This design comes from an exercise in tuning for small area and a short achievable clock period on the open sky130 flow, not from production work. Function was checked by simulation only, so behaviour that the tests miss may differ from the original. Not every run is shown, and edits may drop behaviour that the tests do not exercise. Power is estimated from default activity; no workload was simulated.

--- flow/constraint.sdc ---
create_clock -name core_clock -period 12.0 [get_ports {clk}]
set_input_delay 2.4000 -clock core_clock [delete_from_list [all_inputs] [get_ports {clk}]]
set_output_delay 2.4000 -clock core_clock [all_outputs]
set_load 0.01 [all_outputs]
--- flow/design.v ---
`timescale 1ns / 1ps
module if_layer
(
    input clk,
    input rst,
    input [7:0] spike_in,
    output [1:0] spike_out,
    input [27:0] mem_addr,
    input [31:0] mem_din,
    input mem_wen,
    output [31:0] mem_dout
);
wire        acc_ok = (mem_addr[9:3] == 7'd0);       
wire [2:0]  acc_a  = mem_addr[2:0];
wire        sel1   = (mem_addr[27:10] == 18'd1);
wire        sel0   = (mem_addr[27:10] == 18'd0);
reg  [1:0]  clr;
wire [31:0] rd [0:1];
genvar n;
generate
    for (n = 0; n < 2; n = n + 1) begin : neuron
        wire wsel = mem_wen & acc_ok & (n == 0 ? sel0 : sel1);
        reg [31:0] w [0:7];
        reg [31:0] rdata;
        reg [63:0] pot;
        integer k;
        always @(posedge clk) begin
            for (k = 0; k < 8; k = k + 1)
                if (wsel && acc_a == k)
                    w[k] <= mem_din;
            if (acc_ok)
                rdata <= w[acc_a];
        end
        assign rd[n] = rdata;
        reg [35:0] lo;
        reg [3:0]  negs;
        always @(*) begin
            lo = {4'd0, pot[31:0]};
            negs = 4'd0;
            for (k = 0; k < 8; k = k + 1) begin
                lo = lo + (spike_in[k] ? {4'd0, w[k]} : 36'd0);
                negs = negs + (spike_in[k] & w[k][31]);
            end
        end
        wire [4:0]  delta = {1'b0, lo[35:32]} - {1'b0, negs};
        wire [31:0] hi = pot[63:32] + {{27{delta[4]}}, delta};
        always @(posedge clk) begin
            if (rst | clr[n])
                pot <= 64'd0;
            else
                pot <= {hi, lo[31:0]};
        end
        assign spike_out[n] = (pot >= 64'd15);
    end
endgenerate
always @(posedge clk) begin
    if (rst)
        clr <= 2'b11;
    else if (|clr)
        clr <= 2'b00;
    else
        clr <= spike_out;
end
assign mem_dout = sel1 ? rd[1] : rd[0];
endmodule
--- flow/config.mk ---
export PLATFORM = sky130hd
export DESIGN_NAME = if_layer
export DESIGN_NICKNAME = if_layer
export VERILOG_FILES = /design/flow/design.v
export SDC_FILE = /design/flow/constraint.sdc
export NUM_CORES = 4
export LEC_CHECK = 0
export CAP_MARGIN = 20
export CORE_MARGIN = 2
export CORE_UTILIZATION = 40
export PLACE_DENSITY = 0.6
export SLEW_MARGIN = 20
--- flow/run.sh ---
#!/bin/bash
# synth_recipe.tcl (not shown) runs the flow's synth.tcl, then flattens the netlist and writes it again
# the make line also repeats each setting of config.mk as NAME=value (left out here)
make -C /OpenROAD-flow-scripts/flow DESIGN_CONFIG=/design/flow/config.mk WORK_HOME=/design/flow/orfs CLKGATE_MAP_FILE= SYNTH_SCRIPT=/design/flow/synth_recipe.tcl finish
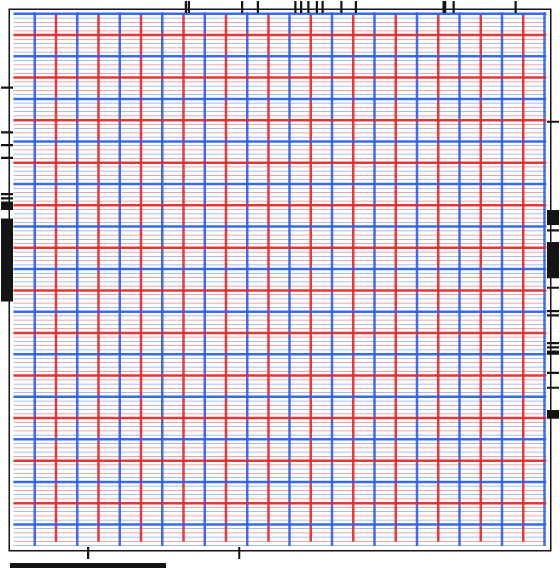
run_1/power_grid.png
The bar under the picture is 100 um long. Pins as bars on the die edge.
[VSS] blue
[VDD] red
met4 straps: 25
met1 rails: 126
rows: 125

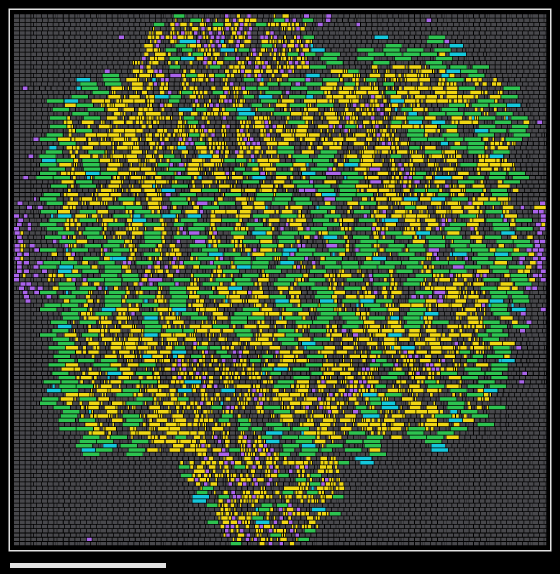
run_1/placement_by_type.png
The bar under the picture is 100 um long. Fill, decap, tap and diode cells in gray.
[flops] green | cells: 706
[clock drivers and dummy loads] cyan | cells: 153
[combinational and other logic] yellow | cells: 3082
[other buffers and delay cells] purple | cells: 437

==> flow_metrics.py, run 1 <==
metrics = {
    "outcome": {
        "status": "complete, no violations",
    },
    "layout": {
        "final_common_cell": "edfxtp_1",
        "final_area_um2": 54600,
        "nFillCells": 10500,
        "final_cell_mix": "576 x edfxtp_1, 568 x inv_1, 461 x fa_1, 376 x and2_1, 321 x buf_4",
        "regArea_um2": 19900,
        "fin_cells": 5905,
        "multi_input_area_um2": 24100,
    },
    "timing": {
        "postLayoutSetupSlackWorst_ns": 0.364,
        "relSlewSlack_pct": 21.9,
        "whs_ns": 0.561,
        "worstMarginPinSlew_ns": 1.17,
        "post-route-period-util_pct": 97.0,
        "setup_viol": 0,
    },
    "synthesis": {
        "synth_top_flop_cell": "edfxtp_1",
        "synth_top_area_share_pct": 37.2,
        "ys_ff_latch": 706,
        "synth_xor_area_share_pct": 1.71,
        "syn_nets": 4613,
        "yosys.area_share.adder_pct": 23.7,
        "yosys.area_share.simple_pct": 12.3,
        "syn_inst": 3940,
        "synth_area_um2": 46500,
        "synth_cell_type_count": 90,
    },
    "worst_setup_path": {
        "worstPathArrival_ns": 12.18,
        "crit_buf_inv": 6,
        "slowest_stage": "fa_1",
        "crit_fanout": 21,
        "rr_startpoint": "neuron[0].w[0][22]",
        "critical_path.top_delay_family": "adder cells",
    },
    "drt": {
        "firstDrtPassIters": 5,
        "ant_nets": 0,
        "drtIter0Drc": 2518,
        "wl_met1_mm": 59.8,
        "wl_mm": 136,
        "topRoutingLayerUsed": "met5",
    },
    "global_routing": {
        "gr-usage-met2_pct": 36.5,
        "use_met1_pct": 31.8,
        "met3_usage_pct": 4.70,
        "grt_pass1_vias": 32700,
        "grt_usage_pct": 22.8,
        "grt_max_degree": 89,
    },
    "placement": {
        "portBuffers": 104,
        "pre_cts_ws_ns": -0.415,
        "gp_congestion": 0.882,
    },
    "die": {
        "start_util_pct": 40.2,
        "dieHeight_um": 345,
        "dieArea_um2": 119000,
        "ioPinCount": 105,
    },
    "job": {
        "max-cap-violations": 0,
    },
    "cts": {
        "cts_tree": "done",
        "ctsHtreeMaxLevel": 3,
        "insertion_delay_ns": 0.68,
        "cts_inserted_buffers": 83,
    },
    "pwr": {
        "power.leakage_uw": 0.0224,
        "ir_worst_vdd_mv": 0.255,
    },
    "hold_path": {
        "min_path_type": "register to register",
        "min_from": "neuron[1].w[0][22]",
    },
}
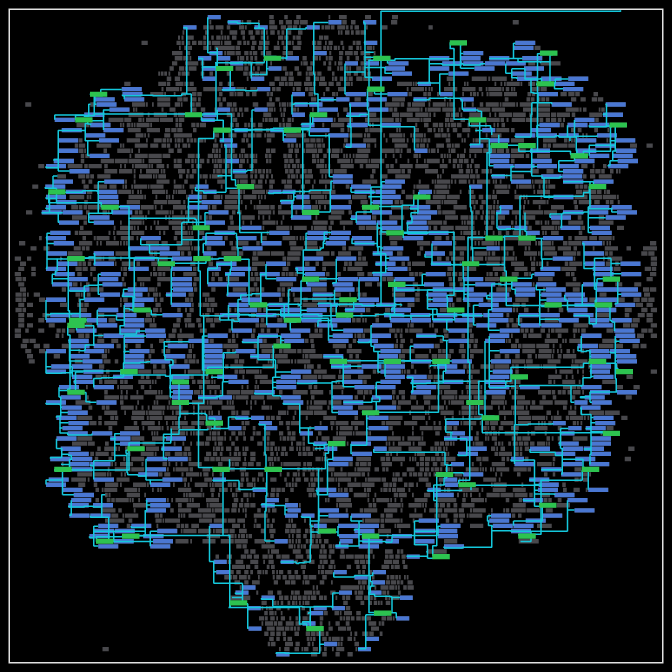
run_1/clk_routes.png
[clock drivers] green | count: 83
[flip-flops] blue | count: 706
[clock wires] cyan | length: 10100 um
routed clock nets: 84
flops lie: all over the die
P_clk: 2600 uW
clock power share: 17.2%

==> run 1: area by class of cell <==
type                    count  area share [%]
multi-input cells        2513            44.2
flip-flops and latches    706            36.4
repair buffers            437            6.81
clock buffers             107            4.10
inverters                 569            3.91
well taps                1524            3.49
clock inverters            46            1.01
diodes                      3          0.0137
==> run 1: path summary, 6_finish.rpt <==
check / to / slack, ns
hold / removal: neuron[1].rdata[22] / 0.56
setup reg to reg: neuron[0].pot[63] / 2.00
hold reg to reg: neuron[1].rdata[22] / 0.56
setup / recovery: neuron[1].pot[63] / 0.36
==> run 1: power breakdown <==
group | total (uW) | leakage (uW) | internal, uW | switching (uW)
Sequential | 2850 | 0.00625 | 2770 | 78.9
Combinational | 9650 | 0.0148 | 4600 | 5050
Clock | 2600 | 0.00134 | 1520 | 1080
==> run 1: timing repair <==
item                       4_1_cts  5_1_grt
resized for setup                0       28
buffers inserted                 0        2
setup endpoints to repair        0       29
==> run 1: state kept, by name, indices dropped and copies added (netlist names) <==
name and flops:
neuron.pot 128, neuron.rdata 64, clr 2, neuron.w 512
--- run 2: outline of the changes from run 1 ---
flow/design.v: 65 -> 1054 lines; modules unchanged: 0
  if_layer: edited, 64 -> 1053 lines
==> flow/flow/run.sh (new file) <==
#!/bin/bash
# Own flow: the standard layout (standard.sh), with a larger setup
# margin for repair_timing so that the layout is optimised beyond the 12 ns
# target. The SDC (clock period, I/O delays, loads) is the standard flow's, unchanged.
set -euo pipefail
bash standard.sh SETUP_SLACK_MARGIN=6.0 CTS_BUF_LIST=sky130_fd_sc_hd__clkbuf_8 finish > standard_flow.log 2>&1
==> flow/standard.sh (new file) <==
#!/bin/bash
# synth_recipe.tcl (not shown) runs the flow's synth.tcl, then flattens the netlist and writes it again
# the make line also repeats each setting of config.mk as NAME=value (left out here)
make -C /OpenROAD-flow-scripts/flow DESIGN_CONFIG=/design/flow/config.mk WORK_HOME=/design/flow/orfs CLKGATE_MAP_FILE= SYNTH_SCRIPT=/design/flow/synth_recipe.tcl "${@:-finish}"
removed: flow/run.sh
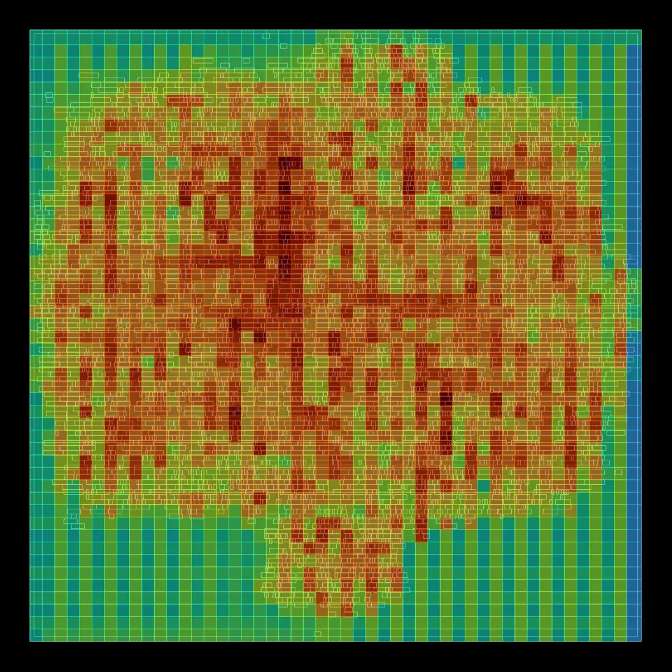
run_2/congestion.png
Most Crowded Layer GR: met2
GRT met2 Usage: 40.8%
wire length per cell: 26.1 um
post-layout util: 50.8%
GR Util met1: 36.6%

==> run 2 against run 1 <==
- wire length rose by 13%
- still clean
- sequential share of layout area fell by 1.5 points
- largest power group unchanged
- register-to-register slack gained 4.5 ns
- largest cell class unchanged
- hold slack worse by 0.021 ns
- non-clock buffer count decreased by 8
- fmax is 67% higher
- flip-flop and latch count did not move
- first-iteration DRC count grew 36%
- cell area is 4.2% higher
==> flow_metrics.py, run 2 <==
metrics = {
    "placement": {
        "dp_hpwl_mm": 90.6,
        "gp_congestion": 0.862,
        "portBuffers": 104,
    },
    "layout": {
        "largest_cell_class": "multi-input gates",
        "seq_share_pct": 35.0,
        "antenna_cells": 10,
        "regArea_um2": 19900,
        "final_common_cell": "edfxtp_1",
        "nFillCells": 9723,
        "multi_input_area_share_pct": 44.6,
        "nNonClkBuffers": 429,
        "multi_input_area_um2": 25400,
        "fin_cells": 5874,
        "n_clock_buffer": 138,
        "buf_share_pct": 9.26,
        "final_cell_mix": "576 x edfxtp_1, 480 x inv_1, 443 x and2_1, 322 x fa_1, 238 x nand2_1",
        "clockNetworkAreaShare_pct": 4.55,
        "nMultiInputCombCells": 2504,
    },
    "global_routing": {
        "grt_pass1_vias": 33500,
        "grt_max_degree": 87,
        "grt_usage_pct": 26.5,
        "met3_usage_pct": 6.75,
    },
    "synthesis": {
        "synth_top_area_share_pct": 38.5,
        "synth_xor_area_share_pct": 0.896,
        "yosys.area_share.simple_pct": 14.6,
        "yosys.area_share.adder_pct": 21.9,
        "synth_cell_type_count": 87,
        "syn_nets": 4446,
        "ys_ff_latch": 706,
        "synth_top_flop_cell": "edfxtp_1",
        "syn_inst": 3857,
        "synth_area_um2": 45000,
    },
    "worst_setup_path": {
        "crit_buf_inv": 6,
        "cp-start-kind": "input port",
        "slowest_stage": "fa_1",
        "crit_fanout": 7,
        "crit_type": "input port to register",
    },
    "cts": {
        "insertion_delay_ns": 0.84,
        "ctsHtreeMaxLevel": 4,
    },
    "timing": {
        "postLayoutSetupSlackWorst_ns": 5.05,
        "whs_ns": 0.540,
        "worstMarginPinSlew_ns": 1.06,
        "post-route-period-util_pct": 57.9,
        "relSlewSlack_pct": 29.5,
    },
    "outcome": {
        "status": "complete, no violations",
    },
    "drt": {
        "drtIter0Drc": 3429,
        "wl_met1_mm": 62.2,
        "topRoutingLayerUsed": "met5",
        "ant_nets": 0,
        "wl_mm": 154,
        "firstDrtPassIters": 6,
    },
    "die": {
        "nWellTaps": 1500,
        "start_util_pct": 40.2,
        "ioPinCount": 105,
    },
    "pwr": {
        "power.leakage_uw": 0.0226,
        "ir_worst_vdd_mv": 0.135,
    },
    "hold_path": {
        "min_path_type": "register to register",
    },
}
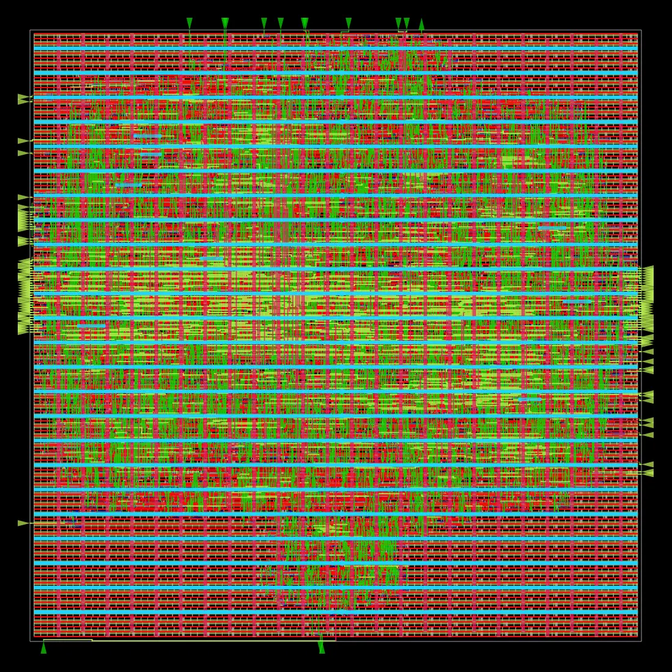
run_2/layout.png
num rows: 123
Die Ht: 339 um
final instance area: 56900 um^2
die width: 339 um

-- run 2: cell types whose count changed after synthesis, sizes merged, moves of 20 or more --
| cell | before | now |
|---|---|---|
| and2 | 378 | 494 |
| inv | 569 | 486 |
| ha | 140 | 68 |
| o21ai | 78 | 121 |
| mux4 | 71 | 29 |
| a21oi | 145 | 108 |
| mux2i | 38 | 71 |
| o22ai | 9 | 37 |
| xor2 | 38 | 13 |
| nor2 | 240 | 218 |
| nor4 | 42 | 22 |
| xnor2 | 53 | 33 |
-- run 2: path summary, 6_finish.rpt --
check / startpoint / endpoint / slack (ns)
worst max-delay path: spike_in[4] / n0_npot[58] / 5.05
worst min-delay path: n0_npot[62] / n0_npot[62] / 0.54
worst max register to register: n0_w5[2] / n0_npot[58] / 6.49
worst min register to register: n0_npot[62] / n0_npot[62] / 0.54
-- run 2: report_power, final --
group	switching (uW)	internal, uW
Clock	1100	1270
Sequential	192	2820
Combinational	4140	3840
Total	5440	7920
-- run 2: repair_timing --
action | CTS | global route
pin swaps | 270 | 158
buffers inserted | 180 | 59
endpoints found under the hold margin | 0 | 0
resized for setup | 804 | 195
setup endpoints to repair | 148 | 136
gates cloned | 39 | 0
==> inputs of run 3 (changes only) <==
--- a/flow/flow/run.sh
+++ b/flow/flow/run.sh
@@ -5,2 +5,2 @@
 set -euo pipefail
-bash standard.sh SETUP_SLACK_MARGIN=6.0 CTS_BUF_LIST=sky130_fd_sc_hd__clkbuf_8 finish > standard_flow.log 2>&1
+bash standard.sh SETUP_SLACK_MARGIN=6.0 finish > standard_flow.log 2>&1
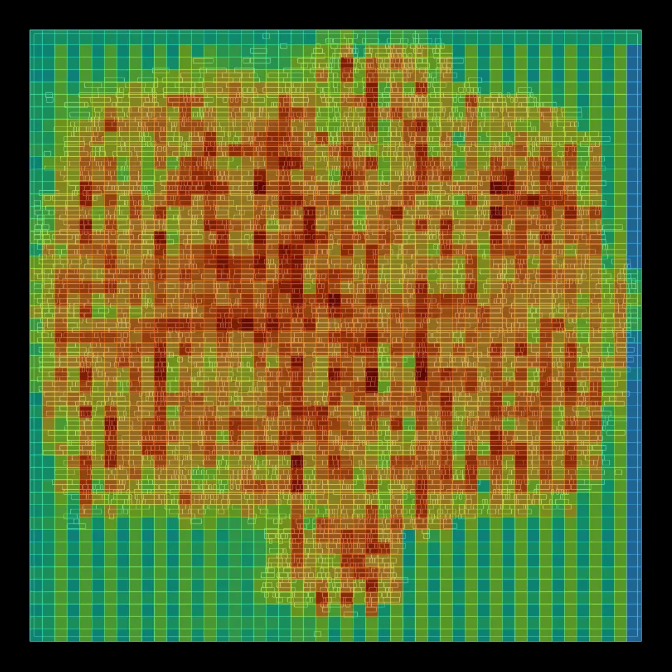
run_3/congestion.png
Tot GR Track Use: 25.5%
post-layout util: 50.0%
GR Util met1: 35.8%
GRT met3 Usage: 6.06%

==> run 3 against run 2 <==
- critical endpoint is now n0_npot[53]
- critical path type unchanged
- highest routed layer unchanged
- worst setup slack worse by 0.23 ns
- flip-flop and latch count unchanged
- combinational power down 3.1%
- cell area down 1.5%
- via count down 1.8%
- synthesized cell count unchanged
- register-to-register slack about the same
==> flow_metrics.py, run 3 <==
metrics = {
    "outcome": {
        "status": "complete, no violations",
    },
    "synthesis": {
        "ys_ff_latch": 706,
        "yosys.area_share.simple_pct": 14.6,
        "syn_nets": 4446,
        "synth_xor_area_share_pct": 0.896,
        "syn_inst": 3857,
    },
    "worst_setup_path": {
        "cp-start-kind": "input port",
        "crit_type": "input port to register",
        "crit_buf_inv": 7,
        "slowest_stage": "fa_1",
    },
    "timing": {
        "relSlewSlack_pct": 27.7,
    },
    "pwr": {
        "powerComb_uw": 7740,
        "seqPwrFrac_pct": 22.5,
        "power.leakage_uw": 0.0221,
        "pg_seq_uw": 3000,
        "p_clk_share_pct": 19.5,
        "pwr-share-comb_pct": 57.9,
        "pg_clk_uw": 2610,
    },
    "cts": {
        "post_cts_buffers": 122,
        "post_cts_resized": 622,
        "insertion_delay_ns": 0.68,
    },
    "die": {
        "dieHeight_um": 339,
        "ioPinCount": 105,
        "core.rowCount": 123,
        "dieWidth_um": 339,
        "start_util_pct": 40.2,
    },
    "drt": {
        "wire_per_inst_um": 26.4,
        "firstDrtPassIters": 6,
        "topRoutingLayerUsed": "met5",
        "drtIter0Drc": 3559,
    },
    "hold_path": {
        "min_path_type": "register to register",
    },
    "global_routing": {
        "gr-usage-met2_pct": 39.6,
        "grt_pass1_vias": 32400,
    },
    "layout": {
        "final_common_cell": "edfxtp_1",
        "fin_cells": 5739,
    },
    "placement": {
        "gp_congestion": 0.862,
    },
}
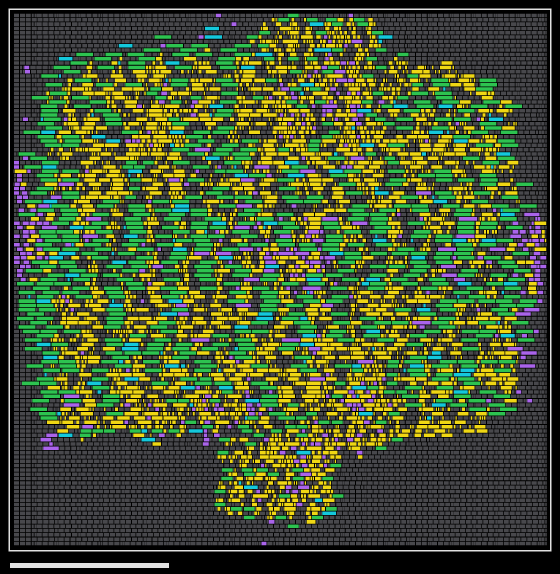
run_3/placement_by_type.png
The bar under the picture is 100 um long. Fill, decap, tap and diode cells in gray.
[combinational and other logic] yellow | cells: 2993
[other buffers and delay cells] purple | cells: 374
[flops] green | cells: 706
[clock drivers and dummy loads] cyan | cells: 154
final instance area: 56100 um^2
sequential cell area share: 35.5%
Core Footprint: 112000 um^2

## run 3: cell counts after synthesis
Identical to the previous run, type by type.
## run 3: path summary, 6_finish.rpt
check               from          end  slack, ns  cells past startpoint
min          n0_npot[62]  n0_npot[62]       0.53                      2
min reg2reg  n0_npot[62]  n0_npot[62]       0.53                      2
max          spike_in[7]  n0_npot[53]       4.81                     23
max reg2reg     n0_w7[2]  n0_npot[53]       6.48                     21
## run 3: through the flow
| step | area [um^2] | worst slack (ns) | hold slack, ns |
|---|---|---|---|
| 2_1_floorplan | 45600 | 4.66 | 0.488 |
| 3_3_place_gp | 48100 | 2.91 | 0.520 |
| 3_5_place_dp | 48100 | 2.94 | 0.529 |
| 4_1_cts | 54400 | 4.93 | 0.546 |
| 5_1_grt | 56000 | 4.70 | 0.588 |
| 6_report | 56100 | 4.81 | 0.535 |
## run 3: cell type report
type	count	area, um^2
tap	1500	1880
fill	9701	56000
clock buffer	108	2200
timing repair buffer	374	4500
multi-input combinational	2506	25200
clock inverter	46	542
antenna	12	30.0
sequential	706	19900
inverter	487	1830
==> inputs of run 4 (changes only) <==
==> flow/run.sh (new file) <==
#!/bin/bash
# synth_recipe.tcl (not shown) runs the flow's synth.tcl, then flattens the netlist and writes it again
# the make line also repeats each setting of config.mk as NAME=value (left out here)
make -C /OpenROAD-flow-scripts/flow DESIGN_CONFIG=/design/flow/config.mk WORK_HOME=/design/flow/orfs CLKGATE_MAP_FILE= SYNTH_SCRIPT=/design/flow/synth_recipe.tcl finish
--- a/flow/config.mk
+++ b/flow/config.mk
@@ -7,2 +7,3 @@
 export LEC_CHECK = 0
+export ABC_CLOCK_PERIOD_IN_PS = 3000
 export CAP_MARGIN = 20
@@ -11,2 +12,3 @@
 export PLACE_DENSITY = 0.6
+export SETUP_SLACK_MARGIN = 5
 export SLEW_MARGIN = 20
removed: flow/flow/run.sh
removed: flow/standard.sh
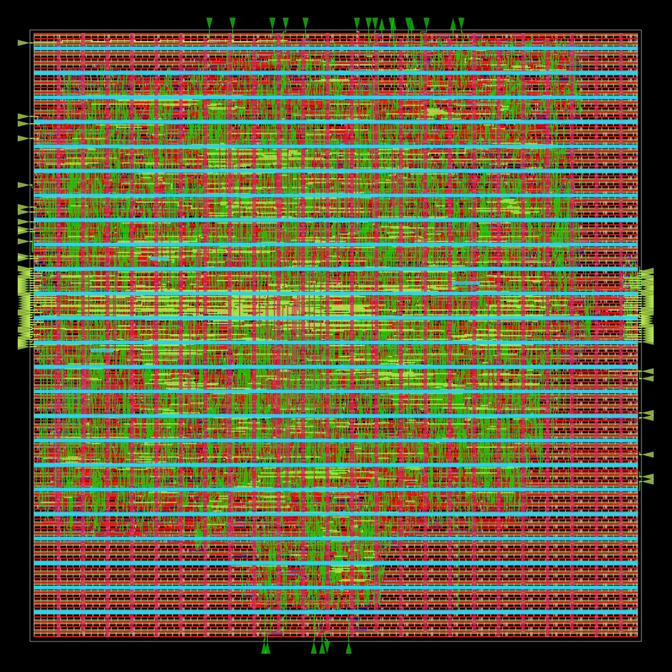
run_4/layout.png
DIE AREA: 115000 um^2
DRT Wirelength: 148 mm
post-layout util: 48.6%
Final Instance Count excl. Fillers: 5661

==> run 4 against run 3 <==
- count of clock-buffer cells in the layout down 8
- largest cell class unchanged
- fmax is 0.89% higher
- sequential power hardly changed
- clock skew decreased by 0.0057 ns
==> flow_metrics.py, run 4 <==
metrics = {
    "layout": {
        "final_common_cell": "edfxtp_1",
        "final_area_um2": 54400,
    },
    "worst_setup_path": {
        "ff2ff_path_depth": 18,
        "r2r_setup_slack_ns": 6.61,
        "slowest_stage": "fa_2",
        "crit_path_start": "spike_in[1]",
        "rr_startpoint": "n0_w4[3]",
        "crit_end": "n0_npot[47]",
        "crit_chain": "buf_12 -> buf_16 -> buf_16 -> and2_1 -> fa_2 -> fa_1 -> inv_1 -> fa_1 -> inv_1 -> fa_2 -> fa_2 -> a211oi_4 -> o21ai_2 -> nand4_1 -> buf_6 -> a2111oi_4 -> o2111a_2 -> o21ai_4 -> or4_4 -> and3_4 -> o21ai_1",
        "crit_buf_inv": 6,
        "worst_r2r_endpoint": "n0_npot[47]",
        "cp-start-kind": "input port",
        "cp.depth": 21,
    },
    "timing": {
        "relSlewSlack_pct": 26.1,
        "postLayoutSetupSlackWorst_ns": 4.88,
    },
    "placement": {
        "gp_congestion": 0.846,
        "pre_cts_ws_ns": 2.82,
    },
    "die": {
        "dieHeight_um": 339,
        "core.rowCount": 123,
        "start_util_pct": 40.2,
        "dieWidth_um": 339,
        "core_area_um2": 112000,
    },
    "global_routing": {
        "met3_usage_pct": 4.84,
        "grt_pass1_vias": 32100,
        "use_met1_pct": 34.2,
    },
    "pwr": {
        "p_clk_share_pct": 20.2,
        "pg_seq_uw": 3000,
        "pg_clk_uw": 2480,
        "pwr-share-comb_pct": 55.3,
        "powerComb_uw": 6770,
    },
    "cts": {
        "clkSlewWorstSetupHoldPaths_ns": 0.06,
        "insertion_delay_ns": 0.65,
    },
    "synthesis": {
        "ys_ff_latch": 706,
        "syn_inst": 3857,
        "synth_xor_area_share_pct": 0.896,
        "yosys.area_share.simple_pct": 14.6,
        "syn_nets": 4446,
    },
    "drt": {
        "drtIter0Drc": 3078,
        "topRoutingLayerUsed": "met5",
        "vias_per_cell": 5.58,
        "firstDrtPassIters": 6,
    },
    "hold_path": {
        "min_path_type": "register to register",
        "min_to": "n1_npot[46]",
        "min_from": "n1_npot[46]",
    },
    "outcome": {
        "status": "complete, no violations",
    },
}
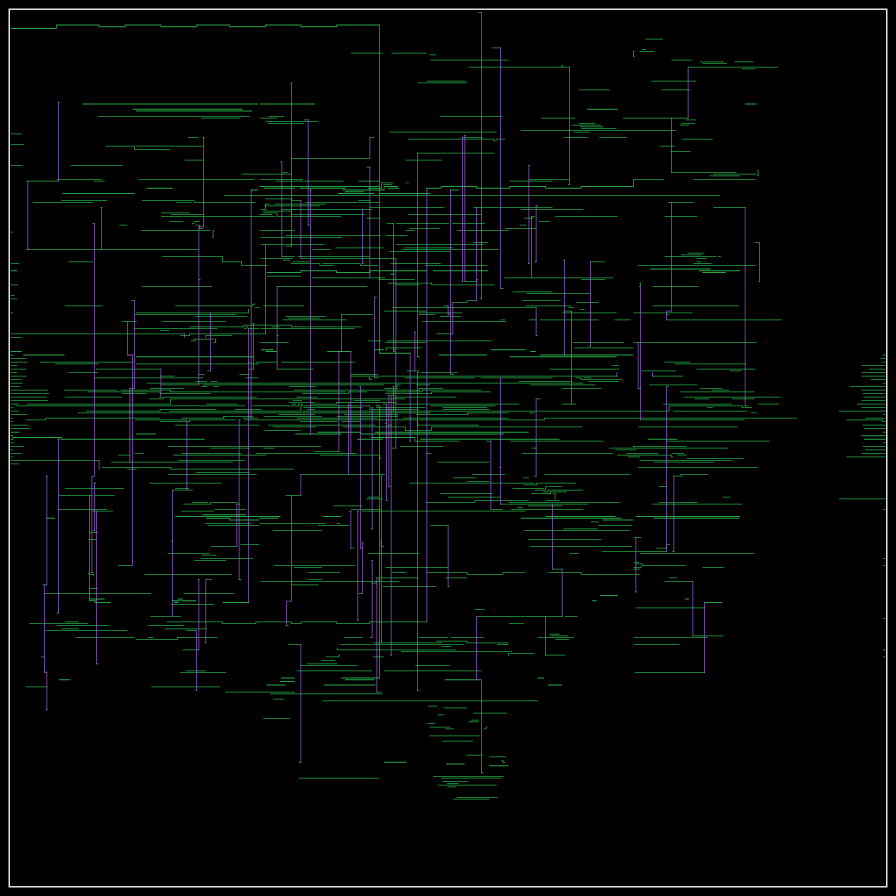
run_4/wires.png
Only two layers are drawn.
[metal 3] green | wire length: 13400 um
[metal 4] purple | wire length: 4510 um
via count: 31600
Tot GR Track Use: 25.0%

[run 4: cell types whose count changed in the layout (fill, tap and decap cells not counted), moves of 14 or more]
cell | previous run | this run
buf_6 | 96 | 22
buf_4 | 151 | 134
buf_2 | 6 | 25
a21oi_1 | 70 | 87
a21oi_2 | 31 | 17
[run 4: layout make-up]
cell class	count	area (um^2)
fillers	9870	57600
multi-input cells	2506	24500
flip-flops and latches	706	19900
repair buffers	310	3670
clock buffers	100	2180
well taps	1500	1880
inverters	487	1830
clock inverters	48	419
diodes	4	10.0
[run 4: repair_timing]
item	in CTS	in global routing
buffers inserted	66	58
endpoints found under the setup margin	130	91
hold buffers	0	0
resized for setup	356	131
pin swaps	86	110
gates cloned	26	11
[run 4: cell families (layout without fill, tap and decap cells)]
family                     after synthesis  count (layout)
muxes                                  168             168
xor gates and xnor gates                46              46
and+or+nand+nor                       1225            1227
other                                    0               4
adders and majority gates              518             518
AOI/OAI and AO/OA                      544             547
buffers and inverters                  650             945
DFF                                    706             706
[run 4: stage by stage]
step,hold WS [ns],instances
2_1_floorplan,0.488,3857
3_3_place_gp,0.515,5348
3_5_place_dp,0.533,5348
4_1_cts,0.546,5588
5_1_grt,0.582,5658
6_report,0.539,5661
==> inputs of run 5 (changes only) <==
--- a/flow/config.mk
+++ b/flow/config.mk
@@ -7,3 +7,2 @@
 export LEC_CHECK = 0
-export ABC_CLOCK_PERIOD_IN_PS = 3000
 export CAP_MARGIN = 20
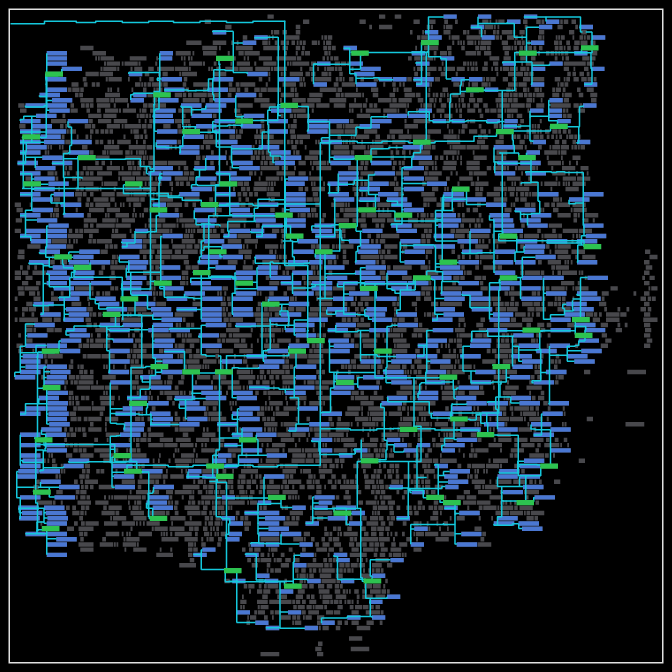
run_5/clk_routes.png
[flip-flops] blue | count: 706
[clock drivers] green | count: 82
[clock wires] cyan | length: 9860 um
routed clock nets: 83
flops lie: all over the die
Worst-Skew Late Latency: 0.65 ns
skew final: 0.0303 ns
P_clk: 2480 uW
clock power share: 20.2%

==> run 5 against run 4 <==
- sequential power about the same
- highest routed layer unchanged
- cell area unchanged
- clock skew unchanged
- first-iteration DRC count unchanged
- hold slack unchanged
- sequential share of layout area unchanged
- still clean on timing, DRC and antenna
- global-route usage unchanged
- core utilization unchanged
- largest power group unchanged
- register-to-register slack about the same
- critical path depth unchanged
==> flow_metrics.py, run 5 <==
metrics = {
    "hold_path": {
        "min_to": "n1_npot[46]",
        "min_path_type": "register to register",
        "min_from": "n1_npot[46]",
    },
    "placement": {
        "dp_cells": 5348,
        "gp_congestion": 0.846,
        "pre_cts_ws_ns": 2.82,
    },
    "cts": {
        "cts_hold_buffers": 0,
        "cts.path.max_buffers": 3,
        "post_cts_buffers": 66,
        "post_cts_resized": 356,
    },
    "worst_setup_path": {
        "slowest_stage": "fa_2",
        "crit_chain": "buf_12 -> buf_16 -> buf_16 -> and2_1 -> fa_2 -> fa_1 -> inv_1 -> fa_1 -> inv_1 -> fa_2 -> fa_2 -> a211oi_4 -> o21ai_2 -> nand4_1 -> buf_6 -> a2111oi_4 -> o2111a_2 -> o21ai_4 -> or4_4 -> and3_4 -> o21ai_1",
        "r2r_setup_slack_ns": 6.61,
        "cp.depth": 21,
        "crit_buf_inv": 6,
        "rr_startpoint": "n0_w4[3]",
        "crit_path_start": "spike_in[1]",
        "cp-start-kind": "input port",
    },
    "timing": {
        "relSlewSlack_pct": 26.1,
        "hold_violations": 0,
        "postLayoutSetupSlackWorst_ns": 4.88,
        "whs_ns": 0.539,
    },
    "global_routing": {
        "use_met1_pct": 34.2,
        "met3_usage_pct": 4.84,
        "overflow": 0,
        "grt_usage_pct": 25.0,
        "grt_pass1_vias": 32100,
    },
    "pwr": {
        "powerComb_uw": 6770,
        "pg_seq_uw": 3000,
        "pwr-share-comb_pct": 55.3,
    },
    "synthesis": {
        "synth.avg_cell_area_um2": 11.7,
        "syn_nets": 4446,
        "async_flop_share_pct": 0,
        "synth_top_cell_by_area": "edfxtp_1",
        "syn_inst": 3857,
        "ys_ff_latch": 706,
    },
    "layout": {
        "reg_top3": "n0_npot x64, n1_npot x64",
        "final_common_cell": "edfxtp_1",
        "final_util_pct": 48.6,
        "final_area_um2": 54400,
        "fin_cells": 5661,
    },
    "drt": {
        "topRoutingLayerUsed": "met5",
        "vias_per_cell": 5.58,
        "firstDrtPassIters": 6,
        "drtIter0Drc": 3078,
        "wl_mm": 148,
        "vias": 31600,
    },
    "die": {
        "ioPinCount": 105,
        "start_util_pct": 40.2,
        "dieArea_um2": 115000,
        "core.rowCount": 123,
        "dieWidth_um": 339,
        "dieHeight_um": 339,
    },
    "outcome": {
        "status": "complete, no violations",
    },
}
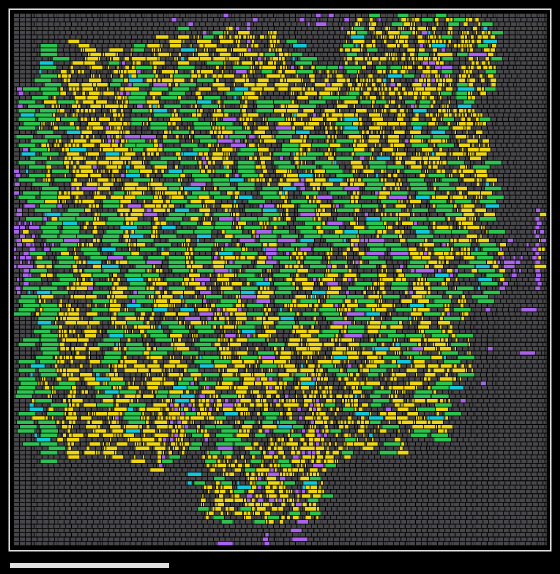
run_5/placement_by_type.png
The bar under the picture is 100 um long. Fill, decap, tap and diode cells in gray.
[flops] green | cells: 706
[other buffers and delay cells] purple | cells: 310
[combinational and other logic] yellow | cells: 2993
[clock drivers and dummy loads] cyan | cells: 148

## run 5: cell counts in the layout (fill, tap and decap cells not counted)
Identical to the previous run, type by type.
## run 5: worst max-delay path by stage
| stage | endpoint | slack (ns) |
|---|---|---|
| 6_report | n0_npot[47] | 4.88 |
| 5_1_grt | n1_npot[61] | 4.75 |
| 4_1_cts | n1_npot[54] | 4.93 |
| 3_5_place_dp | n0_npot[53] | 2.82 |
| 3_3_place_gp | n0_npot[47] | 2.88 |
| 2_1_floorplan | n1_w5[0] | 4.56 |
## run 5: kinds of logic (layout without fill, tap and decap cells)
group	Yosys count	after routing	share of synthesized area, %
multiplexers	168	168	4.73
other	0	4	0
XOR/XNOR	46	46	0.896
flip-flops	706	706	44.2
AO/OA/AOI/OAI	544	547	8.14
buffers and inverters	650	945	5.51
adder cells (fa/ha/maj)	518	518	21.9
AND/OR/NAND/NOR	1225	1227	14.6
## run 5: area by class of cell
class	instances	area, um^2
clock buffer	100	2180
tap	1500	1880
fill	9870	57600
multi-input combinational	2506	24500
sequential	706	19900
clock inverter	48	419
inverter	487	1830
timing repair buffer	310	3670
antenna	4	10.0
==> inputs of run 6 (changes only) <==
==> flow/flow/run.sh (new file) <==
#!/bin/bash
# Own flow: the standard synthesis and layout (standard.sh), with one
# netlist clean-up in between: flow/polarity2.py re-chooses the polarity of full adders (self-dual)
# and simple gates (complement or De Morgan dual) to remove inverters. It
# changes no register and no port. repair_timing aims 6.0 ns above the
# (unchanged) 12 ns constraint. Each tool's output goes to a log here.
set -euo pipefail
R=orfs/results/sky130hd/if_layer/base
bash standard.sh synth > synth_standard.log 2>&1
cp $R/1_2_yosys.v 1_2_yosys.standard.v
python3 flow/polarity2.py 1_2_yosys.standard.v $R/1_2_yosys.v > polarity.log 2>&1
rm -f $R/1_synth.odb $R/1_synth.sdc
bash standard.sh SETUP_SLACK_MARGIN=6.0 "BUFFER_PORTS_ARGS=-buffer_cell sky130_fd_sc_hd__buf_2" finish > layout_standard.log 2>&1
==> flow/flow/polarity2.py (new file) <==
#!/usr/bin/env python3
"""Polarity clean-up of a Yosys netlist written by ORFS synthesis (1_2_yosys.v).

Yosys's extract_fa finds full adders in either polarity and leaves inverters
between them and the logic around them. This script removes most of those
inverters by re-choosing, for every full adder and every simple gate, which
polarity it works in:
  * a full adder is self-dual, FA(~a,~b,~c) = ~FA(a,b,c), so it may take all
    its inputs inverted and give both outputs inverted;
  * a simple gate may be swapped for its complement (output inverted, e.g.
    nand2 -> and2), its De Morgan dual (all inputs inverted, nand2 -> or2),
    or both (nand2 -> nor2).
The choice minimises the area of these cells plus the inverters still needed
(simulated annealing, then greedy descent). Registers, ports and every other
cell are untouched; the function of the netlist is unchanged.

usage: polarity2.py IN.v OUT.v
"""
import re, sys, collections, random, math

P = "sky130_fd_sc_hd__"
LIB = "/OpenROAD-flow-scripts/flow/platforms/sky130hd/lib/sky130_fd_sc_hd__tt_025C_1v80.lib"
AREA = {}
cur = None
for line in open(LIB):
    m = re.match(r'\s*cell \("sky130_fd_sc_hd__(\w+)"\)', line)
    if m:
        cur = m.group(1)
    m = re.match(r'\s*area : ([\d.]+)', line)
    if m and cur and cur not in AREA:
        AREA[cur] = float(m.group(1))

# families: [base, complement (output inverted), dual (inputs inverted), both]
FAMS = [
    ["nand2", "and2", "or2", "nor2"], ["nand3", "and3", "or3", "nor3"], ["nand4", "and4", "or4", "nor4"],
    ["a21oi", "a21o", "o21a", "o21ai"], ["a22oi", "a22o", "o22a", "o22ai"],
    ["a211oi", "a211o", "o211a", "o211ai"], ["a31oi", "a31o", "o31a", "o31ai"],
    ["a221oi", "a221o", "o221a", "o221ai"], ["a32oi", "a32o", "o32a", "o32ai"],
    ["xor2", "xnor2", "xor2", "xnor2"],
]
VARIANT = {}   # short cell name -> list of 4 short names indexed by state (bit0 out, bit1 in)
def size_of(fn, drive):
    for d in (drive, "1", "0", "2"):
        if fn + "_" + d in AREA:
            return fn + "_" + d
    return None
for fam in FAMS:
    for k, fn in enumerate(fam):
        for drive in ("0", "1"):
            name = fn + "_" + drive
            if name not in AREA:
                continue
            vs = []
            for s in range(4):
                # state s relative to this member: index k ^ s in the family
                vs.append(size_of(fam[k ^ s], drive))
            if all(vs):
                VARIANT[name] = vs
VARIANT["fa_1"] = ["fa_1", None, None, "fa_1"]
INVERTING = lambda fn: fn.startswith(("nand", "nor", "xnor")) or fn.rsplit("_", 1)[0].endswith(("oi", "ai"))

OUTPINS = {"X", "Y", "Q", "Q_N", "SUM", "COUT", "HI", "LO"}
src = open(sys.argv[1]).read()
inst_re = re.compile(r"^  (\S+) (\S+ ?) ?\(\n(.*?)\n  \);\n", re.S | re.M)
pin_re = re.compile(r"\.(\w+)\((.*?)\)(?:,)?\s*$")
cells, spans = [], []
for m in inst_re.finditer(src):
    pins = []
    for line in m.group(3).split("\n"):
        pm = pin_re.search(line.strip())
        if not pm:
            raise SystemExit("cannot parse pin line: " + line)
        pins.append([pm.group(1), pm.group(2).strip()])
    cells.append({"type": m.group(1), "name": m.group(2), "pins": pins})
    spans.append((m.start(), m.end()))
for (a1, b1), (a2, b2) in zip(spans, spans[1:]):
    assert src[b1:a2].strip() == "", "unparsed text between cells"

ports = set()
for m in re.finditer(r"^\s*(input|output)\s*(\[\d+:\d+\])?\s*(\S+);", src, re.M):
    rng, nm = m.group(2), m.group(3)
    if rng:
        hi, lo = map(int, rng[1:-1].split(":"))
        for k in range(min(hi, lo), max(hi, lo) + 1):
            ports.add(f"{nm}[{k}]")
    ports.add(nm)

def short(t):
    return t[len(P):] if t.startswith(P) else None
def pin_of(c, p):
    for q, n in c["pins"]:
        if q == p:
            return n
    return None

driver = {}
for ci, c in enumerate(cells):
    for pin, net in c["pins"]:
        if pin in OUTPINS:
            driver[net] = ci
isinv = [short(c["type"]) == "inv_1" for c in cells]

def base(net):
    q = 0
    for _ in range(10):
        if net in driver and isinv[driver[net]] and net not in ports:
            net = pin_of(cells[driver[net]], "A")
            q ^= 1
        else:
            break
    return net, q

flippable = []
for ci, c in enumerate(cells):
    s = short(c["type"])
    if s in VARIANT:
        outs = [n for p, n in c["pins"] if p in OUTPINS]
        if any(o in ports for o in outs):
            continue
        flippable.append(ci)
fidx = {ci: k for k, ci in enumerate(flippable)}
state = [0] * len(flippable)
isfa = set(ci for ci in flippable if short(cells[ci]["type"]) == "fa_1")

def oflip(ci):
    return state[fidx[ci]] & 1 if ci in fidx else 0
def iflip(ci):
    return (state[fidx[ci]] >> 1) & 1 if ci in fidx else 0

net_loads = collections.defaultdict(list)
for ci, c in enumerate(cells):
    if isinv[ci]:
        y = pin_of(c, "Y")
        if y in ports:
            b, q = base(y)
            net_loads[b].append((-1, q))
        continue
    for pin, net in c["pins"]:
        if pin in OUTPINS:
            continue
        b, q = base(net)
        net_loads[b].append((ci, q))
drv_of = {b: driver[b] for b in net_loads if b in driver and driver[b] in fidx}

def net_cost(b):
    d = oflip(drv_of[b]) if b in drv_of else 0
    for ci, q in net_loads[b]:
        if q ^ d ^ (iflip(ci) if ci >= 0 else 0):
            return AREA["inv_1"]
    return 0.0
def cell_cost(ci):
    return AREA[VARIANT[short(cells[ci]["type"])][state[fidx[ci]]]]
touch = collections.defaultdict(set)
for b, loads in net_loads.items():
    for ci, q in loads:
        if ci in fidx:
            touch[ci].add(b)
    if b in drv_of:
        touch[drv_of[b]].add(b)
def total():
    return sum(net_cost(b) for b in net_loads) + sum(cell_cost(ci) for ci in flippable)
def local(ci):
    return sum(net_cost(b) for b in touch[ci]) + cell_cost(ci)
def choices(ci):
    return (0, 3) if ci in isfa else (0, 1, 2, 3)

before = total() + sum(AREA["inv_1"] for i in range(len(cells)) if isinv[i]) - sum(net_cost(b) for b in net_loads)
def optimise(seed, fa_start):
    rng = random.Random(seed)
    state[:] = [3 if (fa_start and ci in isfa) else 0 for ci in flippable]
    if fa_start == 2:
        # gates whose output feeds only full adders start complemented
        for ci in flippable:
            if ci in isfa:
                continue
            outs = [n for p, n in cells[ci]["pins"] if p in OUTPINS]
            if outs and all(net_loads.get(o) and all(l in isfa for l, q in net_loads[o]) for o in outs):
                state[fidx[ci]] = 1
    cur = total()
    best, best_state = cur, list(state)
    moves = 300 * len(flippable)
    T0, T1 = 3.0, 0.02
    for it in range(moves):
        T = T0 * (T1 / T0) ** (it / moves)
        ci = flippable[rng.randrange(len(flippable))]
        k = fidx[ci]
        old = state[k]
        new = rng.choice([s for s in choices(ci) if s != old])
        b0 = local(ci)
        state[k] = new
        d = local(ci) - b0
        if d <= 0 or rng.random() < math.exp(-d / T):
            cur += d
            if cur < best - 1e-9:
                best, best_state = cur, list(state)
        else:
            state[k] = old
    state[:] = best_state
    improved = True
    while improved:
        improved = False
        for ci in flippable:
            k = fidx[ci]
            old = state[k]
            b0 = local(ci)
            bestv, bests = b0, old
            for s in choices(ci):
                state[k] = s
                v = local(ci)
                if v < bestv - 1e-9:
                    bestv, bests = v, s
            state[k] = bests
            if bests != old:
                improved = True
    return total(), list(state)
res = [optimise(s, f) for s in (1, 2) for f in (0, 1, 2)]
end, st = min(res)
state[:] = st

# rewrite
extra_wires = []
phys_inv = {}
def inverted(b):
    if b not in phys_inv:
        phys_inv[b] = f"_pol_n{len(phys_inv)}_"
        extra_wires.append(phys_inv[b])
    return phys_inv[b]
flipnet = {}
for b, ci in drv_of.items():
    if oflip(ci):
        flipnet[b] = f"_pol_f{len(flipnet)}_"
        extra_wires.append(flipnet[b])
def phys(b):
    return flipnet.get(b, b)
def connect(b, want):
    r = want ^ (oflip(drv_of[b]) if b in drv_of else 0)
    return inverted(b) if r else phys(b)

out_cells = []
for ci, c in enumerate(cells):
    if isinv[ci]:
        y = pin_of(c, "Y")
        if y in ports:
            b, q = base(y)
            r = q ^ (oflip(drv_of[b]) if b in drv_of else 0)
            if r:
                out_cells.append((P + "inv_1", c["name"], [["A", phys(b)], ["Y", y]]))
            else:
                out_cells.append((P + "buf_1", c["name"], [["A", phys(b)], ["X", y]]))
        continue
    typ = c["type"]
    inv_in = 0
    if ci in fidx:
        typ = P + VARIANT[short(c["type"])][state[fidx[ci]]]
        inv_in = iflip(ci)
    pins = []
    for pin, net in c["pins"]:
        if pin in OUTPINS:
            if pin in ("X", "Y") and typ != c["type"]:
                pin = "Y" if INVERTING(short(typ)) else "X"
            pins.append([pin, flipnet.get(net, net) if ci in fidx else net])
        else:
            b, q = base(net)
            pins.append([pin, connect(b, q ^ inv_in)])
    out_cells.append((typ, c["name"], pins))
for b, nm in phys_inv.items():
    out_cells.append((P + "inv_1", f"_pol_i{nm[6:-1]}_ ", [["A", phys(b)], ["Y", nm]]))

def fmt(t, n, pins):
    body = ",\n".join(f"    .{p}({net}{' ' if net.startswith(chr(92)) else ''})" for p, net in pins)
    if not n.endswith(" "):
        n = n + " "
    return f"  {t} {n}(\n{body}\n  );\n"
first, last = spans[0][0], spans[-1][1]
out = src[:first] + "".join(f"  wire {w};\n" for w in extra_wires) + "".join(fmt(*x) for x in out_cells) + src[last:]
open(sys.argv[2], "w").write(out)
n_inv = sum(1 for t, n, p in out_cells if short(t) == "inv_1")
sys.stderr.write(f"polarity2: cells+inverters area {before:.1f} -> {end:.1f}; inverters {sum(isinv)} -> {n_inv}; changed cells {sum(1 for s in state if s)} of {len(flippable)}\n")
==> flow/standard.sh (new file) <==
#!/bin/bash
# synth_recipe.tcl (not shown) runs the flow's synth.tcl, then flattens the netlist and writes it again
# the make line also repeats each setting of config.mk as NAME=value (left out here)
make -C /OpenROAD-flow-scripts/flow DESIGN_CONFIG=/design/flow/config.mk WORK_HOME=/design/flow/orfs CLKGATE_MAP_FILE= SYNTH_SCRIPT=/design/flow/synth_recipe.tcl "${@:-finish}"
--- a/flow/config.mk
+++ b/flow/config.mk
@@ -7,2 +7,3 @@
 export LEC_CHECK = 0
+export ABC_AREA = 1
 export CAP_MARGIN = 20
@@ -10,4 +11,5 @@
 export CORE_UTILIZATION = 40
+export CTS_CLUSTER_DIAMETER = 80
+export CTS_CLUSTER_SIZE = 24
 export PLACE_DENSITY = 0.6
-export SETUP_SLACK_MARGIN = 5
 export SLEW_MARGIN = 20
removed: flow/run.sh
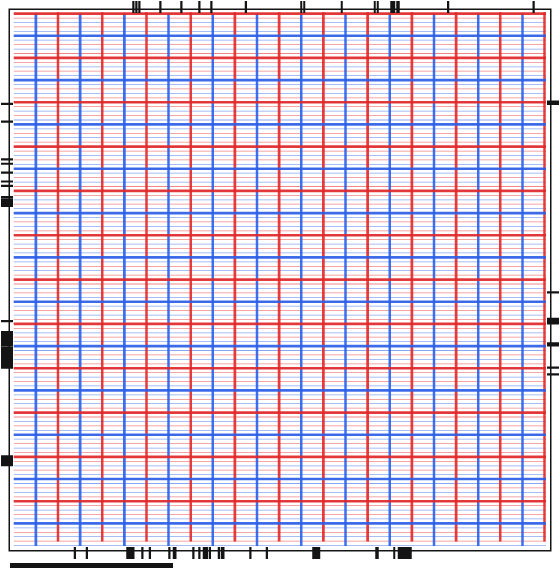
run_6/power_grid.png
The bar under the picture is 100 um long. Pins as bars on the die edge.
[VSS] blue
[VDD] red
met1 rails: 121
met4 straps: 24
Die Ht: 331 um
VDD IR max: 0.169 mV
Core Footprint: 107000 um^2

==> run 6 against run 5 <==
- still clean
- worst setup slack better by 0.70 ns
- clock skew up 0.0072 ns
- core utilization is 2.3 points higher
- cell count fell by 0.67%
- global-route usage grew 4.2 points
- first-iteration DRC count is 25% higher
- total power up 0.29%
- critical path depth down 14
- die area is 4.7% lower
- largest power group unchanged
- highest routed layer unchanged
==> flow_metrics.py, run 6 <==
metrics = {
    "timing": {
        "relSlewSlack_pct": 19.0,
        "postLayoutSetupSlackWorst_ns": 5.58,
        "clock_skew_ns": 0.0375,
    },
    "drt": {
        "vias_per_cell": 5.90,
        "vias": 33200,
        "wl_mm": 163,
        "drtIter0Drc": 3845,
    },
    "placement": {
        "gp_congestion": 0.898,
        "dp_cells": 5247,
        "pre_cts_ws_ns": 3.68,
    },
    "global_routing": {
        "met3_usage_pct": 6.49,
        "use_met1_pct": 37.6,
        "overflow": 0,
        "grt_usage_pct": 29.2,
    },
    "hold_path": {
        "min_from": "n0_npot[55]",
        "min_to": "n0_npot[55]",
        "min_path_type": "register to register",
    },
    "worst_setup_path": {
        "rr_startpoint": "n0_w4[24]",
        "cp-start-kind": "input port",
        "r2r_setup_slack_ns": 7.36,
    },
    "cts": {
        "post_cts_resized": 415,
        "cts.path.max_buffers": 3,
        "cts_hold_buffers": 0,
    },
    "outcome": {
        "status": "complete, no violations",
    },
    "synthesis": {
        "syn_nets": 4442,
    },
    "layout": {
        "fin_cells": 5623,
    },
    "die": {
        "dieWidth_um": 331,
        "dieArea_um2": 110000,
    },
}
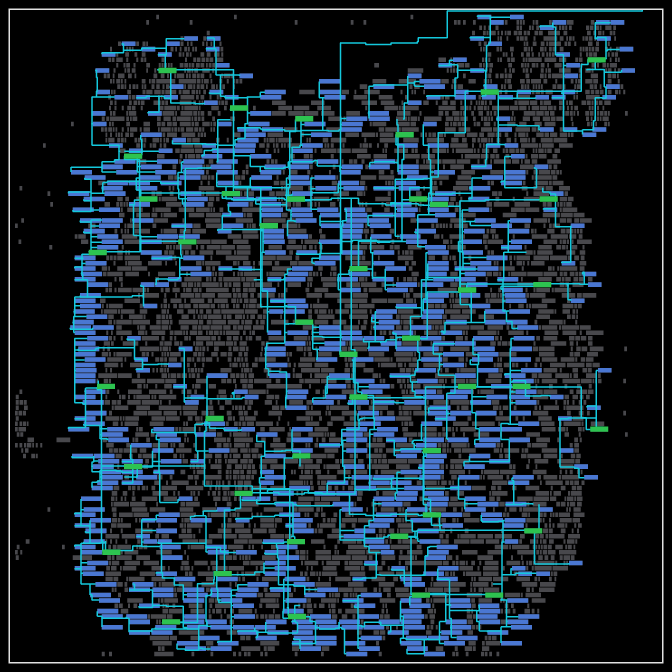
run_6/clk_routes.png
[clock wires] cyan | length: 9070 um
[flip-flops] blue | count: 706
[clock drivers] green | count: 42
routed clock nets: 43

-- run 6: power by group --
part / total (uW) / internal [uW] / switching (uW)
logic: 7660 / 3340 / 4330
registers: 2940 / 2790 / 154
clock network: 1670 / 733 / 942
total: 12300 / 6860 / 5420
-- run 6: critical path, stage by stage --
cell and delay (ns):
buf_2 0.09, or4_4 0.53, nor2_2 0.11, nand3_2 0.09, buf_12 0.23, mux2_2 0.38, buf_2 0.16
-- run 6: final cells by class --
cell class / count / area (um^2)
clock inverter: 19 / 218
inverter: 313 / 1180
tap: 1403 / 1760
multi-input combinational: 2689 / 24800
fill: 9064 / 52400
sequential: 706 / 19900
timing repair buffer: 426 / 5230
antenna: 9 / 22.5
clock buffer: 58 / 1180
-- run 6: worst max path at each step --
stage / start / end / depth (start not counted)
floorplan: spike_in[5] / n0_npot[49] / 25
global placement: spike_in[5] / n1_npot[42] / 22
detailed placement: spike_in[5] / n1_npot[42] / 21
CTS: mem_addr[17] / mem_dout[15] / 7
global route: spike_in[7] / n0_npot[53] / 23
finish: mem_addr[17] / mem_dout[16] / 7
-- run 6: routing by layer --
metal  part of all wire (%)  wire [um]
met5                  0.052         85
met1                     38      61600
met2                     45      73500
met4                    6.6      10800
met3                     10      16800
==> inputs of run 7 (changes only) <==
--- a/flow/flow/run.sh
+++ b/flow/flow/run.sh
@@ -4,3 +4,3 @@
 # and simple gates (complement or De Morgan dual) to remove inverters. It
-# changes no register and no port. repair_timing aims 6.0 ns above the
+# changes no register and no port. repair_timing aims 5.5 ns above the
 # (unchanged) 12 ns constraint. Each tool's output goes to a log here.
@@ -12,2 +12,2 @@
 rm -f $R/1_synth.odb $R/1_synth.sdc
-bash standard.sh SETUP_SLACK_MARGIN=6.0 "BUFFER_PORTS_ARGS=-buffer_cell sky130_fd_sc_hd__buf_2" finish > layout_standard.log 2>&1
+bash standard.sh SETUP_SLACK_MARGIN=5.5 "BUFFER_PORTS_ARGS=-buffer_cell sky130_fd_sc_hd__buf_2" finish > layout_standard.log 2>&1
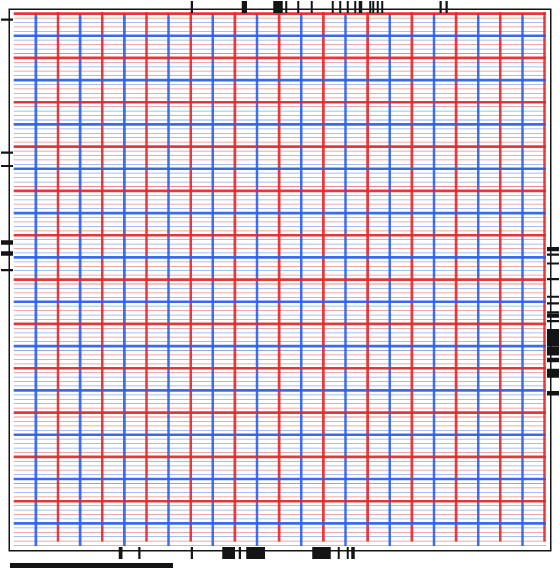
run_7/power_grid.png
The bar under the picture is 100 um long. Pins as bars on the die edge.
[VSS] blue
[VDD] red
signal pins: 105
met1 rails: 121

==> run 7 against run 6 <==
- count of clock-buffer cells in the layout fell by 8
- clock skew is 0.0089 ns higher
- core utilization is 3.9 points lower
- combinational power fell by 24%
- flip-flop and latch count unchanged
- critical path depth did not move
- critical path type unchanged
==> flow_metrics.py, run 7 <==
metrics = {
    "global_routing": {
        "grt_usage_pct": 25.5,
        "grt_max_degree": 63,
        "grt_pass1_vias": 31100,
        "grt_pass1_wl_mm": 207,
        "overflow": 0,
    },
    "outcome": {
        "status": "complete, no violations",
    },
    "layout": {
        "fin_cells": 5433,
        "final_cell_mix": "759 x nand2_1, 576 x edfxtp_1, 299 x inv_1, 285 x nand3_1, 282 x fa_1",
        "final_nets": 4583,
        "area_growth_pct": 16.8,
        "final_common_cell": "nand2_1",
        "drive_above_1_share_pct": 20.0,
    },
    "drt": {
        "vias_per_cell": 5.76,
        "ant_nets": 0,
        "wl_mm": 148,
        "drtIter0Drc": 3648,
        "vias": 31300,
    },
    "worst_setup_path": {
        "worst_r2r_endpoint": "n0_npot[34]",
        "rr_startpoint": "n0_w4[3]",
        "crit_fanout": 32,
        "cp-start-kind": "input port",
        "crit_path_start": "mem_addr[17]",
        "crit_end": "mem_dout[31]",
        "r2r_setup_slack_ns": 7.27,
    },
    "timing": {
        "postLayoutSetupSlackWorst_ns": 5.41,
        "relSlewSlack_pct": 27.1,
        "hold_violations": 0,
        "clock_skew_ns": 0.0463,
        "period_minus_slack_ns": 6.59,
        "setup_viol": 0,
        "worstMarginPinSlew_ns": 1.09,
    },
    "hold_path": {
        "min_to": "n0_npot[63]",
        "hold_depth": 3,
        "min_path_type": "register to register",
        "min_from": "n0_npot[63]",
    },
    "placement": {
        "gp_congestion": 0.884,
        "portBuffers": 104,
        "dp_cells": 5242,
        "dp_hpwl_mm": 92.1,
        "pre_cts_ws_ns": 3.43,
    },
    "cts": {
        "clk_root_buffer_cell": "clkbuf_16",
        "cts_hold_buffers": 0,
        "post_cts_buffers": 15,
        "post_cts_resized": 88,
        "cts.path.max_buffers": 3,
        "ctsHtreeMaxLevel": 2,
        "clkSlewWorstSetupHoldPaths_ns": 0.09,
    },
    "die": {
        "dieWidth_um": 331,
        "dieHeight_um": 331,
        "dieArea_um2": 110000,
        "core.rowCount": 120,
        "core_area_um2": 107000,
    },
    "synthesis": {
        "syn_nets": 4442,
        "ys_warn_count": 1,
        "synth.avg_cell_area_um2": 11.1,
    },
    "pwr": {
        "ir_worst_vdd_mv": 0.104,
    },
}
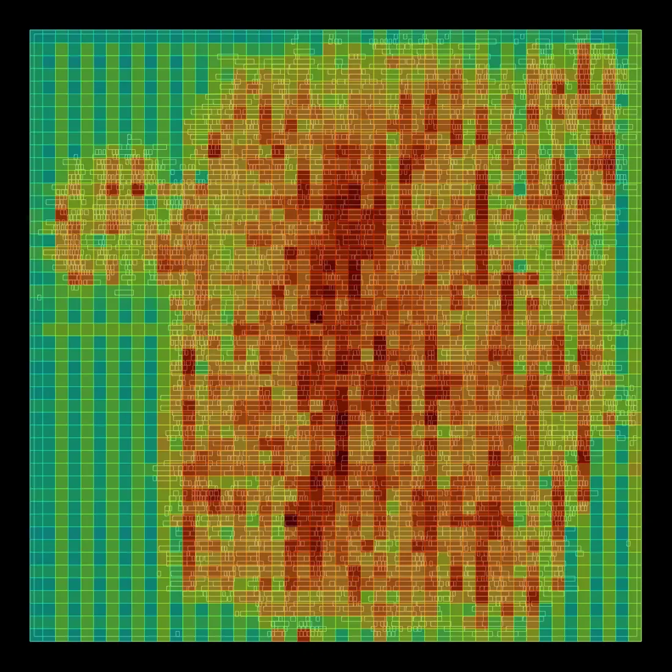
run_7/congestion.png
GRT met3 Usage: 4.85%
post-layout util: 47.0%

==> run 7: area by class of cell <==
type | instances | area, um^2
Clock inverter | 28 | 332
Fill cell | 9642 | 56500
Inverter | 313 | 1180
Multi-Input combinational cell | 2683 | 23000
Sequential cell | 706 | 19900
Clock buffer | 50 | 1120
Tap cell | 1403 | 1760
Antenna cell | 3 | 7.51
Timing Repair Buffer | 247 | 2780
==> run 7: metal layers <==
| layer | global-route usage [%] | part of all wire [%] | up-vias |
|---|---|---|---|
| li1 | - | - | 13600 |
| met1 | 34.6 | 40 | 15700 |
| met2 | 41.4 | 46 | 1660 |
| met3 | 4.85 | 9.8 | 313 |
| met4 | 8.44 | 4.4 | 14 |
| met5 | 0 | 0.065 | - |
==> run 7: critical path, stage by stage <==
cell and delay, ns:
buf_2 0.10, or4_4 0.62, nor2_1 0.16, nand3_2 0.10
buf_12 0.20, mux2_4 0.39, buf_2 0.16
==> run 7: power by group <==
part	total [uW]	leakage [uW]	switching (uW)	internal [uW]
Sequential	2940	0.00627	155	2790
Clock	1710	0.000708	951	759
Combinational	5800	0.0117	3460	2340
Total	10500	0.0187	4560	5890
==> inputs of run 8 (changes only) <==
--- a/flow/config.mk
+++ b/flow/config.mk
@@ -10,6 +10,6 @@
 export CORE_MARGIN = 2
-export CORE_UTILIZATION = 40
+export CORE_UTILIZATION = 55
 export CTS_CLUSTER_DIAMETER = 80
 export CTS_CLUSTER_SIZE = 24
-export PLACE_DENSITY = 0.6
+export PLACE_DENSITY = 0.72
 export SLEW_MARGIN = 20
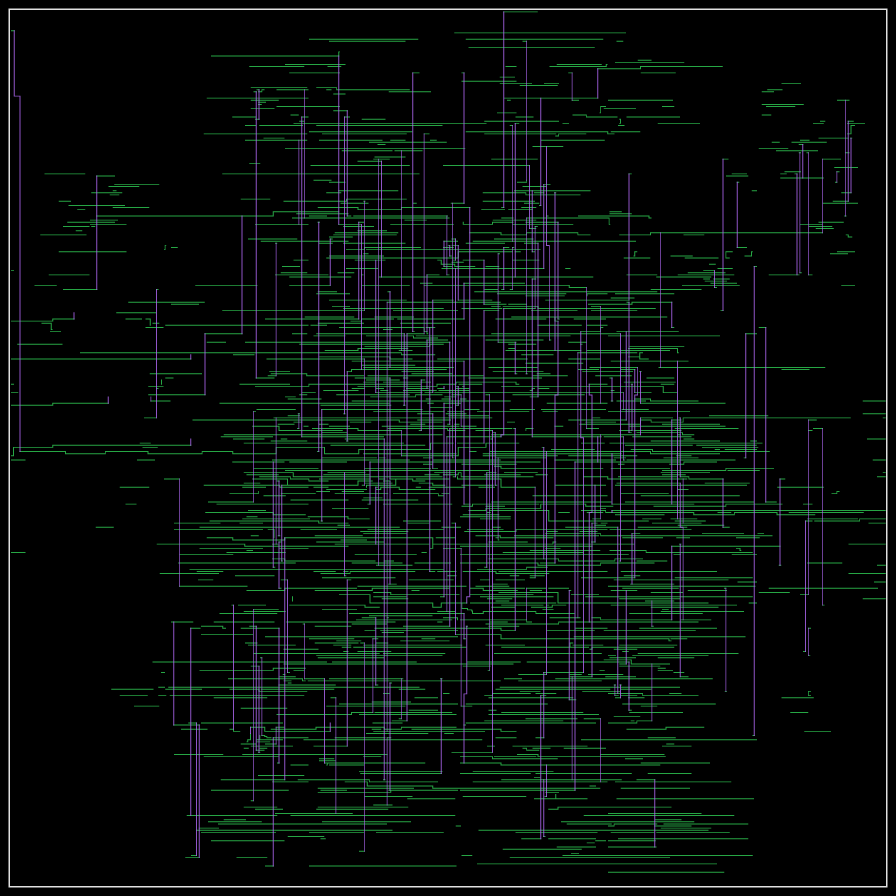
run_8/wires.png
Only two layers are drawn.
[metal 4] purple | wire length: 7850 um
[metal 3] green | wire length: 19500 um

==> run 8 against run 7 <==
- fmax grew 0.67%
- via count up 3.7%
- hold slack worse by 0.0026 ns
- first-iteration DRC count rose by 16%
- critical path depth rose by 12
- cell area shrank 0.48%
- core utilization grew 17 points
- clock skew is essentially flat
- critical endpoint is now n0_npot[34]
==> flow_metrics.py, run 8 <==
metrics = {
    "outcome": {
        "status": "complete, no violations",
    },
    "synthesis": {
        "syn_nets": 4442,
        "ys_warn_count": 1,
        "synth.avg_cell_area_um2": 11.1,
    },
    "timing": {
        "postLayoutSetupSlackWorst_ns": 5.46,
        "worstMarginPinSlew_ns": 1.00,
        "relSlewSlack_pct": 33.3,
        "setup_viol": 0,
        "clock_skew_ns": 0.0459,
        "hold_violations": 0,
    },
    "drt": {
        "met3_length_mm": 19.5,
        "vias": 32400,
        "wl_met1_mm": 50.4,
        "wl_met2_mm": 64.7,
        "ant_nets": 0,
        "drtIter0Drc": 4235,
    },
    "placement": {
        "gp_congestion": 0.939,
        "portBuffers": 104,
        "dp_hpwl_mm": 87.1,
    },
    "layout": {
        "regArea_um2": 19900,
        "multi_input_area_um2": 23200,
        "final_common_cell": "nand2_1",
        "fin_cells": 5089,
        "drive_above_1_share_pct": 20.8,
        "final_nets": 4600,
        "nFillCells": 5784,
    },
    "global_routing": {
        "grt_pass1_wl_mm": 205,
        "grt.busiest_layer": "met2",
        "grt_max_degree": 63,
        "grt_usage_pct": 34.6,
        "use_met1_pct": 46.6,
        "grt_pass1_vias": 32000,
        "overflow": 0,
    },
    "worst_setup_path": {
        "cp-start-kind": "input port",
        "r2r_setup_slack_ns": 7.28,
        "crit_fanout": 8,
        "rr_startpoint": "n0_w2[18]",
    },
    "die": {
        "core_area_um2": 77300,
        "dieHeight_um": 283,
        "dieArea_um2": 80200,
    },
    "pwr": {
        "power-top-group": "combinational cells",
        "pg_clk_uw": 1650,
        "p_int_uw": 5920,
        "ir_worst_vdd_mv": 0.195,
        "switching_share_pct": 44.0,
        "p_sw_uw": 4650,
        "pwr-share-comb_pct": 56.6,
        "p_clk_share_pct": 15.6,
        "pg_seq_uw": 2940,
    },
    "cts": {
        "clkSlewWorstSetupHoldPaths_ns": 0.08,
        "cts.path.max_buffers": 3,
        "clk_root_buffer_cell": "clkbuf_16",
        "cts_hold_buffers": 0,
    },
    "hold_path": {
        "min_path_type": "register to register",
        "min_to": "n1_npot[58]",
    },
}
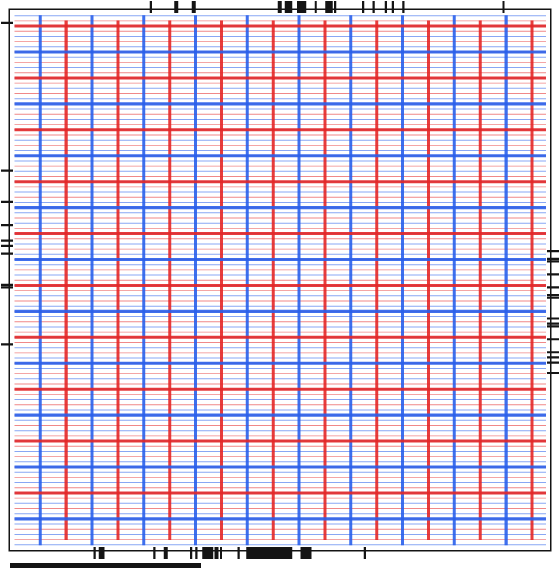
run_8/power_grid.png
The bar under the picture is 100 um long. Pins as bars on the die edge.
[VDD] red
[VSS] blue
met5 straps: 20
met4 straps: 20
signal pins: 105
rows: 102
met1 rails: 103

==> run 8: changes by cell type in the layout (fill, tap and decap cells not counted), moves of 7 or more <==
cell,change
buf_4,+16
clkbuf_16,-13
fa_1,-10
fa_2,+10
nand2_1,-7
==> run 8: final cells by class <==
cell class | count | area share (%)
Sequential cell | 706 | 39.9
Clock buffer | 54 | 2.24
Inverter | 313 | 2.36
Tap cell | 1040 | 2.61
Multi-Input combinational cell | 2683 | 46.5
Timing Repair Buffer | 264 | 5.82
Antenna cell | 5 | 0.0251
Clock inverter | 24 | 0.525
==> run 8: worst max-delay path, stage by stage <==
cell	delay, ns
buf_16	0.13
buf_16	0.15
buf_4	0.16
nand2_1	0.12
fa_1	0.43
fa_2	0.57
fa_2	0.50
fa_1	0.56
inv_1	0.07
ha_4	0.28
nand2_1	0.11
or4_4	0.44
or3_4	0.35
nand3_4	0.09
nand2_2	0.06
nand3_2	0.09
and2_4	0.16
nor3_1	0.05
or3_1	0.30
==> run 8: repair_timing <==
action,CTS,global route
gates cloned,27,11
setup buffers,41,47
pin swaps,11,55
endpoints found under the setup margin,118,67
resized for setup,102,98
==> inputs of run 9 (changes only) <==
==> flow/flow/run.sh (replaced) <==
#!/bin/bash
# Own flow: the standard synthesis and layout (standard.sh), with one
# netlist clean-up in between: flow/polarity.py flips full adders (self-dual)
# and 2-input gates to their complements where that removes inverters. It
# changes no register and no port. Each tool's output goes to a log here.
set -euo pipefail
R=orfs/results/sky130hd/if_layer/base
bash standard.sh synth > synth_standard.log 2>&1
cp $R/1_2_yosys.v 1_2_yosys.standard.v
python3 flow/polarity.py 1_2_yosys.standard.v $R/1_2_yosys.v > polarity.log 2>&1
rm -f $R/1_synth.odb $R/1_synth.sdc
bash standard.sh "BUFFER_PORTS_ARGS=-buffer_cell sky130_fd_sc_hd__buf_2" finish > layout_standard.log 2>&1
==> flow/flow/polarity.py (new file) <==
#!/usr/bin/env python3
"""Polarity clean-up of a Yosys netlist written by ORFS synthesis (1_2_yosys.v).

Yosys's extract_fa finds full adders in either polarity and leaves inverters
between them, and ABC maps AND gates feeding adders as and2 where a nand2
would do. A full adder is self-dual (FA(~a,~b,~c) = ~FA(a,b,c)), so each
adder may be flipped: all of its inputs and both of its outputs inverted.
Likewise and2/nand2, or2/nor2 and xor2/xnor2 may be swapped for their
complement. This script chooses a flip for every such cell that minimises
the cell area of the flipped cells plus the inverters still needed, and
rewrites the netlist. Registers and ports are untouched.

usage: polarity.py IN.v OUT.v
"""
import re, sys, collections, random

AREA = {"inv_1": 3.7536, "and2_1": 6.256, "nand2_1": 3.7536, "or2_1": 6.256,
        "nor2_1": 3.7536, "xor2_1": 8.7584, "xnor2_1": 8.7584, "fa_1": 20.0192}
COMP = {"and2_1": "nand2_1", "nand2_1": "and2_1", "or2_1": "nor2_1", "nor2_1": "or2_1",
        "xor2_1": "xnor2_1", "xnor2_1": "xor2_1", "fa_1": "fa_1"}
OUTPINS = {"X", "Y", "Q", "Q_N", "SUM", "COUT", "HI", "LO"}
P = "sky130_fd_sc_hd__"

src = open(sys.argv[1]).read()
inst_re = re.compile(r"^  (\S+) (\S+ ?) ?\(\n(.*?)\n  \);\n", re.S | re.M)
pin_re = re.compile(r"\.(\w+)\((.*?)\)(?:,)?\s*$")

cells = []   # dict(type, name, pins: list of [pin, net])
spans = []
for m in inst_re.finditer(src):
    typ, name, body = m.group(1), m.group(2), m.group(3)
    pins = []
    for line in body.split("\n"):
        pm = pin_re.search(line.strip())
        if not pm:
            raise SystemExit("cannot parse pin line: " + line)
        pins.append([pm.group(1), pm.group(2).strip()])
    cells.append({"type": typ, "name": name, "pins": pins})
    spans.append((m.start(), m.end()))

ports = set()
for m in re.finditer(r"^\s*(input|output)\s*(\[\d+:\d+\])?\s*(\S+);", src, re.M):
    rng, nm = m.group(2), m.group(3)
    if rng:
        hi, lo = map(int, rng[1:-1].split(":"))
        for k in range(min(hi, lo), max(hi, lo) + 1):
            ports.add(f"{nm}[{k}]")
    ports.add(nm)

def short(t):
    return t[len(P):] if t.startswith(P) else None

driver = {}
for ci, c in enumerate(cells):
    for pin, net in c["pins"]:
        if pin in OUTPINS:
            driver[net] = (ci, pin)

isinv = [short(c["type"]) == "inv_1" for c in cells]
def pin_of(c, p):
    for q, n in c["pins"]:
        if q == p:
            return n
    return None

def base(net):
    """(base net, parity) stripping inverters."""
    q = 0
    seen = 0
    while net in driver and isinv[driver[net][0]] and net not in ports and seen < 10:
        net = pin_of(cells[driver[net][0]], "A")
        q ^= 1
        seen += 1
    return net, q

flippable = []
for ci, c in enumerate(cells):
    s = short(c["type"])
    if s in COMP and (s in __import__("os").environ.get("ONLY", s)):
        outs = [n for p, n in c["pins"] if p in OUTPINS]
        if any(o in ports for o in outs):
            continue
        flippable.append(ci)
fidx = {ci: k for k, ci in enumerate(flippable)}
isfa = set(ci for ci in flippable if short(cells[ci]["type"]) == "fa_1")
def flin(ci):
    """does flipping cell ci invert what it needs at its inputs (full adders only)"""
    return flip[fidx[ci]] if ci in isfa else 0

# loads: every non-inverter input pin, expressed on its base net
# net_loads[base] = list of (load cell index or -1, parity q)
net_loads = collections.defaultdict(list)
for ci, c in enumerate(cells):
    if isinv[ci]:
        continue
    for pin, net in c["pins"]:
        if pin in OUTPINS:
            continue
        b, q = base(net)
        net_loads[b].append((ci, q))
# output ports driven through inverters count as loads
port_loads = []
for ci, c in enumerate(cells):
    if isinv[ci]:
        y = pin_of(c, "Y")
        if y in ports:
            b, q = base(y)
            net_loads[b].append((-1, q))

# nets by driver: base nets driven by flippable cells
drv_of = {}
for b in net_loads:
    if b in driver and driver[b][0] in fidx:
        drv_of[b] = driver[b][0]

flip = [0] * len(flippable)
def fl(ci):
    return flip[fidx[ci]] if ci in fidx else 0

def net_cost(b):
    d = fl(drv_of[b]) if b in drv_of else 0
    need = False
    for ci, q in net_loads[b]:
        r = q ^ d ^ (flin(ci) if ci >= 0 else 0)
        if r:
            need = True
            break
    return AREA["inv_1"] if need else 0.0

def cell_cost(ci):
    s = short(cells[ci]["type"])
    return AREA[COMP[s]] if fl(ci) else AREA[s]

# nets touching each flippable cell
touch = collections.defaultdict(set)
for b, loads in net_loads.items():
    for ci, q in loads:
        if ci in fidx:
            touch[ci].add(b)
    if b in drv_of:
        touch[drv_of[b]].add(b)

def total():
    return sum(net_cost(b) for b in net_loads) + sum(cell_cost(ci) for ci in flippable)

orig_inv = sum(isinv) * AREA["inv_1"] + sum(AREA[short(cells[ci]["type"])] for ci in flippable)
def optimise(allflip):
    global flip
    start = total()
    import math
    if allflip:
        for ci in flippable:
            if short(cells[ci]["type"]) in ("fa_1", "and2_1"):
                flip[fidx[ci]] = 1
        cur0 = total()
        sys.stderr.write(f"all flipped start {cur0:.1f}\n")
        start = cur0
    def delta_flip(ci):
        before = sum(net_cost(b) for b in touch[ci]) + cell_cost(ci)
        flip[fidx[ci]] ^= 1
        after = sum(net_cost(b) for b in touch[ci]) + cell_cost(ci)
        return after - before
    rng = random.Random(1)
    cur = start
    best = cur
    best_flip = list(flip)
    moves = 400 * len(flippable)
    T0, T1 = 3.0, 0.02
    for it in range(moves):
        T = T0 * (T1 / T0) ** (it / moves)
        ci = flippable[rng.randrange(len(flippable))]
        d = delta_flip(ci)
        if d <= 0 or rng.random() < math.exp(-d / T):
            cur += d
            if cur < best - 1e-9:
                best = cur
                best_flip = list(flip)
        else:
            flip[fidx[ci]] ^= 1
    flip[:] = best_flip
    improved = True
    rounds = 0
    while improved and rounds < 50:
        improved = False
        rounds += 1
        for ci in flippable:
            if delta_flip(ci) < -1e-9:
                improved = True
            else:
                flip[fidx[ci]] ^= 1
    
    return total(), list(flip), start

results = []
for af in (False, True):
    flip[:] = [0] * len(flippable)
    results.append(optimise(af))
best = min(results, key=lambda r: r[0])
flip[:] = best[1]
start = best[2]
rounds = 0
end = total()
sys.stderr.write(f"polarity: inverters+flippable area before {orig_inv:.1f}, model start {start:.1f}, after {end:.1f}, flipped {sum(flip)} of {len(flippable)}, rounds {rounds}\n")

# rewrite
newcells = []
extra_wires = []
ninv = 0
phys_inv = {}   # base net -> inverted net name
def inverted(b):
    global ninv
    if b not in phys_inv:
        nm = f"_pol_n{len(phys_inv)}_"
        phys_inv[b] = nm
        extra_wires.append(nm)
    return phys_inv[b]

# physical net of a base net b carries b ^ flip(driver)
flipnet = {}
for b, ci in drv_of.items():
    if fl(ci):
        flipnet[b] = f"_pol_f{len(flipnet)}_"
        extra_wires.append(flipnet[b])

def phys(b):
    return flipnet.get(b, b)

def phys_parity(b):
    return fl(drv_of[b]) if b in drv_of else 0

def connect(b, want):
    """net carrying value (b ^ want) physically"""
    r = want ^ phys_parity(b)
    return inverted(b) if r else phys(b)

out_cells = []
for ci, c in enumerate(cells):
    if isinv[ci]:
        y = pin_of(c, "Y")
        if y in ports:
            b, q = base(y)
            # drive the port from the right polarity: buffer-free, keep an inverter if needed
            r = q ^ phys_parity(b)
            if r:
                out_cells.append((P + "inv_1", c["name"], [["A", phys(b)], ["Y", y]]))
            else:
                out_cells.append((P + "buf_1", c["name"], [["A", phys(b)], ["X", y]]))
        continue
    s = short(c["type"])
    f = fl(ci)
    typ = P + COMP[s] if (ci in fidx and f) else c["type"]
    pins = []
    for pin, net in c["pins"]:
        if pin in OUTPINS:
            if typ != c["type"] and pin in ("X", "Y"):
                pin = "Y" if short(typ) in ("nand2_1", "nor2_1", "xnor2_1") else "X"
            pins.append([pin, flipnet.get(net, net) if ci in fidx else net])
        else:
            b, q = base(net)
            pins.append([pin, connect(b, q ^ (f if ci in isfa else 0))])
    out_cells.append((typ, c["name"], pins))
for b, nm in phys_inv.items():
    out_cells.append((P + "inv_1", f"_pol_i{nm[6:-1]}_ ", [["A", phys(b)], ["Y", nm]]))

def fmt(t, n, pins):
    body = ",\n".join(f"    .{p}({net}{' ' if net.startswith(chr(92)) else ''})" for p, net in pins)
    if not n.endswith(" "):
        n = n + " "
    return f"  {t} {n}(\n{body}\n  );\n"

first, last = spans[0][0], spans[-1][1]
for (a1, b1), (a2, b2) in zip(spans, spans[1:]):
    assert src[b1:a2].strip() == "", "unparsed text between cells: " + src[b1:a2][:200]
head = src[:first]
# declare new wires after the last existing wire declaration in head
decl = "".join(f"  wire {w};\n" for w in extra_wires)
out = head + decl + "".join(fmt(*x) for x in out_cells) + src[last:]
open(sys.argv[2], "w").write(out)
newarea = sum(AREA.get(short(t), 0) for t, n, p in out_cells if short(t) in ("inv_1",) ) + \
    sum(AREA[short(t)] for t, n, p in out_cells if short(t) in AREA and short(t) != "inv_1")
sys.stderr.write(f"polarity: inverters now {sum(1 for t,n,p in out_cells if short(t)=='inv_1')} (were {sum(isinv)})\n")
if len(sys.argv) > 3:  # diagnostics
    c = collections.Counter()
    for b in net_loads:
        if net_cost(b) > 0:
            dt = short(cells[driver[b][0]]["type"]) if b in driver else ("port" if b in ports else "?")
            lt = tuple(sorted(set((short(cells[ci]["type"]) if ci >= 0 else "port") + ("*" if (q ^ (fl(drv_of[b]) if b in drv_of else 0) ^ (flin(ci) if ci >= 0 else 0)) else "") for ci, q in net_loads[b])))
            c[(dt, lt)] += 1
    for k, v in c.most_common(20):
        print(v, k)
    c2 = collections.Counter((short(cells[ci]["type"]), fl(ci)) for ci in flippable)
    print(c2)
==> flow/config.mk (replaced) <==
export PLATFORM = sky130hd
export DESIGN_NAME = if_layer
export DESIGN_NICKNAME = if_layer
export VERILOG_FILES = /design/flow/design.v
export SDC_FILE = /design/flow/constraint.sdc
export NUM_CORES = 4
export LEC_CHECK = 0
export CAP_MARGIN = 20
export CORE_MARGIN = 2
export CORE_UTILIZATION = 40
export CTS_CLUSTER_DIAMETER = 100
export CTS_CLUSTER_SIZE = 30
export PLACE_DENSITY = 0.6
export SETUP_SLACK_MARGIN = 5
export SLEW_MARGIN = 20
removed: flow/flow/polarity2.py
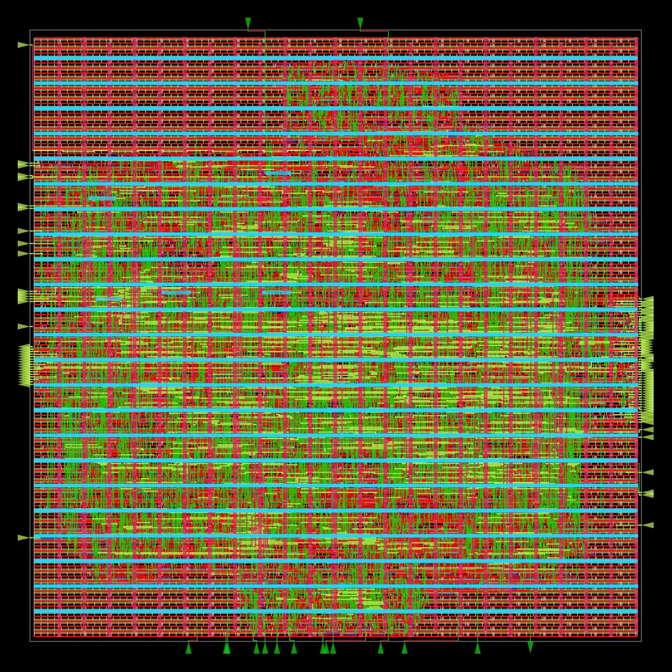
run_9/layout.png
Die Ht: 331 um
final instance area: 49500 um^2
Final Instance Count excl. Fillers: 5116
post-layout util: 46.9%
die width: 331 um

==> run 9 against run 8 <==
- via count down 6.3%
- non-clock buffer count up 5
- hold slack better by 0.046 ns
==> flow_metrics.py, run 9 <==
metrics = {
    "worst_setup_path": {
        "cp-start-kind": "input port",
        "r2r_setup_slack_ns": 6.66,
        "crit_fanout": 8,
        "crit_chain": "buf_16 -> buf_16 -> buf_12 -> nand2_1 -> fa_2 -> fa_2 -> fa_1 -> fa_1 -> inv_1 -> ha_4 -> inv_1 -> o31ai_4 -> a22oi_2 -> a2111oi_4 -> buf_4 -> o2111a_2 -> buf_6 -> o21ai_4 -> or4_4 -> and3_4 -> o21ai_1",
        "crit_buf_inv": 7,
        "rr_startpoint": "n0_w7[4]",
    },
    "timing": {
        "worstMarginPinSlew_ns": 1.38,
        "relSlewSlack_pct": 7.01,
        "clock_skew_ns": 0.0265,
    },
    "cts": {
        "cts_hold_buffers": 0,
        "clk_root_buffer_cell": "clkbuf_16",
        "cts.path.max_buffers": 3,
    },
    "placement": {
        "gp_congestion": 0.898,
        "dp_hpwl_mm": 89.3,
        "portBuffers": 104,
    },
    "outcome": {
        "status": "complete, no violations",
    },
    "global_routing": {
        "grt_max_degree": 94,
        "overflow": 0,
        "grt_pass1_vias": 30100,
        "grt_usage_pct": 25.7,
    },
    "synthesis": {
        "synth.avg_cell_area_um2": 12.0,
    },
    "drt": {
        "ant_nets": 0,
        "drtIter0Drc": 3870,
    },
    "hold_path": {
        "min_path_type": "register to register",
    },
    "die": {
        "dieArea_um2": 109000,
    },
    "pwr": {
        "pg_clk_uw": 1480,
        "ir_worst_vdd_mv": 0.150,
        "pg_seq_uw": 3020,
        "p_clk_share_pct": 13.7,
    },
    "layout": {
        "final_common_cell": "nand2_1",
    },
}
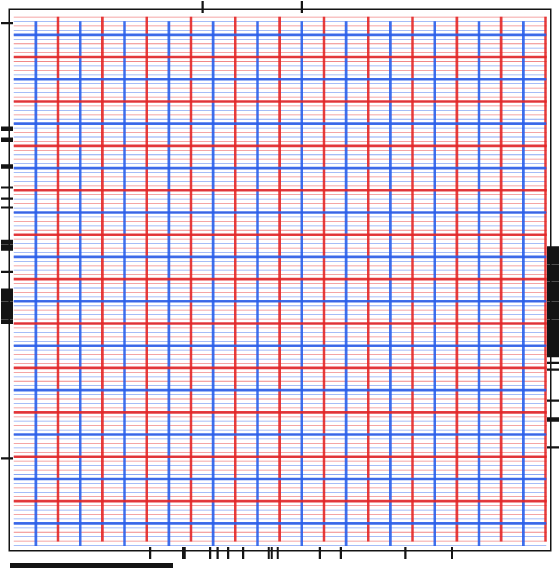
run_9/power_grid.png
The bar under the picture is 100 um long. Pins as bars on the die edge.
[VSS] blue
[VDD] red
met4 straps: 24
met5 straps: 23
met1 rails: 120
rows: 119

run 9: what timing repair did:
action                                  in CTS  in global routing
cloned                                      18                 15
gates resized for setup                    118                150
endpoints found under the hold margin        0                  0
pin swaps                                   26                 83
endpoints found under the setup margin     121                 67
buffers inserted                            39                 44
run 9: how the worst max path moves through the flow:
stage	endpoint	slack [ns]	cells past startpoint
2_1_floorplan	n1_w5[0]	4.56	5
3_5_place_dp	n1_npot[43]	2.73	18
4_1_cts	n1_npot[43]	4.97	19
6_report	n0_npot[47]	4.95	21
5_1_grt	n1_npot[57]	4.85	21
3_3_place_gp	n1_npot[43]	2.82	18
run 9: final cells by class:
type                       instances  area, um^2
clock buffer                      44         941
inverter                         177         664
fill                            9409       56100
antenna                            7        17.5
timing repair buffer             269        2980
sequential                       706       19900
multi-input combinational       2505       23100
tap                             1391        1740
clock inverter                    17         199
run 9: layer usage:
| metal | track usage [%] | vias up | share of wire (%) |
|---|---|---|---|
| li1 | - | 12800 | - |
| met1 | 37.6 | 15700 | 42 |
| met2 | 39.5 | 1726 | 44 |
| met3 | 4.77 | 227 | 11 |
| met4 | 6.50 | 10 | 2.7 |
| met5 | 0 | - | 0.045 |
==> inputs of run 10 (changes only) <==
--- a/flow/config.mk
+++ b/flow/config.mk
@@ -10,6 +10,6 @@
 export CORE_UTILIZATION = 40
-export CTS_CLUSTER_DIAMETER = 100
-export CTS_CLUSTER_SIZE = 30
+export CTS_CLUSTER_DIAMETER = 80
+export CTS_CLUSTER_SIZE = 24
 export PLACE_DENSITY = 0.6
-export SETUP_SLACK_MARGIN = 5
+export SETUP_SLACK_MARGIN = 4.6
 export SLEW_MARGIN = 20
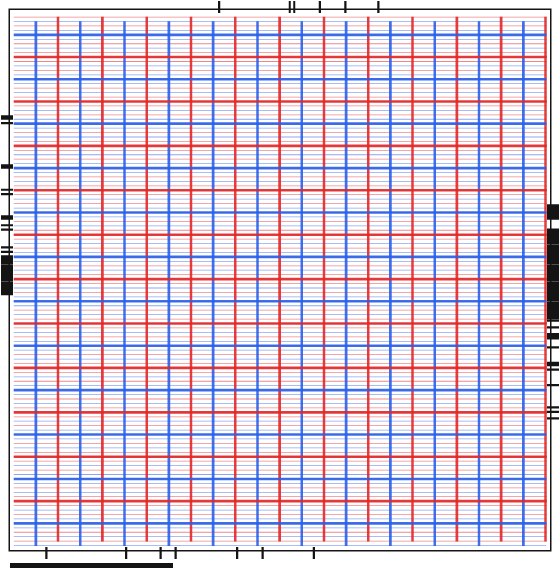
run_10/power_grid.png
The bar under the picture is 100 um long. Pins as bars on the die edge.
[VSS] blue
[VDD] red
met1 rails: 120
rows: 119
signal pins: 105
met4 straps: 24
met5 straps: 23
VDD IR max: 0.138 mV
Core Footprint: 106000 um^2

==> run 10 against run 9 <==
- flip-flop and latch count unchanged
- die area unchanged
- critical path depth decreased by 2
- register-to-register slack got worse by 0.14 ns
- global-route usage decreased by 1.5 points
- non-clock buffer count decreased by 61
- critical endpoint is now n0_npot[58]
- cell area decreased by 2.8%
==> flow_metrics.py, run 10 <==
metrics = {
    "timing": {
        "setup_tns_ns": 0,
        "hold_violations": 0,
        "worstMarginPinSlew_ns": 1.34,
        "postLayoutSetupSlackWorst_ns": 4.72,
        "relSlewSlack_pct": 9.27,
    },
    "pwr": {
        "pg_seq_uw": 3020,
        "power_density_nw_per_um2": 217,
        "p_clk_share_pct": 17.8,
    },
    "worst_setup_path": {
        "cp-start-kind": "input port",
        "crit_buf_inv": 4,
        "crit_chain": "buf_8 -> buf_16 -> nand2_1 -> fa_1 -> fa_2 -> fa_2 -> fa_1 -> inv_1 -> ha_4 -> a21oi_1 -> o31ai_4 -> a22oi_2 -> a2111oi_4 -> buf_4 -> o2111a_2 -> o2111ai_4 -> or4_4 -> and3_1 -> o21ai_1",
        "crit_fanout": 15,
        "slowest_stage": "fa_2",
    },
    "layout": {
        "fin_cells": 5069,
        "antenna_cells": 0,
        "final_util_pct": 45.6,
        "final_common_cell": "nand2_1",
        "nFillCells": 9550,
    },
    "synthesis": {
        "synth.avg_cell_area_um2": 12.0,
        "syn_nets": 4136,
    },
    "cts": {
        "post_cts_resized": 57,
        "ctsHtreeMaxLevel": 2,
        "clkSlewWorstSetupHoldPaths_ns": 0.09,
        "post_cts_buffers": 12,
        "cts.path.max_buffers": 3,
        "clk_root_buffer_cell": "clkbuf_16",
        "cts_hold_buffers": 0,
    },
    "placement": {
        "dp_hpwl_mm": 86.7,
        "gp_congestion": 0.878,
        "portBuffers": 104,
    },
    "die": {
        "dieWidth_um": 331,
        "start_util_pct": 40.5,
        "dieHeight_um": 331,
        "dieArea_um2": 109000,
    },
    "global_routing": {
        "grt_pass1_vias": 29400,
        "overflow": 0,
        "grt_usage_pct": 24.2,
        "antenna_found_initial": 8,
        "grt_max_degree": 78,
    },
    "outcome": {
        "status": "complete, no violations",
    },
    "drt": {
        "drtIter0Drc": 3356,
        "ant_nets": 0,
    },
    "hold_path": {
        "min_path_type": "register to register",
    },
}
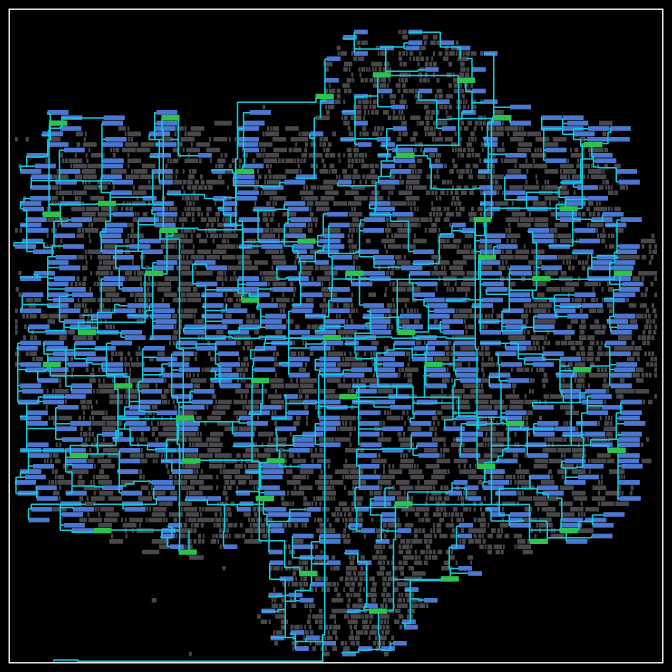
run_10/clk_routes.png
[flip-flops] blue | count: 706
[clock wires] cyan | length: 9210 um
[clock drivers] green | count: 46
routed clock nets: 47
skew final: 0.0362 ns
Worst-Skew Late Latency: 0.66 ns
P_clk: 1860 uW

run 10: layout make-up:
type / count / area [um^2] / share of cell area, %
repair buffers: 208 / 1940 / 4.03
clock inverters: 28 / 392 / 0.814
inverters: 177 / 664 / 1.38
clock buffers: 56 / 1260 / 2.62
well taps: 1391 / 1740 / 3.62
flip-flops and latches: 706 / 19900 / 41.3
multi-input cells: 2503 / 22200 / 46.2
run 10: through the flow:
step	total power (uW)	hold slack (ns)	area, um^2
2_1_floorplan	6920	0.488	42900
3_3_place_gp	8070	0.521	45000
3_5_place_dp	8100	0.536	45000
4_1_cts	10000	0.550	47100
5_1_grt	11200	0.597	48100
6_report	10500	0.551	48100
run 10: routing by layer:
layer / up-vias / global-route usage [%] / share of wire, %
met5: - / 0 / 0.041
met4: 10 / 5.28 / 2.3
met3: 210 / 4.82 / 10
met2: 1497 / 38.1 / 45
met1: 15000 / 34.9 / 42
li1: 12700 / - / -
run 10: final timing paths:
kind,cells past startpoint,slack (ns),to,start
worst min-delay path,2,0.55,n0_npot[62],n0_npot[62]
worst max-delay path,19,4.72,n0_npot[58],spike_in[7]
worst max register to register,17,6.52,n0_npot[58],n0_w7[4]
worst min register to register,2,0.55,n0_npot[62],n0_npot[62]
==> inputs of run 11 (changes only) <==
--- a/flow/config.mk
+++ b/flow/config.mk
@@ -7,2 +7,3 @@
 export LEC_CHECK = 0
+export ABC_AREA = 1
 export CAP_MARGIN = 20
@@ -13,3 +14,3 @@
 export PLACE_DENSITY = 0.6
-export SETUP_SLACK_MARGIN = 4.6
+export SETUP_SLACK_MARGIN = 5
 export SLEW_MARGIN = 20
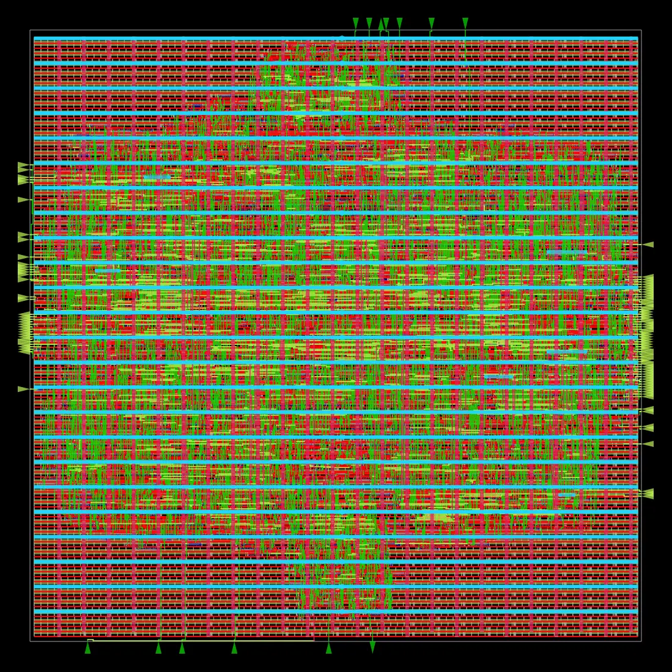
run_11/layout.png
Final Instance Count excl. Fillers: 5678
DIE AREA: 111000 um^2
DRT Wirelength: 139 mm

==> run 11 against run 10 <==
- still clean
- synthesized cell count increased by 17%
- core utilization decreased by 0.83 points
- via count increased by 8.9%
- synthesized area increased by 1.8%
- worst setup slack improved by 0.35 ns
==> flow_metrics.py, run 11 <==
metrics = {
    "worst_setup_path": {
        "ff2ff_path_depth": 15,
        "crit_fanout": 32,
        "r2r_setup_slack_ns": 7.23,
    },
    "timing": {
        "relSlewSlack_pct": 41.4,
        "hold_violations": 0,
        "worstMarginPinSlew_ns": 0.878,
        "postLayoutSetupSlackWorst_ns": 5.07,
        "setup_tns_ns": 0,
        "whs_ns": 0.505,
    },
    "hold_path": {
        "min_to": "n1_npot[63]",
        "hold_depth": 2,
        "min_from": "n1_npot[63]",
    },
    "drt": {
        "drtIter0Drc": 3808,
        "ant_nets": 0,
    },
    "global_routing": {
        "overflow": 0,
        "grt_max_degree": 65,
        "antenna_found_initial": 14,
    },
    "pwr": {
        "ir_worst_vdd_mv": 0.117,
        "p_total_uw": 9680,
        "pg_seq_uw": 2930,
        "power_density_nw_per_um2": 201,
    },
    "layout": {
        "nFillCells": 10000,
        "final_area_um2": 48100,
        "final_util_pct": 44.8,
        "final_common_cell": "nand2_1",
        "regArea_um2": 19900,
    },
    "cts": {
        "clkSlewWorstSetupHoldPaths_ns": 0.10,
        "cts.path.max_buffers": 3,
        "clk_root_buffer_cell": "clkbuf_16",
    },
    "outcome": {
        "status": "complete, no violations",
    },
    "die": {
        "dieHeight_um": 334,
        "core_area_um2": 108000,
    },
    "placement": {
        "dp_hpwl_mm": 86.7,
        "place_area_um2": 45600,
        "gp_congestion": 0.901,
    },
    "synthesis": {
        "syn_nets": 4748,
    },
}
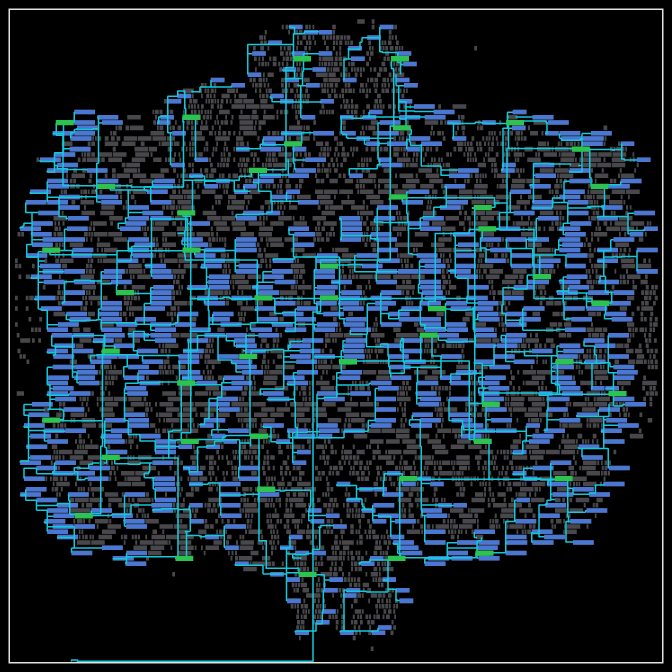
run_11/clk_routes.png
[clock drivers] green | count: 45
[clock wires] cyan | length: 9120 um
[flip-flops] blue | count: 706
routed clock nets: 46
skew final: 0.0280 ns
P_clk: 1800 uW
Worst-Skew Late Latency: 0.65 ns
clock power share: 18.6%

[run 11: routing by layer]
| metal | up-vias | track usage, % | share of wire, % |
|---|---|---|---|
| li1 | 14100 | - | - |
| met1 | 16000 | 34.3 | 41 |
| met2 | 1727 | 38.8 | 46 |
| met3 | 255 | 3.65 | 9.9 |
| met4 | 12 | 6.93 | 2.9 |
| met5 | - | 0 | 0.062 |
[run 11: timing repair]
action                                  in CTS  in global routing
endpoints found under the setup margin     125                 70
gates resized for setup                     49                 47
hold buffers                                 0                  0
cloned                                       6                 14
pin swaps                                    3                  3
setup buffers                                8                  4
[run 11: area by class of cell]
| type | count | share of cell area [%] |
|---|---|---|
| Sequential cell | 706 | 41.3 |
| Inverter | 619 | 4.83 |
| Antenna cell | 5 | 0.0260 |
| Clock inverter | 28 | 0.754 |
| Clock buffer | 52 | 2.55 |
| Multi-Input combinational cell | 2686 | 43.7 |
| Tap cell | 1403 | 3.65 |
| Timing Repair Buffer | 179 | 3.11 |
[run 11: critical path, stage by stage]
cell and delay (ns):
buf_2 0.10, or4_1 0.54, nor2_1 0.20, nand3_4 0.47, mux2_1 0.61, buf_2 0.18
==> inputs of run 12 (changes only) <==
--- a/flow/config.mk
+++ b/flow/config.mk
@@ -7,3 +7,2 @@
 export LEC_CHECK = 0
-export ABC_AREA = 1
 export CAP_MARGIN = 20
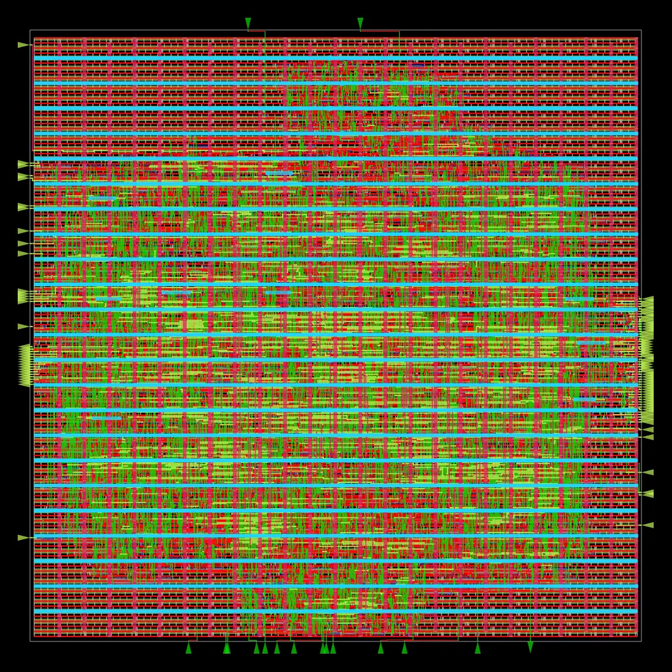
run_12/layout.png
Final Instance Count excl. Fillers: 5174
final instance area: 50400 um^2
post-layout util: 47.7%
num rows: 119

==> run 12 against run 11 <==
- via count is 4.8% lower
- cell count is 8.9% lower
- critical path depth is 13 higher
- count of clock-buffer cells in the layout stayed put
- combinational power grew 31%
- clock power fell by 8%
- first-iteration DRC count decreased by 3.5%
- sequential power grew 3%
- largest cell class unchanged
==> flow_metrics.py, run 12 <==
metrics = {
    "timing": {
        "clock_skew_ns": 0.0415,
        "setup_tns_ns": 0,
        "relSlewSlack_pct": 16.1,
        "grt_setup_unrepaired": "true",
        "postLayoutSetupSlackWorst_ns": 5.03,
        "worstMarginPinSlew_ns": 1.24,
        "hold_violations": 0,
    },
    "pwr": {
        "ir_worst_vdd_mv": 0.148,
        "pg_clk_uw": 1660,
        "switching_share_pct": 42.2,
        "pwr-share-comb_pct": 58.0,
        "power-top-group": "combinational cells",
        "pg_seq_uw": 3020,
        "power_density_nw_per_um2": 221,
        "p_clk_share_pct": 14.8,
    },
    "global_routing": {
        "met3_usage_pct": 5.62,
        "grt.busiest_layer": "met2",
        "grt_max_degree": 94,
        "use_met1_pct": 37.2,
        "overflow": 0,
        "gr-usage-met2_pct": 39.2,
        "antenna_found_initial": 15,
    },
    "placement": {
        "place_area_um2": 45600,
        "gp_congestion": 0.898,
        "dp_hpwl_mm": 89.3,
    },
    "synthesis": {
        "synth.avg_cell_area_um2": 12.0,
        "ys_warn_count": 1,
        "syn_nets": 4136,
    },
    "worst_setup_path": {
        "worst_path_largest_cell_delay_ns": 0.60,
        "crit_path_start": "spike_in[3]",
        "r2r_setup_slack_ns": 6.71,
        "crit_fanout": 8,
        "cp.depth": 19,
        "crit_chain": "buf_16 -> bufbuf_16 -> nand2_1 -> fa_1 -> fa_2 -> fa_2 -> fa_1 -> inv_1 -> ha_4 -> a21o_1 -> a21o_1 -> a221oi_2 -> o21ai_2 -> o2111a_2 -> buf_6 -> o21ai_4 -> nor3_2 -> or4_1 -> and2_1",
        "ff2ff_path_depth": 18,
        "crit_buf_inv": 4,
        "slowest_stage": "fa_1",
        "critical_path.top_delay_family": "adder cells",
    },
    "cts": {
        "clk_root_buffer_cell": "clkbuf_16",
        "insertion_delay_ns": 0.65,
        "cts_hold_buffers": 0,
        "cts.path.max_buffers": 3,
        "post_cts_buffers": 37,
        "clkSlewWorstSetupHoldPaths_ns": 0.09,
        "cts_inserted_buffers": 43,
        "post_cts_resized": 110,
    },
    "outcome": {
        "status": "complete, no violations",
    },
    "layout": {
        "final_nets": 4339,
        "final_common_cell": "nand2_1",
        "final_cell_mix": "663 x nand2_1, 576 x edfxtp_1, 338 x fa_1, 196 x nor2_1, 170 x inv_1",
    },
    "hold_path": {
        "hold_depth": 2,
        "min_from": "n1_npot[46]",
        "min_to": "n1_npot[46]",
    },
    "die": {
        "dieHeight_um": 331,
        "dieArea_um2": 109000,
        "ioPinCount": 105,
        "core_area_um2": 106000,
    },
    "drt": {
        "drtIter0Drc": 3674,
        "ant_nets": 0,
    },
}
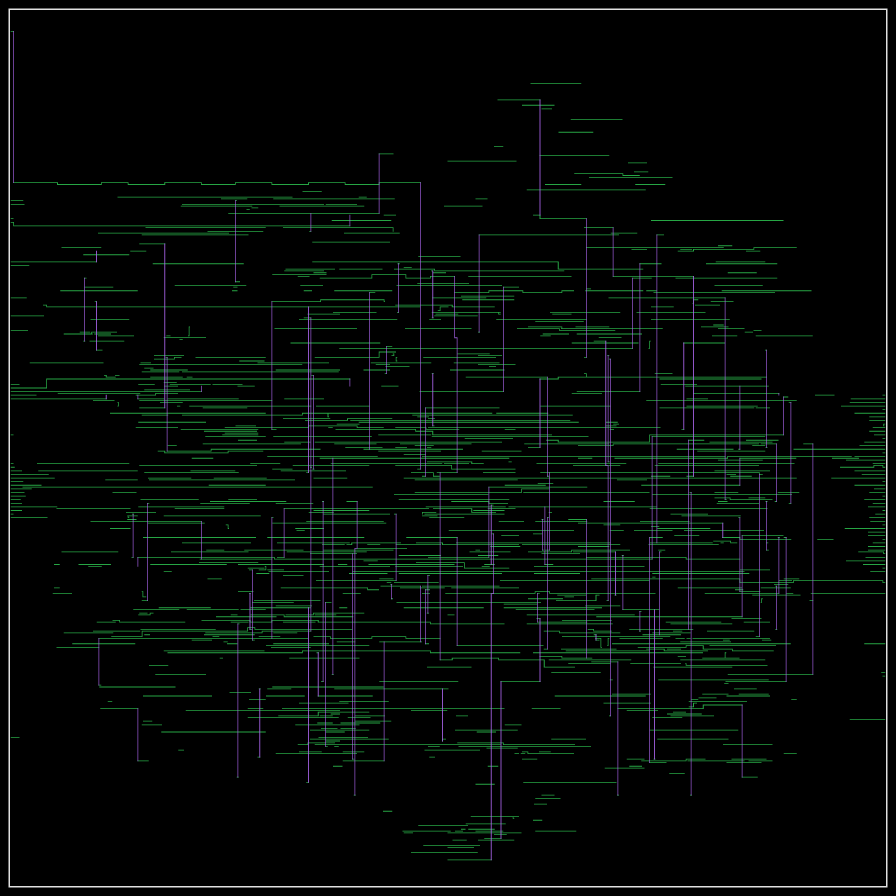
run_12/wires.png
Only two layers are drawn.
[metal 3] green | wire length: 17200 um
[metal 4] purple | wire length: 4230 um
via count: 30500
DRT Wirelength: 145 mm
Tot GR Track Use: 25.7%
wire length per cell: 28.1 um

-- run 12: cell types whose count changed in the layout (fill, tap and decap cells not counted), moves of 42 or more --
cell	delta
fa_1	-111
buf_4	+90
fa_2	+111
o22ai_1	-69
nand3_1	-268
ha_1	-45
nand4_1	-67
nand2_1	-200
mux2i_1	+71
mux2_2	+42
inv_1	-443
-- run 12: area by class of cell --
cell class / instances / area, um^2
inverters: 177 / 664
clock buffers: 52 / 1140
flip-flops and latches: 706 / 19900
multi-input cells: 2503 / 23200
well taps: 1391 / 1740
clock inverters: 22 / 267
diodes: 4 / 10.0
repair buffers: 319 / 3470
fillers: 9339 / 55200
-- run 12: per-stage QoR --
step | utilization, % | total power [uW] | hold slack (ns) | std cells
detailed placement | 43.2 | 8500 | 0.536 | 4932
global route | 47.7 | 11900 | 0.555 | 5172
global placement | 43.2 | 8450 | 0.522 | 4932
finish | 47.7 | 11200 | 0.546 | 5174
floorplan | - | 7260 | 0.488 | 3547
CTS | 45.9 | 10400 | 0.551 | 5062
-- run 12: metal layers --
metal | part of all wire (%) | routed length [um]
met5 | 0.079 | 115
met4 | 2.9 | 4230
met3 | 12 | 17200
met2 | 44 | 63500
met1 | 41 | 60300
==> inputs of run 13 (changes only) <==
--- a/flow/config.mk
+++ b/flow/config.mk
@@ -9,6 +9,6 @@
 export CORE_MARGIN = 2
-export CORE_UTILIZATION = 40
+export CORE_UTILIZATION = 55
 export CTS_CLUSTER_DIAMETER = 80
 export CTS_CLUSTER_SIZE = 24
-export PLACE_DENSITY = 0.6
+export PLACE_DENSITY = 0.72
 export SETUP_SLACK_MARGIN = 5
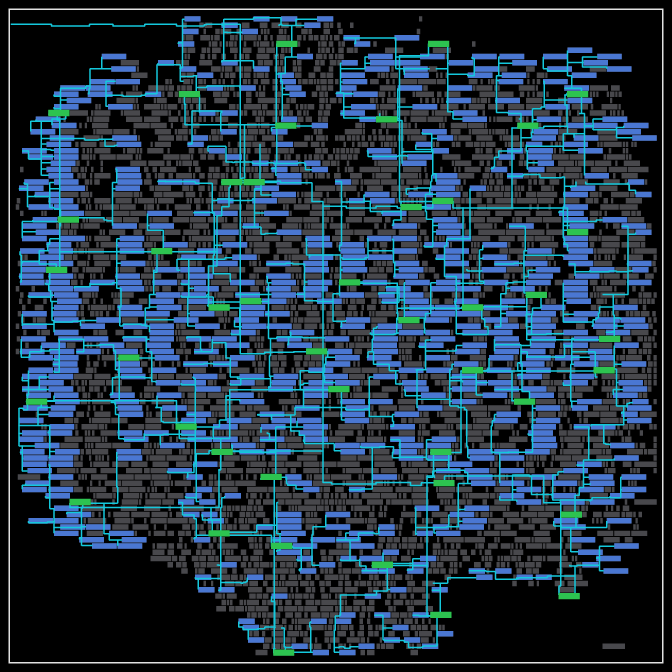
run_13/clk_routes.png
[clock drivers] green | count: 43
[flip-flops] blue | count: 706
[clock wires] cyan | length: 8210 um
routed clock nets: 44

==> run 13 against run 12 <==
- non-clock buffer count fell by 53
- clock power rose by 2%
- cell area fell by 2.2%
- core utilization rose by 16 points
- synthesized cell count did not move
- highest routed layer unchanged
- cell count fell by 7.7%
- critical path depth fell by 2
- hold slack got worse by 0.0039 ns
- register-to-register slack got worse by 0.04 ns
==> flow_metrics.py, run 13 <==
metrics = {
    "outcome": {
        "status": "complete, no violations",
    },
    "drt": {
        "ant_nets": 0,
        "wl_met2_mm": 60.2,
        "wl_mm": 131,
        "drtIter0Drc": 3964,
        "wire_per_inst_um": 27.5,
    },
    "cts": {
        "post_cts_buffers": 26,
        "post_cts_resized": 113,
    },
    "synthesis": {
        "synth.avg_cell_area_um2": 12.0,
        "syn_nets": 4136,
    },
    "hold_path": {
        "min_to": "n1_npot[46]",
    },
    "layout": {
        "final_nets": 4290,
        "regArea_um2": 19900,
        "multi_input_area_um2": 23100,
        "final_common_cell": "nand2_1",
        "final_area_um2": 49300,
    },
    "timing": {
        "setup_tns_ns": 0,
    },
    "global_routing": {
        "gr-usage-met2_pct": 50.4,
        "met3_usage_pct": 7.08,
        "grt.busiest_layer": "met2",
        "overflow": 0,
    },
    "worst_setup_path": {
        "crit_fanout": 14,
        "ff2ff_path_depth": 16,
    },
    "placement": {
        "gp_congestion": 0.877,
    },
    "pwr": {
        "power_density_nw_per_um2": 220,
        "p_total_uw": 10900,
    },
    "die": {
        "core_area_um2": 77200,
    },
}
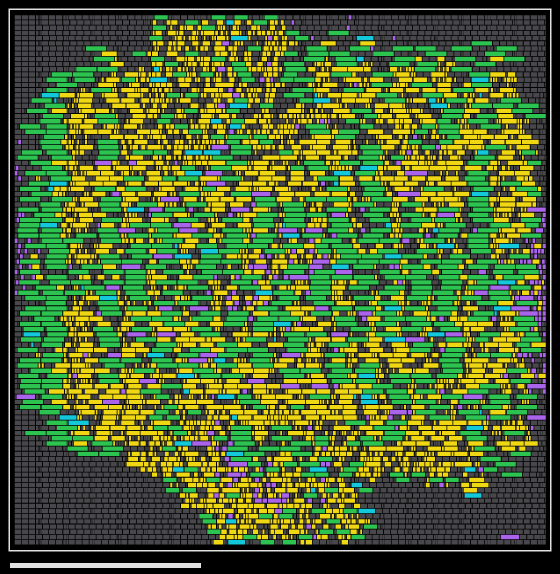
run_13/placement_by_type.png
The bar under the picture is 100 um long. Fill, decap, tap and diode cells in gray.
[flops] green | cells: 706
[other buffers and delay cells] purple | cells: 266
[clock drivers and dummy loads] cyan | cells: 78
[combinational and other logic] yellow | cells: 2684
post-layout util: 63.8%
num rows: 102

## run 13: final cells by class
class	count	area share, %
Inverter	177	1.35
Clock buffer	53	2.30
Clock inverter	25	0.706
Timing Repair Buffer	266	5.81
Tap cell	1040	2.64
Sequential cell	706	40.4
Multi-Input combinational cell	2507	46.8
Antenna cell	2	0.0102
## run 13: where the power goes
group | internal (uW) | total, uW | switching [uW]
registers | 2810 | 3020 | 212
clock network | 781 | 1700 | 922
logic | 2760 | 6140 | 3390
## run 13: worst max path at each step
stage                 from          end  cells past startpoint
2_1_floorplan  mem_addr[5]     n1_w5[0]                      5
3_5_place_dp   spike_in[3]  n1_npot[43]                     18
4_1_cts        spike_in[6]  n1_npot[45]                     19
5_1_grt        spike_in[4]  n0_npot[47]                     20
3_3_place_gp   spike_in[3]  n1_npot[43]                     18
6_report       spike_in[0]  n0_npot[58]                     17
## run 13: critical path, cell delays in order
cell	delay (ns)
buf_16	0.15
buf_16	0.16
nand2_1	0.16
fa_1	0.44
fa_1	0.51
fa_1	0.52
fa_1	0.56
inv_1	0.07
ha_4	0.29
and3_4	0.21
nand4_1	0.24
a2111oi_4	0.50
o2111a_2	0.37
o2111ai_4	0.16
or4_4	0.47
and3_4	0.18
o21ai_1	0.12
==> inputs of run 14 (changes only) <==
--- a/flow/config.mk
+++ b/flow/config.mk
@@ -7,2 +7,3 @@
 export LEC_CHECK = 0
+export ABC_AREA = 1
 export CAP_MARGIN = 20
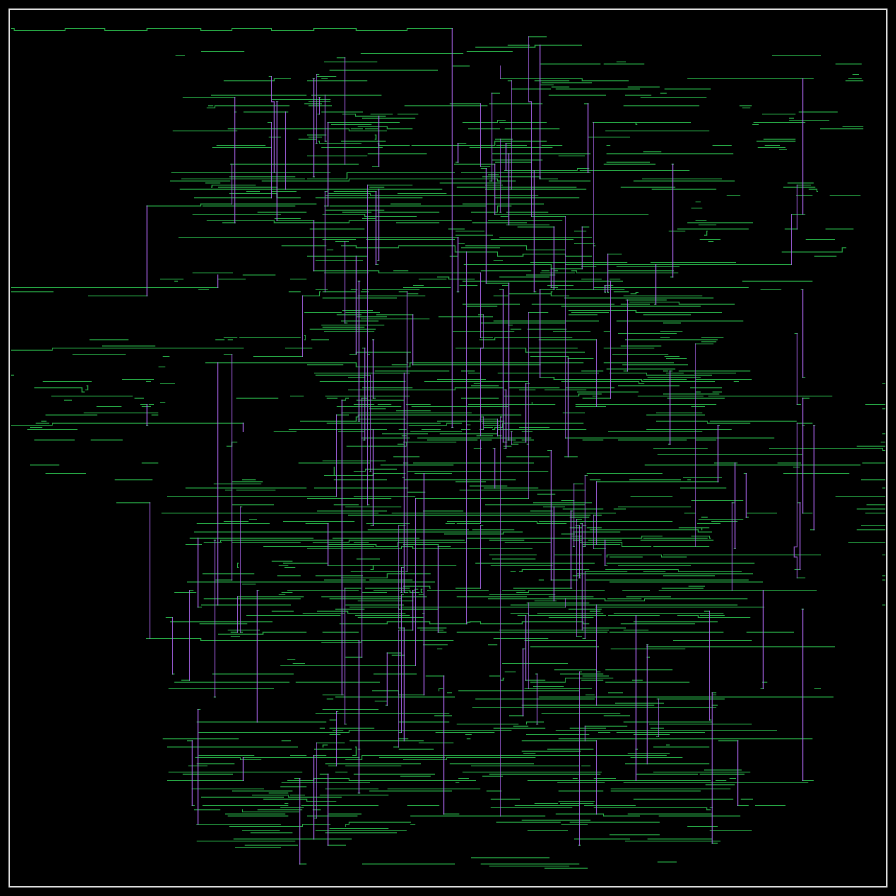
run_14/wires.png
Only two layers are drawn.
[metal 3] green | wire length: 17900 um
[metal 4] purple | wire length: 5010 um
DRT Wirelength: 131 mm
via count: 32100
wire length per cell: 24.7 um
Tot GR Track Use: 31.5%

==> run 14 against run 13 <==
- still clean on timing, DRC and antenna
- via count is 5.9% higher
- clock power hardly changed
- worst setup slack better by 0.096 ns
- first-iteration DRC count is 0.40% lower
- synthesized area is 1.8% higher
- core utilization is 3.7 points lower
- flip-flop and latch count stayed put
- non-clock buffer count is 100 lower
- critical path type unchanged
- largest power group unchanged
- highest routed layer unchanged
==> flow_metrics.py, run 14 <==
metrics = {
    "worst_setup_path": {
        "worst_path_largest_cell_delay_ns": 0.56,
        "crit_buf_inv": 5,
        "critical_path.top_delay_family": "adder cells",
        "ff2ff_path_depth": 18,
        "slowest_stage": "fa_1",
        "crit_fanout": 28,
        "crit_chain": "buf_6 -> buf_16 -> nand2_1 -> fa_1 -> fa_1 -> fa_1 -> fa_1 -> inv_1 -> ha_1 -> fa_1 -> nand3_1 -> nand3_1 -> a21oi_2 -> inv_1 -> a21oi_1 -> inv_1 -> nand3b_1 -> nand2_1 -> a21boi_0 -> o21ai_0",
        "cpMostUsedCell": "fa_1",
        "cp.depth": 20,
    },
    "global_routing": {
        "gr-usage-met2_pct": 50.5,
        "overflow": 0,
        "grt.busiest_layer": "met2",
        "met3_usage_pct": 6.71,
    },
    "hold_path": {
        "min_to": "n1_npot[58]",
    },
    "die": {
        "core.rowCount": 103,
        "core_area_um2": 78600,
    },
    "layout": {
        "final_nets": 4803,
        "final_area_um2": 47300,
    },
    "cts": {
        "insertion_delay_ns": 0.64,
    },
    "synthesis": {
        "syn_nets": 4748,
        "synth_area_um2": 43500,
        "synth.avg_cell_area_um2": 10.5,
    },
    "timing": {
        "setup_tns_ns": 0,
    },
    "pwr": {
        "switching_share_pct": 44.1,
        "p_clk_share_pct": 18.1,
        "p_sw_uw": 4170,
        "pwr-share-comb_pct": 50.9,
        "seqPwrFrac_pct": 31.0,
        "p_total_uw": 9460,
        "p_int_uw": 5290,
    },
    "drt": {
        "drtIter0Drc": 3948,
        "wl_met1_mm": 47.7,
        "wl_met2_mm": 60.0,
        "ant_nets": 0,
    },
    "placement": {
        "gp_congestion": 0.953,
    },
    "outcome": {
        "status": "complete, no violations",
    },
}
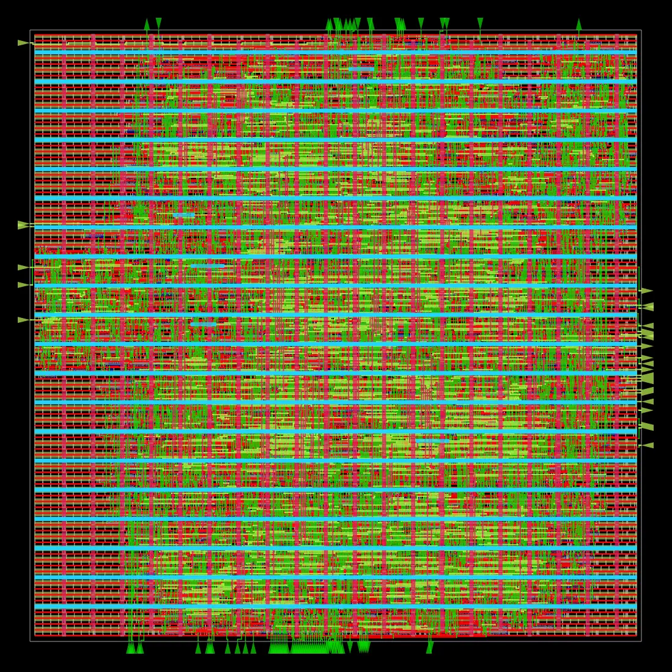
run_14/layout.png
post-layout util: 60.1%
DIE AREA: 81300 um^2
Die Ht: 285 um
Final Instance Count excl. Fillers: 5298

run 14: repair_timing:
item                                    4_1_cts  5_1_grt
setup buffers                                 0        4
endpoints found under the setup margin       94       65
cloned                                        4       10
resized for setup                            41       24
pin swaps                                     2        5
run 14: worst max-delay path by stage:
stage	from	end	slack [ns]
after floorplan	mem_addr[4]	n0_w0[0]	4.55
after detailed placement	spike_in[4]	n0_npot[50]	3.35
after global routing	spike_in[2]	n0_npot[35]	4.90
final	spike_in[2]	n0_npot[35]	5.09
after CTS	spike_in[1]	n1_npot[48]	5.01
after global placement	spike_in[4]	n0_npot[46]	3.47
run 14: power by group through the flow:
stage                     combinational (uW)  clock [uW]  sequential, uW
after floorplan                         3540           0            2940
after global routing                    5450        1800            2960
after CTS                               4700        1720            2930
after global placement                  4530           0            2990
after detailed placement                4630           0            2990
final                                   4820        1710            2940
run 14: cell type report:
class	count	area (um^2)	share of cell area (%)
repair buffers	166	1410	2.97
clock inverters	21	318	0.672
multi-input cells	2679	20900	44.1
inverters	619	2320	4.91
clock buffers	56	1150	2.44
well taps	1050	1310	2.78
diodes	1	2.50	0.00529
flip-flops and latches	706	19900	42.1
==> inputs of run 15 (changes only) <==
--- a/flow/flow/run.sh
+++ b/flow/flow/run.sh
@@ -4,3 +4,4 @@
 # and 2-input gates to their complements where that removes inverters. It
-# changes no register and no port. Each tool's output goes to a log here.
+# changes no register and no port. repair_timing aims 5.5 ns above the
+# (unchanged) 12 ns constraint. Each tool's output goes to a log here.
 set -euo pipefail
@@ -11,2 +12,2 @@
 rm -f $R/1_synth.odb $R/1_synth.sdc
-bash standard.sh "BUFFER_PORTS_ARGS=-buffer_cell sky130_fd_sc_hd__buf_2" finish > layout_standard.log 2>&1
+bash standard.sh SETUP_SLACK_MARGIN=5.5 "BUFFER_PORTS_ARGS=-buffer_cell sky130_fd_sc_hd__buf_2" finish > layout_standard.log 2>&1
--- a/flow/config.mk
+++ b/flow/config.mk
@@ -14,3 +14,2 @@
 export PLACE_DENSITY = 0.72
-export SETUP_SLACK_MARGIN = 5
 export SLEW_MARGIN = 20
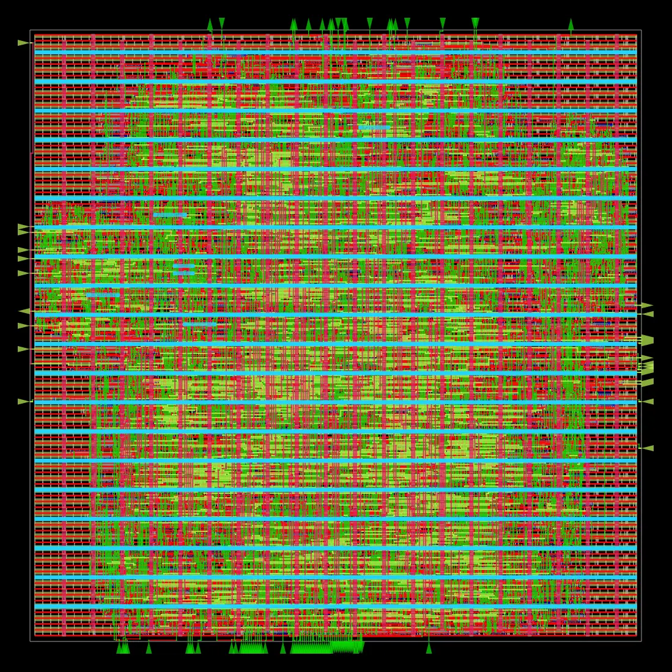
run_15/layout.png
DRT Wirelength: 144 mm
die width: 285 um

==> run 15 against run 14 <==
- cell area increased by 4.3%
- register-to-register slack improved by 0.29 ns
- combinational power increased by about 10%
- sequential share of layout area decreased by 1.7 points
- critical path depth decreased by 12
- hold slack improved by 0.0038 ns
- largest cell class unchanged
- highest routed layer unchanged
==> flow_metrics.py, run 15 <==
metrics = {
    "synthesis": {
        "synth.avg_cell_area_um2": 10.5,
        "syn_nets": 4748,
        "synth_area_um2": 43500,
    },
    "worst_setup_path": {
        "crit_fanout": 10,
        "crit_end": "mem_dout[10]",
        "rr_startpoint": "n1_w7[10]",
    },
    "drt": {
        "ant_nets": 0,
        "drtIter0Drc": 4278,
        "vias": 33200,
    },
    "pwr": {
        "p_int_uw": 5490,
        "pwr-share-comb_pct": 53.5,
        "power-top-group": "combinational cells",
        "p_sw_uw": 4460,
        "pg_clk_uw": 1690,
        "switching_share_pct": 44.9,
        "seqPwrFrac_pct": 29.5,
        "pg_seq_uw": 2940,
        "p_total_uw": 9950,
        "p_clk_share_pct": 17.0,
        "powerComb_uw": 5320,
    },
    "outcome": {
        "status": "complete, no violations",
    },
    "layout": {
        "final_area_um2": 49300,
        "fin_cells": 5384,
    },
    "global_routing": {
        "gr-usage-met2_pct": 52.2,
        "overflow": 0,
        "grt_pass1_vias": 33000,
        "grt.busiest_layer": "met2",
        "grt_pass1_wl_mm": 204,
    },
    "placement": {
        "gp_congestion": 0.973,
        "dp_cells": 5198,
    },
    "timing": {
        "setup_tns_ns": 0,
    },
    "hold_path": {
        "min_to": "n1_npot[63]",
    },
    "cts": {
        "clkSlewWorstSetupHoldPaths_ns": 0.09,
        "insertion_delay_ns": 0.64,
    },
    "die": {
        "dieArea_um2": 81300,
        "core_area_um2": 78600,
    },
}
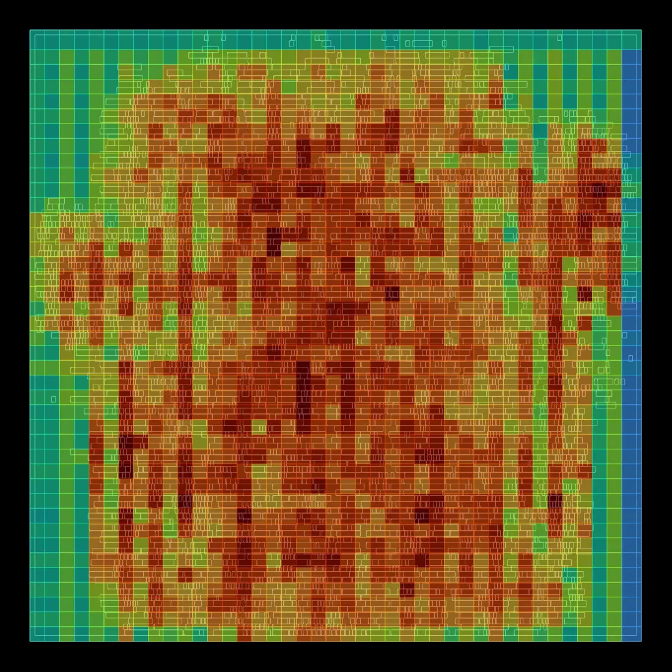
run_15/congestion.png
post-layout util: 62.7%
GR Util met1: 44.6%
GRT met3 Usage: 9.33%
wire length per cell: 26.7 um
Tot GR Track Use: 34.0%

-- run 15: cell types whose count changed in the layout (fill, tap and decap cells not counted), moves of 14 or more --
cell / before / now
buf_16: 10 / 26
buf_4: 42 / 71
nor2_1: 185 / 168
nor2_2: 4 / 18
buf_12: 4 / 25
ha_1: 68 / 45
-- run 15: final cells by class --
| class | count | area (um^2) |
|---|---|---|
| antenna | 5 | 12.5 |
| clock buffer | 54 | 1160 |
| clock inverter | 20 | 263 |
| fill | 6011 | 29300 |
| inverter | 619 | 2320 |
| multi-input combinational | 2692 | 21600 |
| sequential | 706 | 19900 |
| tap | 1050 | 1310 |
| timing repair buffer | 238 | 2730 |
-- run 15: worst max-delay path, cell delays in order --
cell and delay (ns):
buf_6 0.09, or4_4 0.54, nor2_4 0.17, buf_12 0.13, nand3_4 0.10, buf_12 0.20, mux2_2 0.32, buf_2 0.15
-- run 15: repair_timing --
action	CTS	global route
buffers inserted	15	41
cloned	25	26
gates resized for setup	100	104
pin swaps	10	27
endpoints found under the setup margin	147	92

static timing again, ports no longer ideal:
How much do the figures lean on ideal ports? The routed layouts below were timed once more, with nothing changed but the port constraints. Step 1 sets driving cells, clkbuf_16 on the clock port and buf_2 on the other inputs (assumed; they add their load-dependent delay and slew). Step 2 times the ports against the registers' clock, not the clock port: input delays grow and output delays shrink by t, the midpoint of the rising clock arrivals with the driver on. Three values: no drivers, after step 1, after step 2; two values: the first two.
| run | shift t [ns] | setup slack, ns | hold WS [ns] | worst register clock-pin slew, ns | worst slew at a driven data input, ns |
|---|---|---|---|---|---|
| run 1 | 0.730 | 0.364 / 0.329 / -0.400 | 0.561 / 0.561 / 0.561 | 0.06 / 0.06 | 0.17 |
| run 2 | 0.880 | 5.047 / 4.945 / 4.065 | 0.540 / 0.540 / 0.540 | 0.07 / 0.07 | 0.36 |
| run 3 | 0.740 | 4.814 / 4.762 / 4.021 | 0.535 / 0.535 / 0.535 | 0.07 / 0.07 | 0.35 |
| run 4 | 0.716 | 4.877 / 4.788 / 4.072 | 0.539 / 0.539 / 0.539 | 0.07 / 0.07 | 0.26 |
| run 5 | 0.716 | 4.877 / 4.788 / 4.072 | 0.539 / 0.539 / 0.539 | 0.07 / 0.07 | 0.26 |
| run 6 | 0.701 | 5.578 / 5.427 / 4.726 | 0.487 / 0.487 / 0.487 | 0.11 / 0.11 | 0.34 |
| run 7 | 0.716 | 5.412 / 5.363 / 4.647 | 0.507 / 0.507 / 0.507 | 0.10 / 0.10 | 0.32 |
| run 8 | 0.689 | 5.456 / 5.315 / 4.626 | 0.505 / 0.505 / 0.505 | 0.11 / 0.11 | 0.30 |
| run 9 | 0.675 | 4.952 / 4.744 / 4.069 | 0.550 / 0.550 / 0.550 | 0.12 / 0.12 | 0.32 |
| run 10 | 0.712 | 4.722 / 4.603 / 3.891 | 0.551 / 0.551 / 0.551 | 0.10 / 0.10 | 0.31 |
| run 11 | 0.710 | 5.071 / 5.051 / 4.476 | 0.505 / 0.505 / 0.505 | 0.11 / 0.11 | 0.17 |
| run 12 | 0.696 | 5.028 / 4.828 / 4.133 | 0.546 / 0.546 / 0.546 | 0.10 / 0.10 | 0.34 |
| run 13 | 0.694 | 4.990 / 4.766 / 4.072 | 0.543 / 0.543 / 0.543 | 0.10 / 0.10 | 0.35 |
| run 14 | 0.680 | 5.086 / 5.108 / 4.428 | 0.508 / 0.508 / 0.508 | 0.10 / 0.10 | 0.10 |
| run 15 | 0.692 | 5.480 / 5.382 / 4.690 | 0.512 / 0.512 / 0.512 | 0.10 / 0.10 | 0.28 |
Met with ideal ports but missed after step 2: setup timing in run 1. For run 2, which loses most, drivers alone change the setup slack by -0.102 ns; drivers and shift together by -0.982 ns.
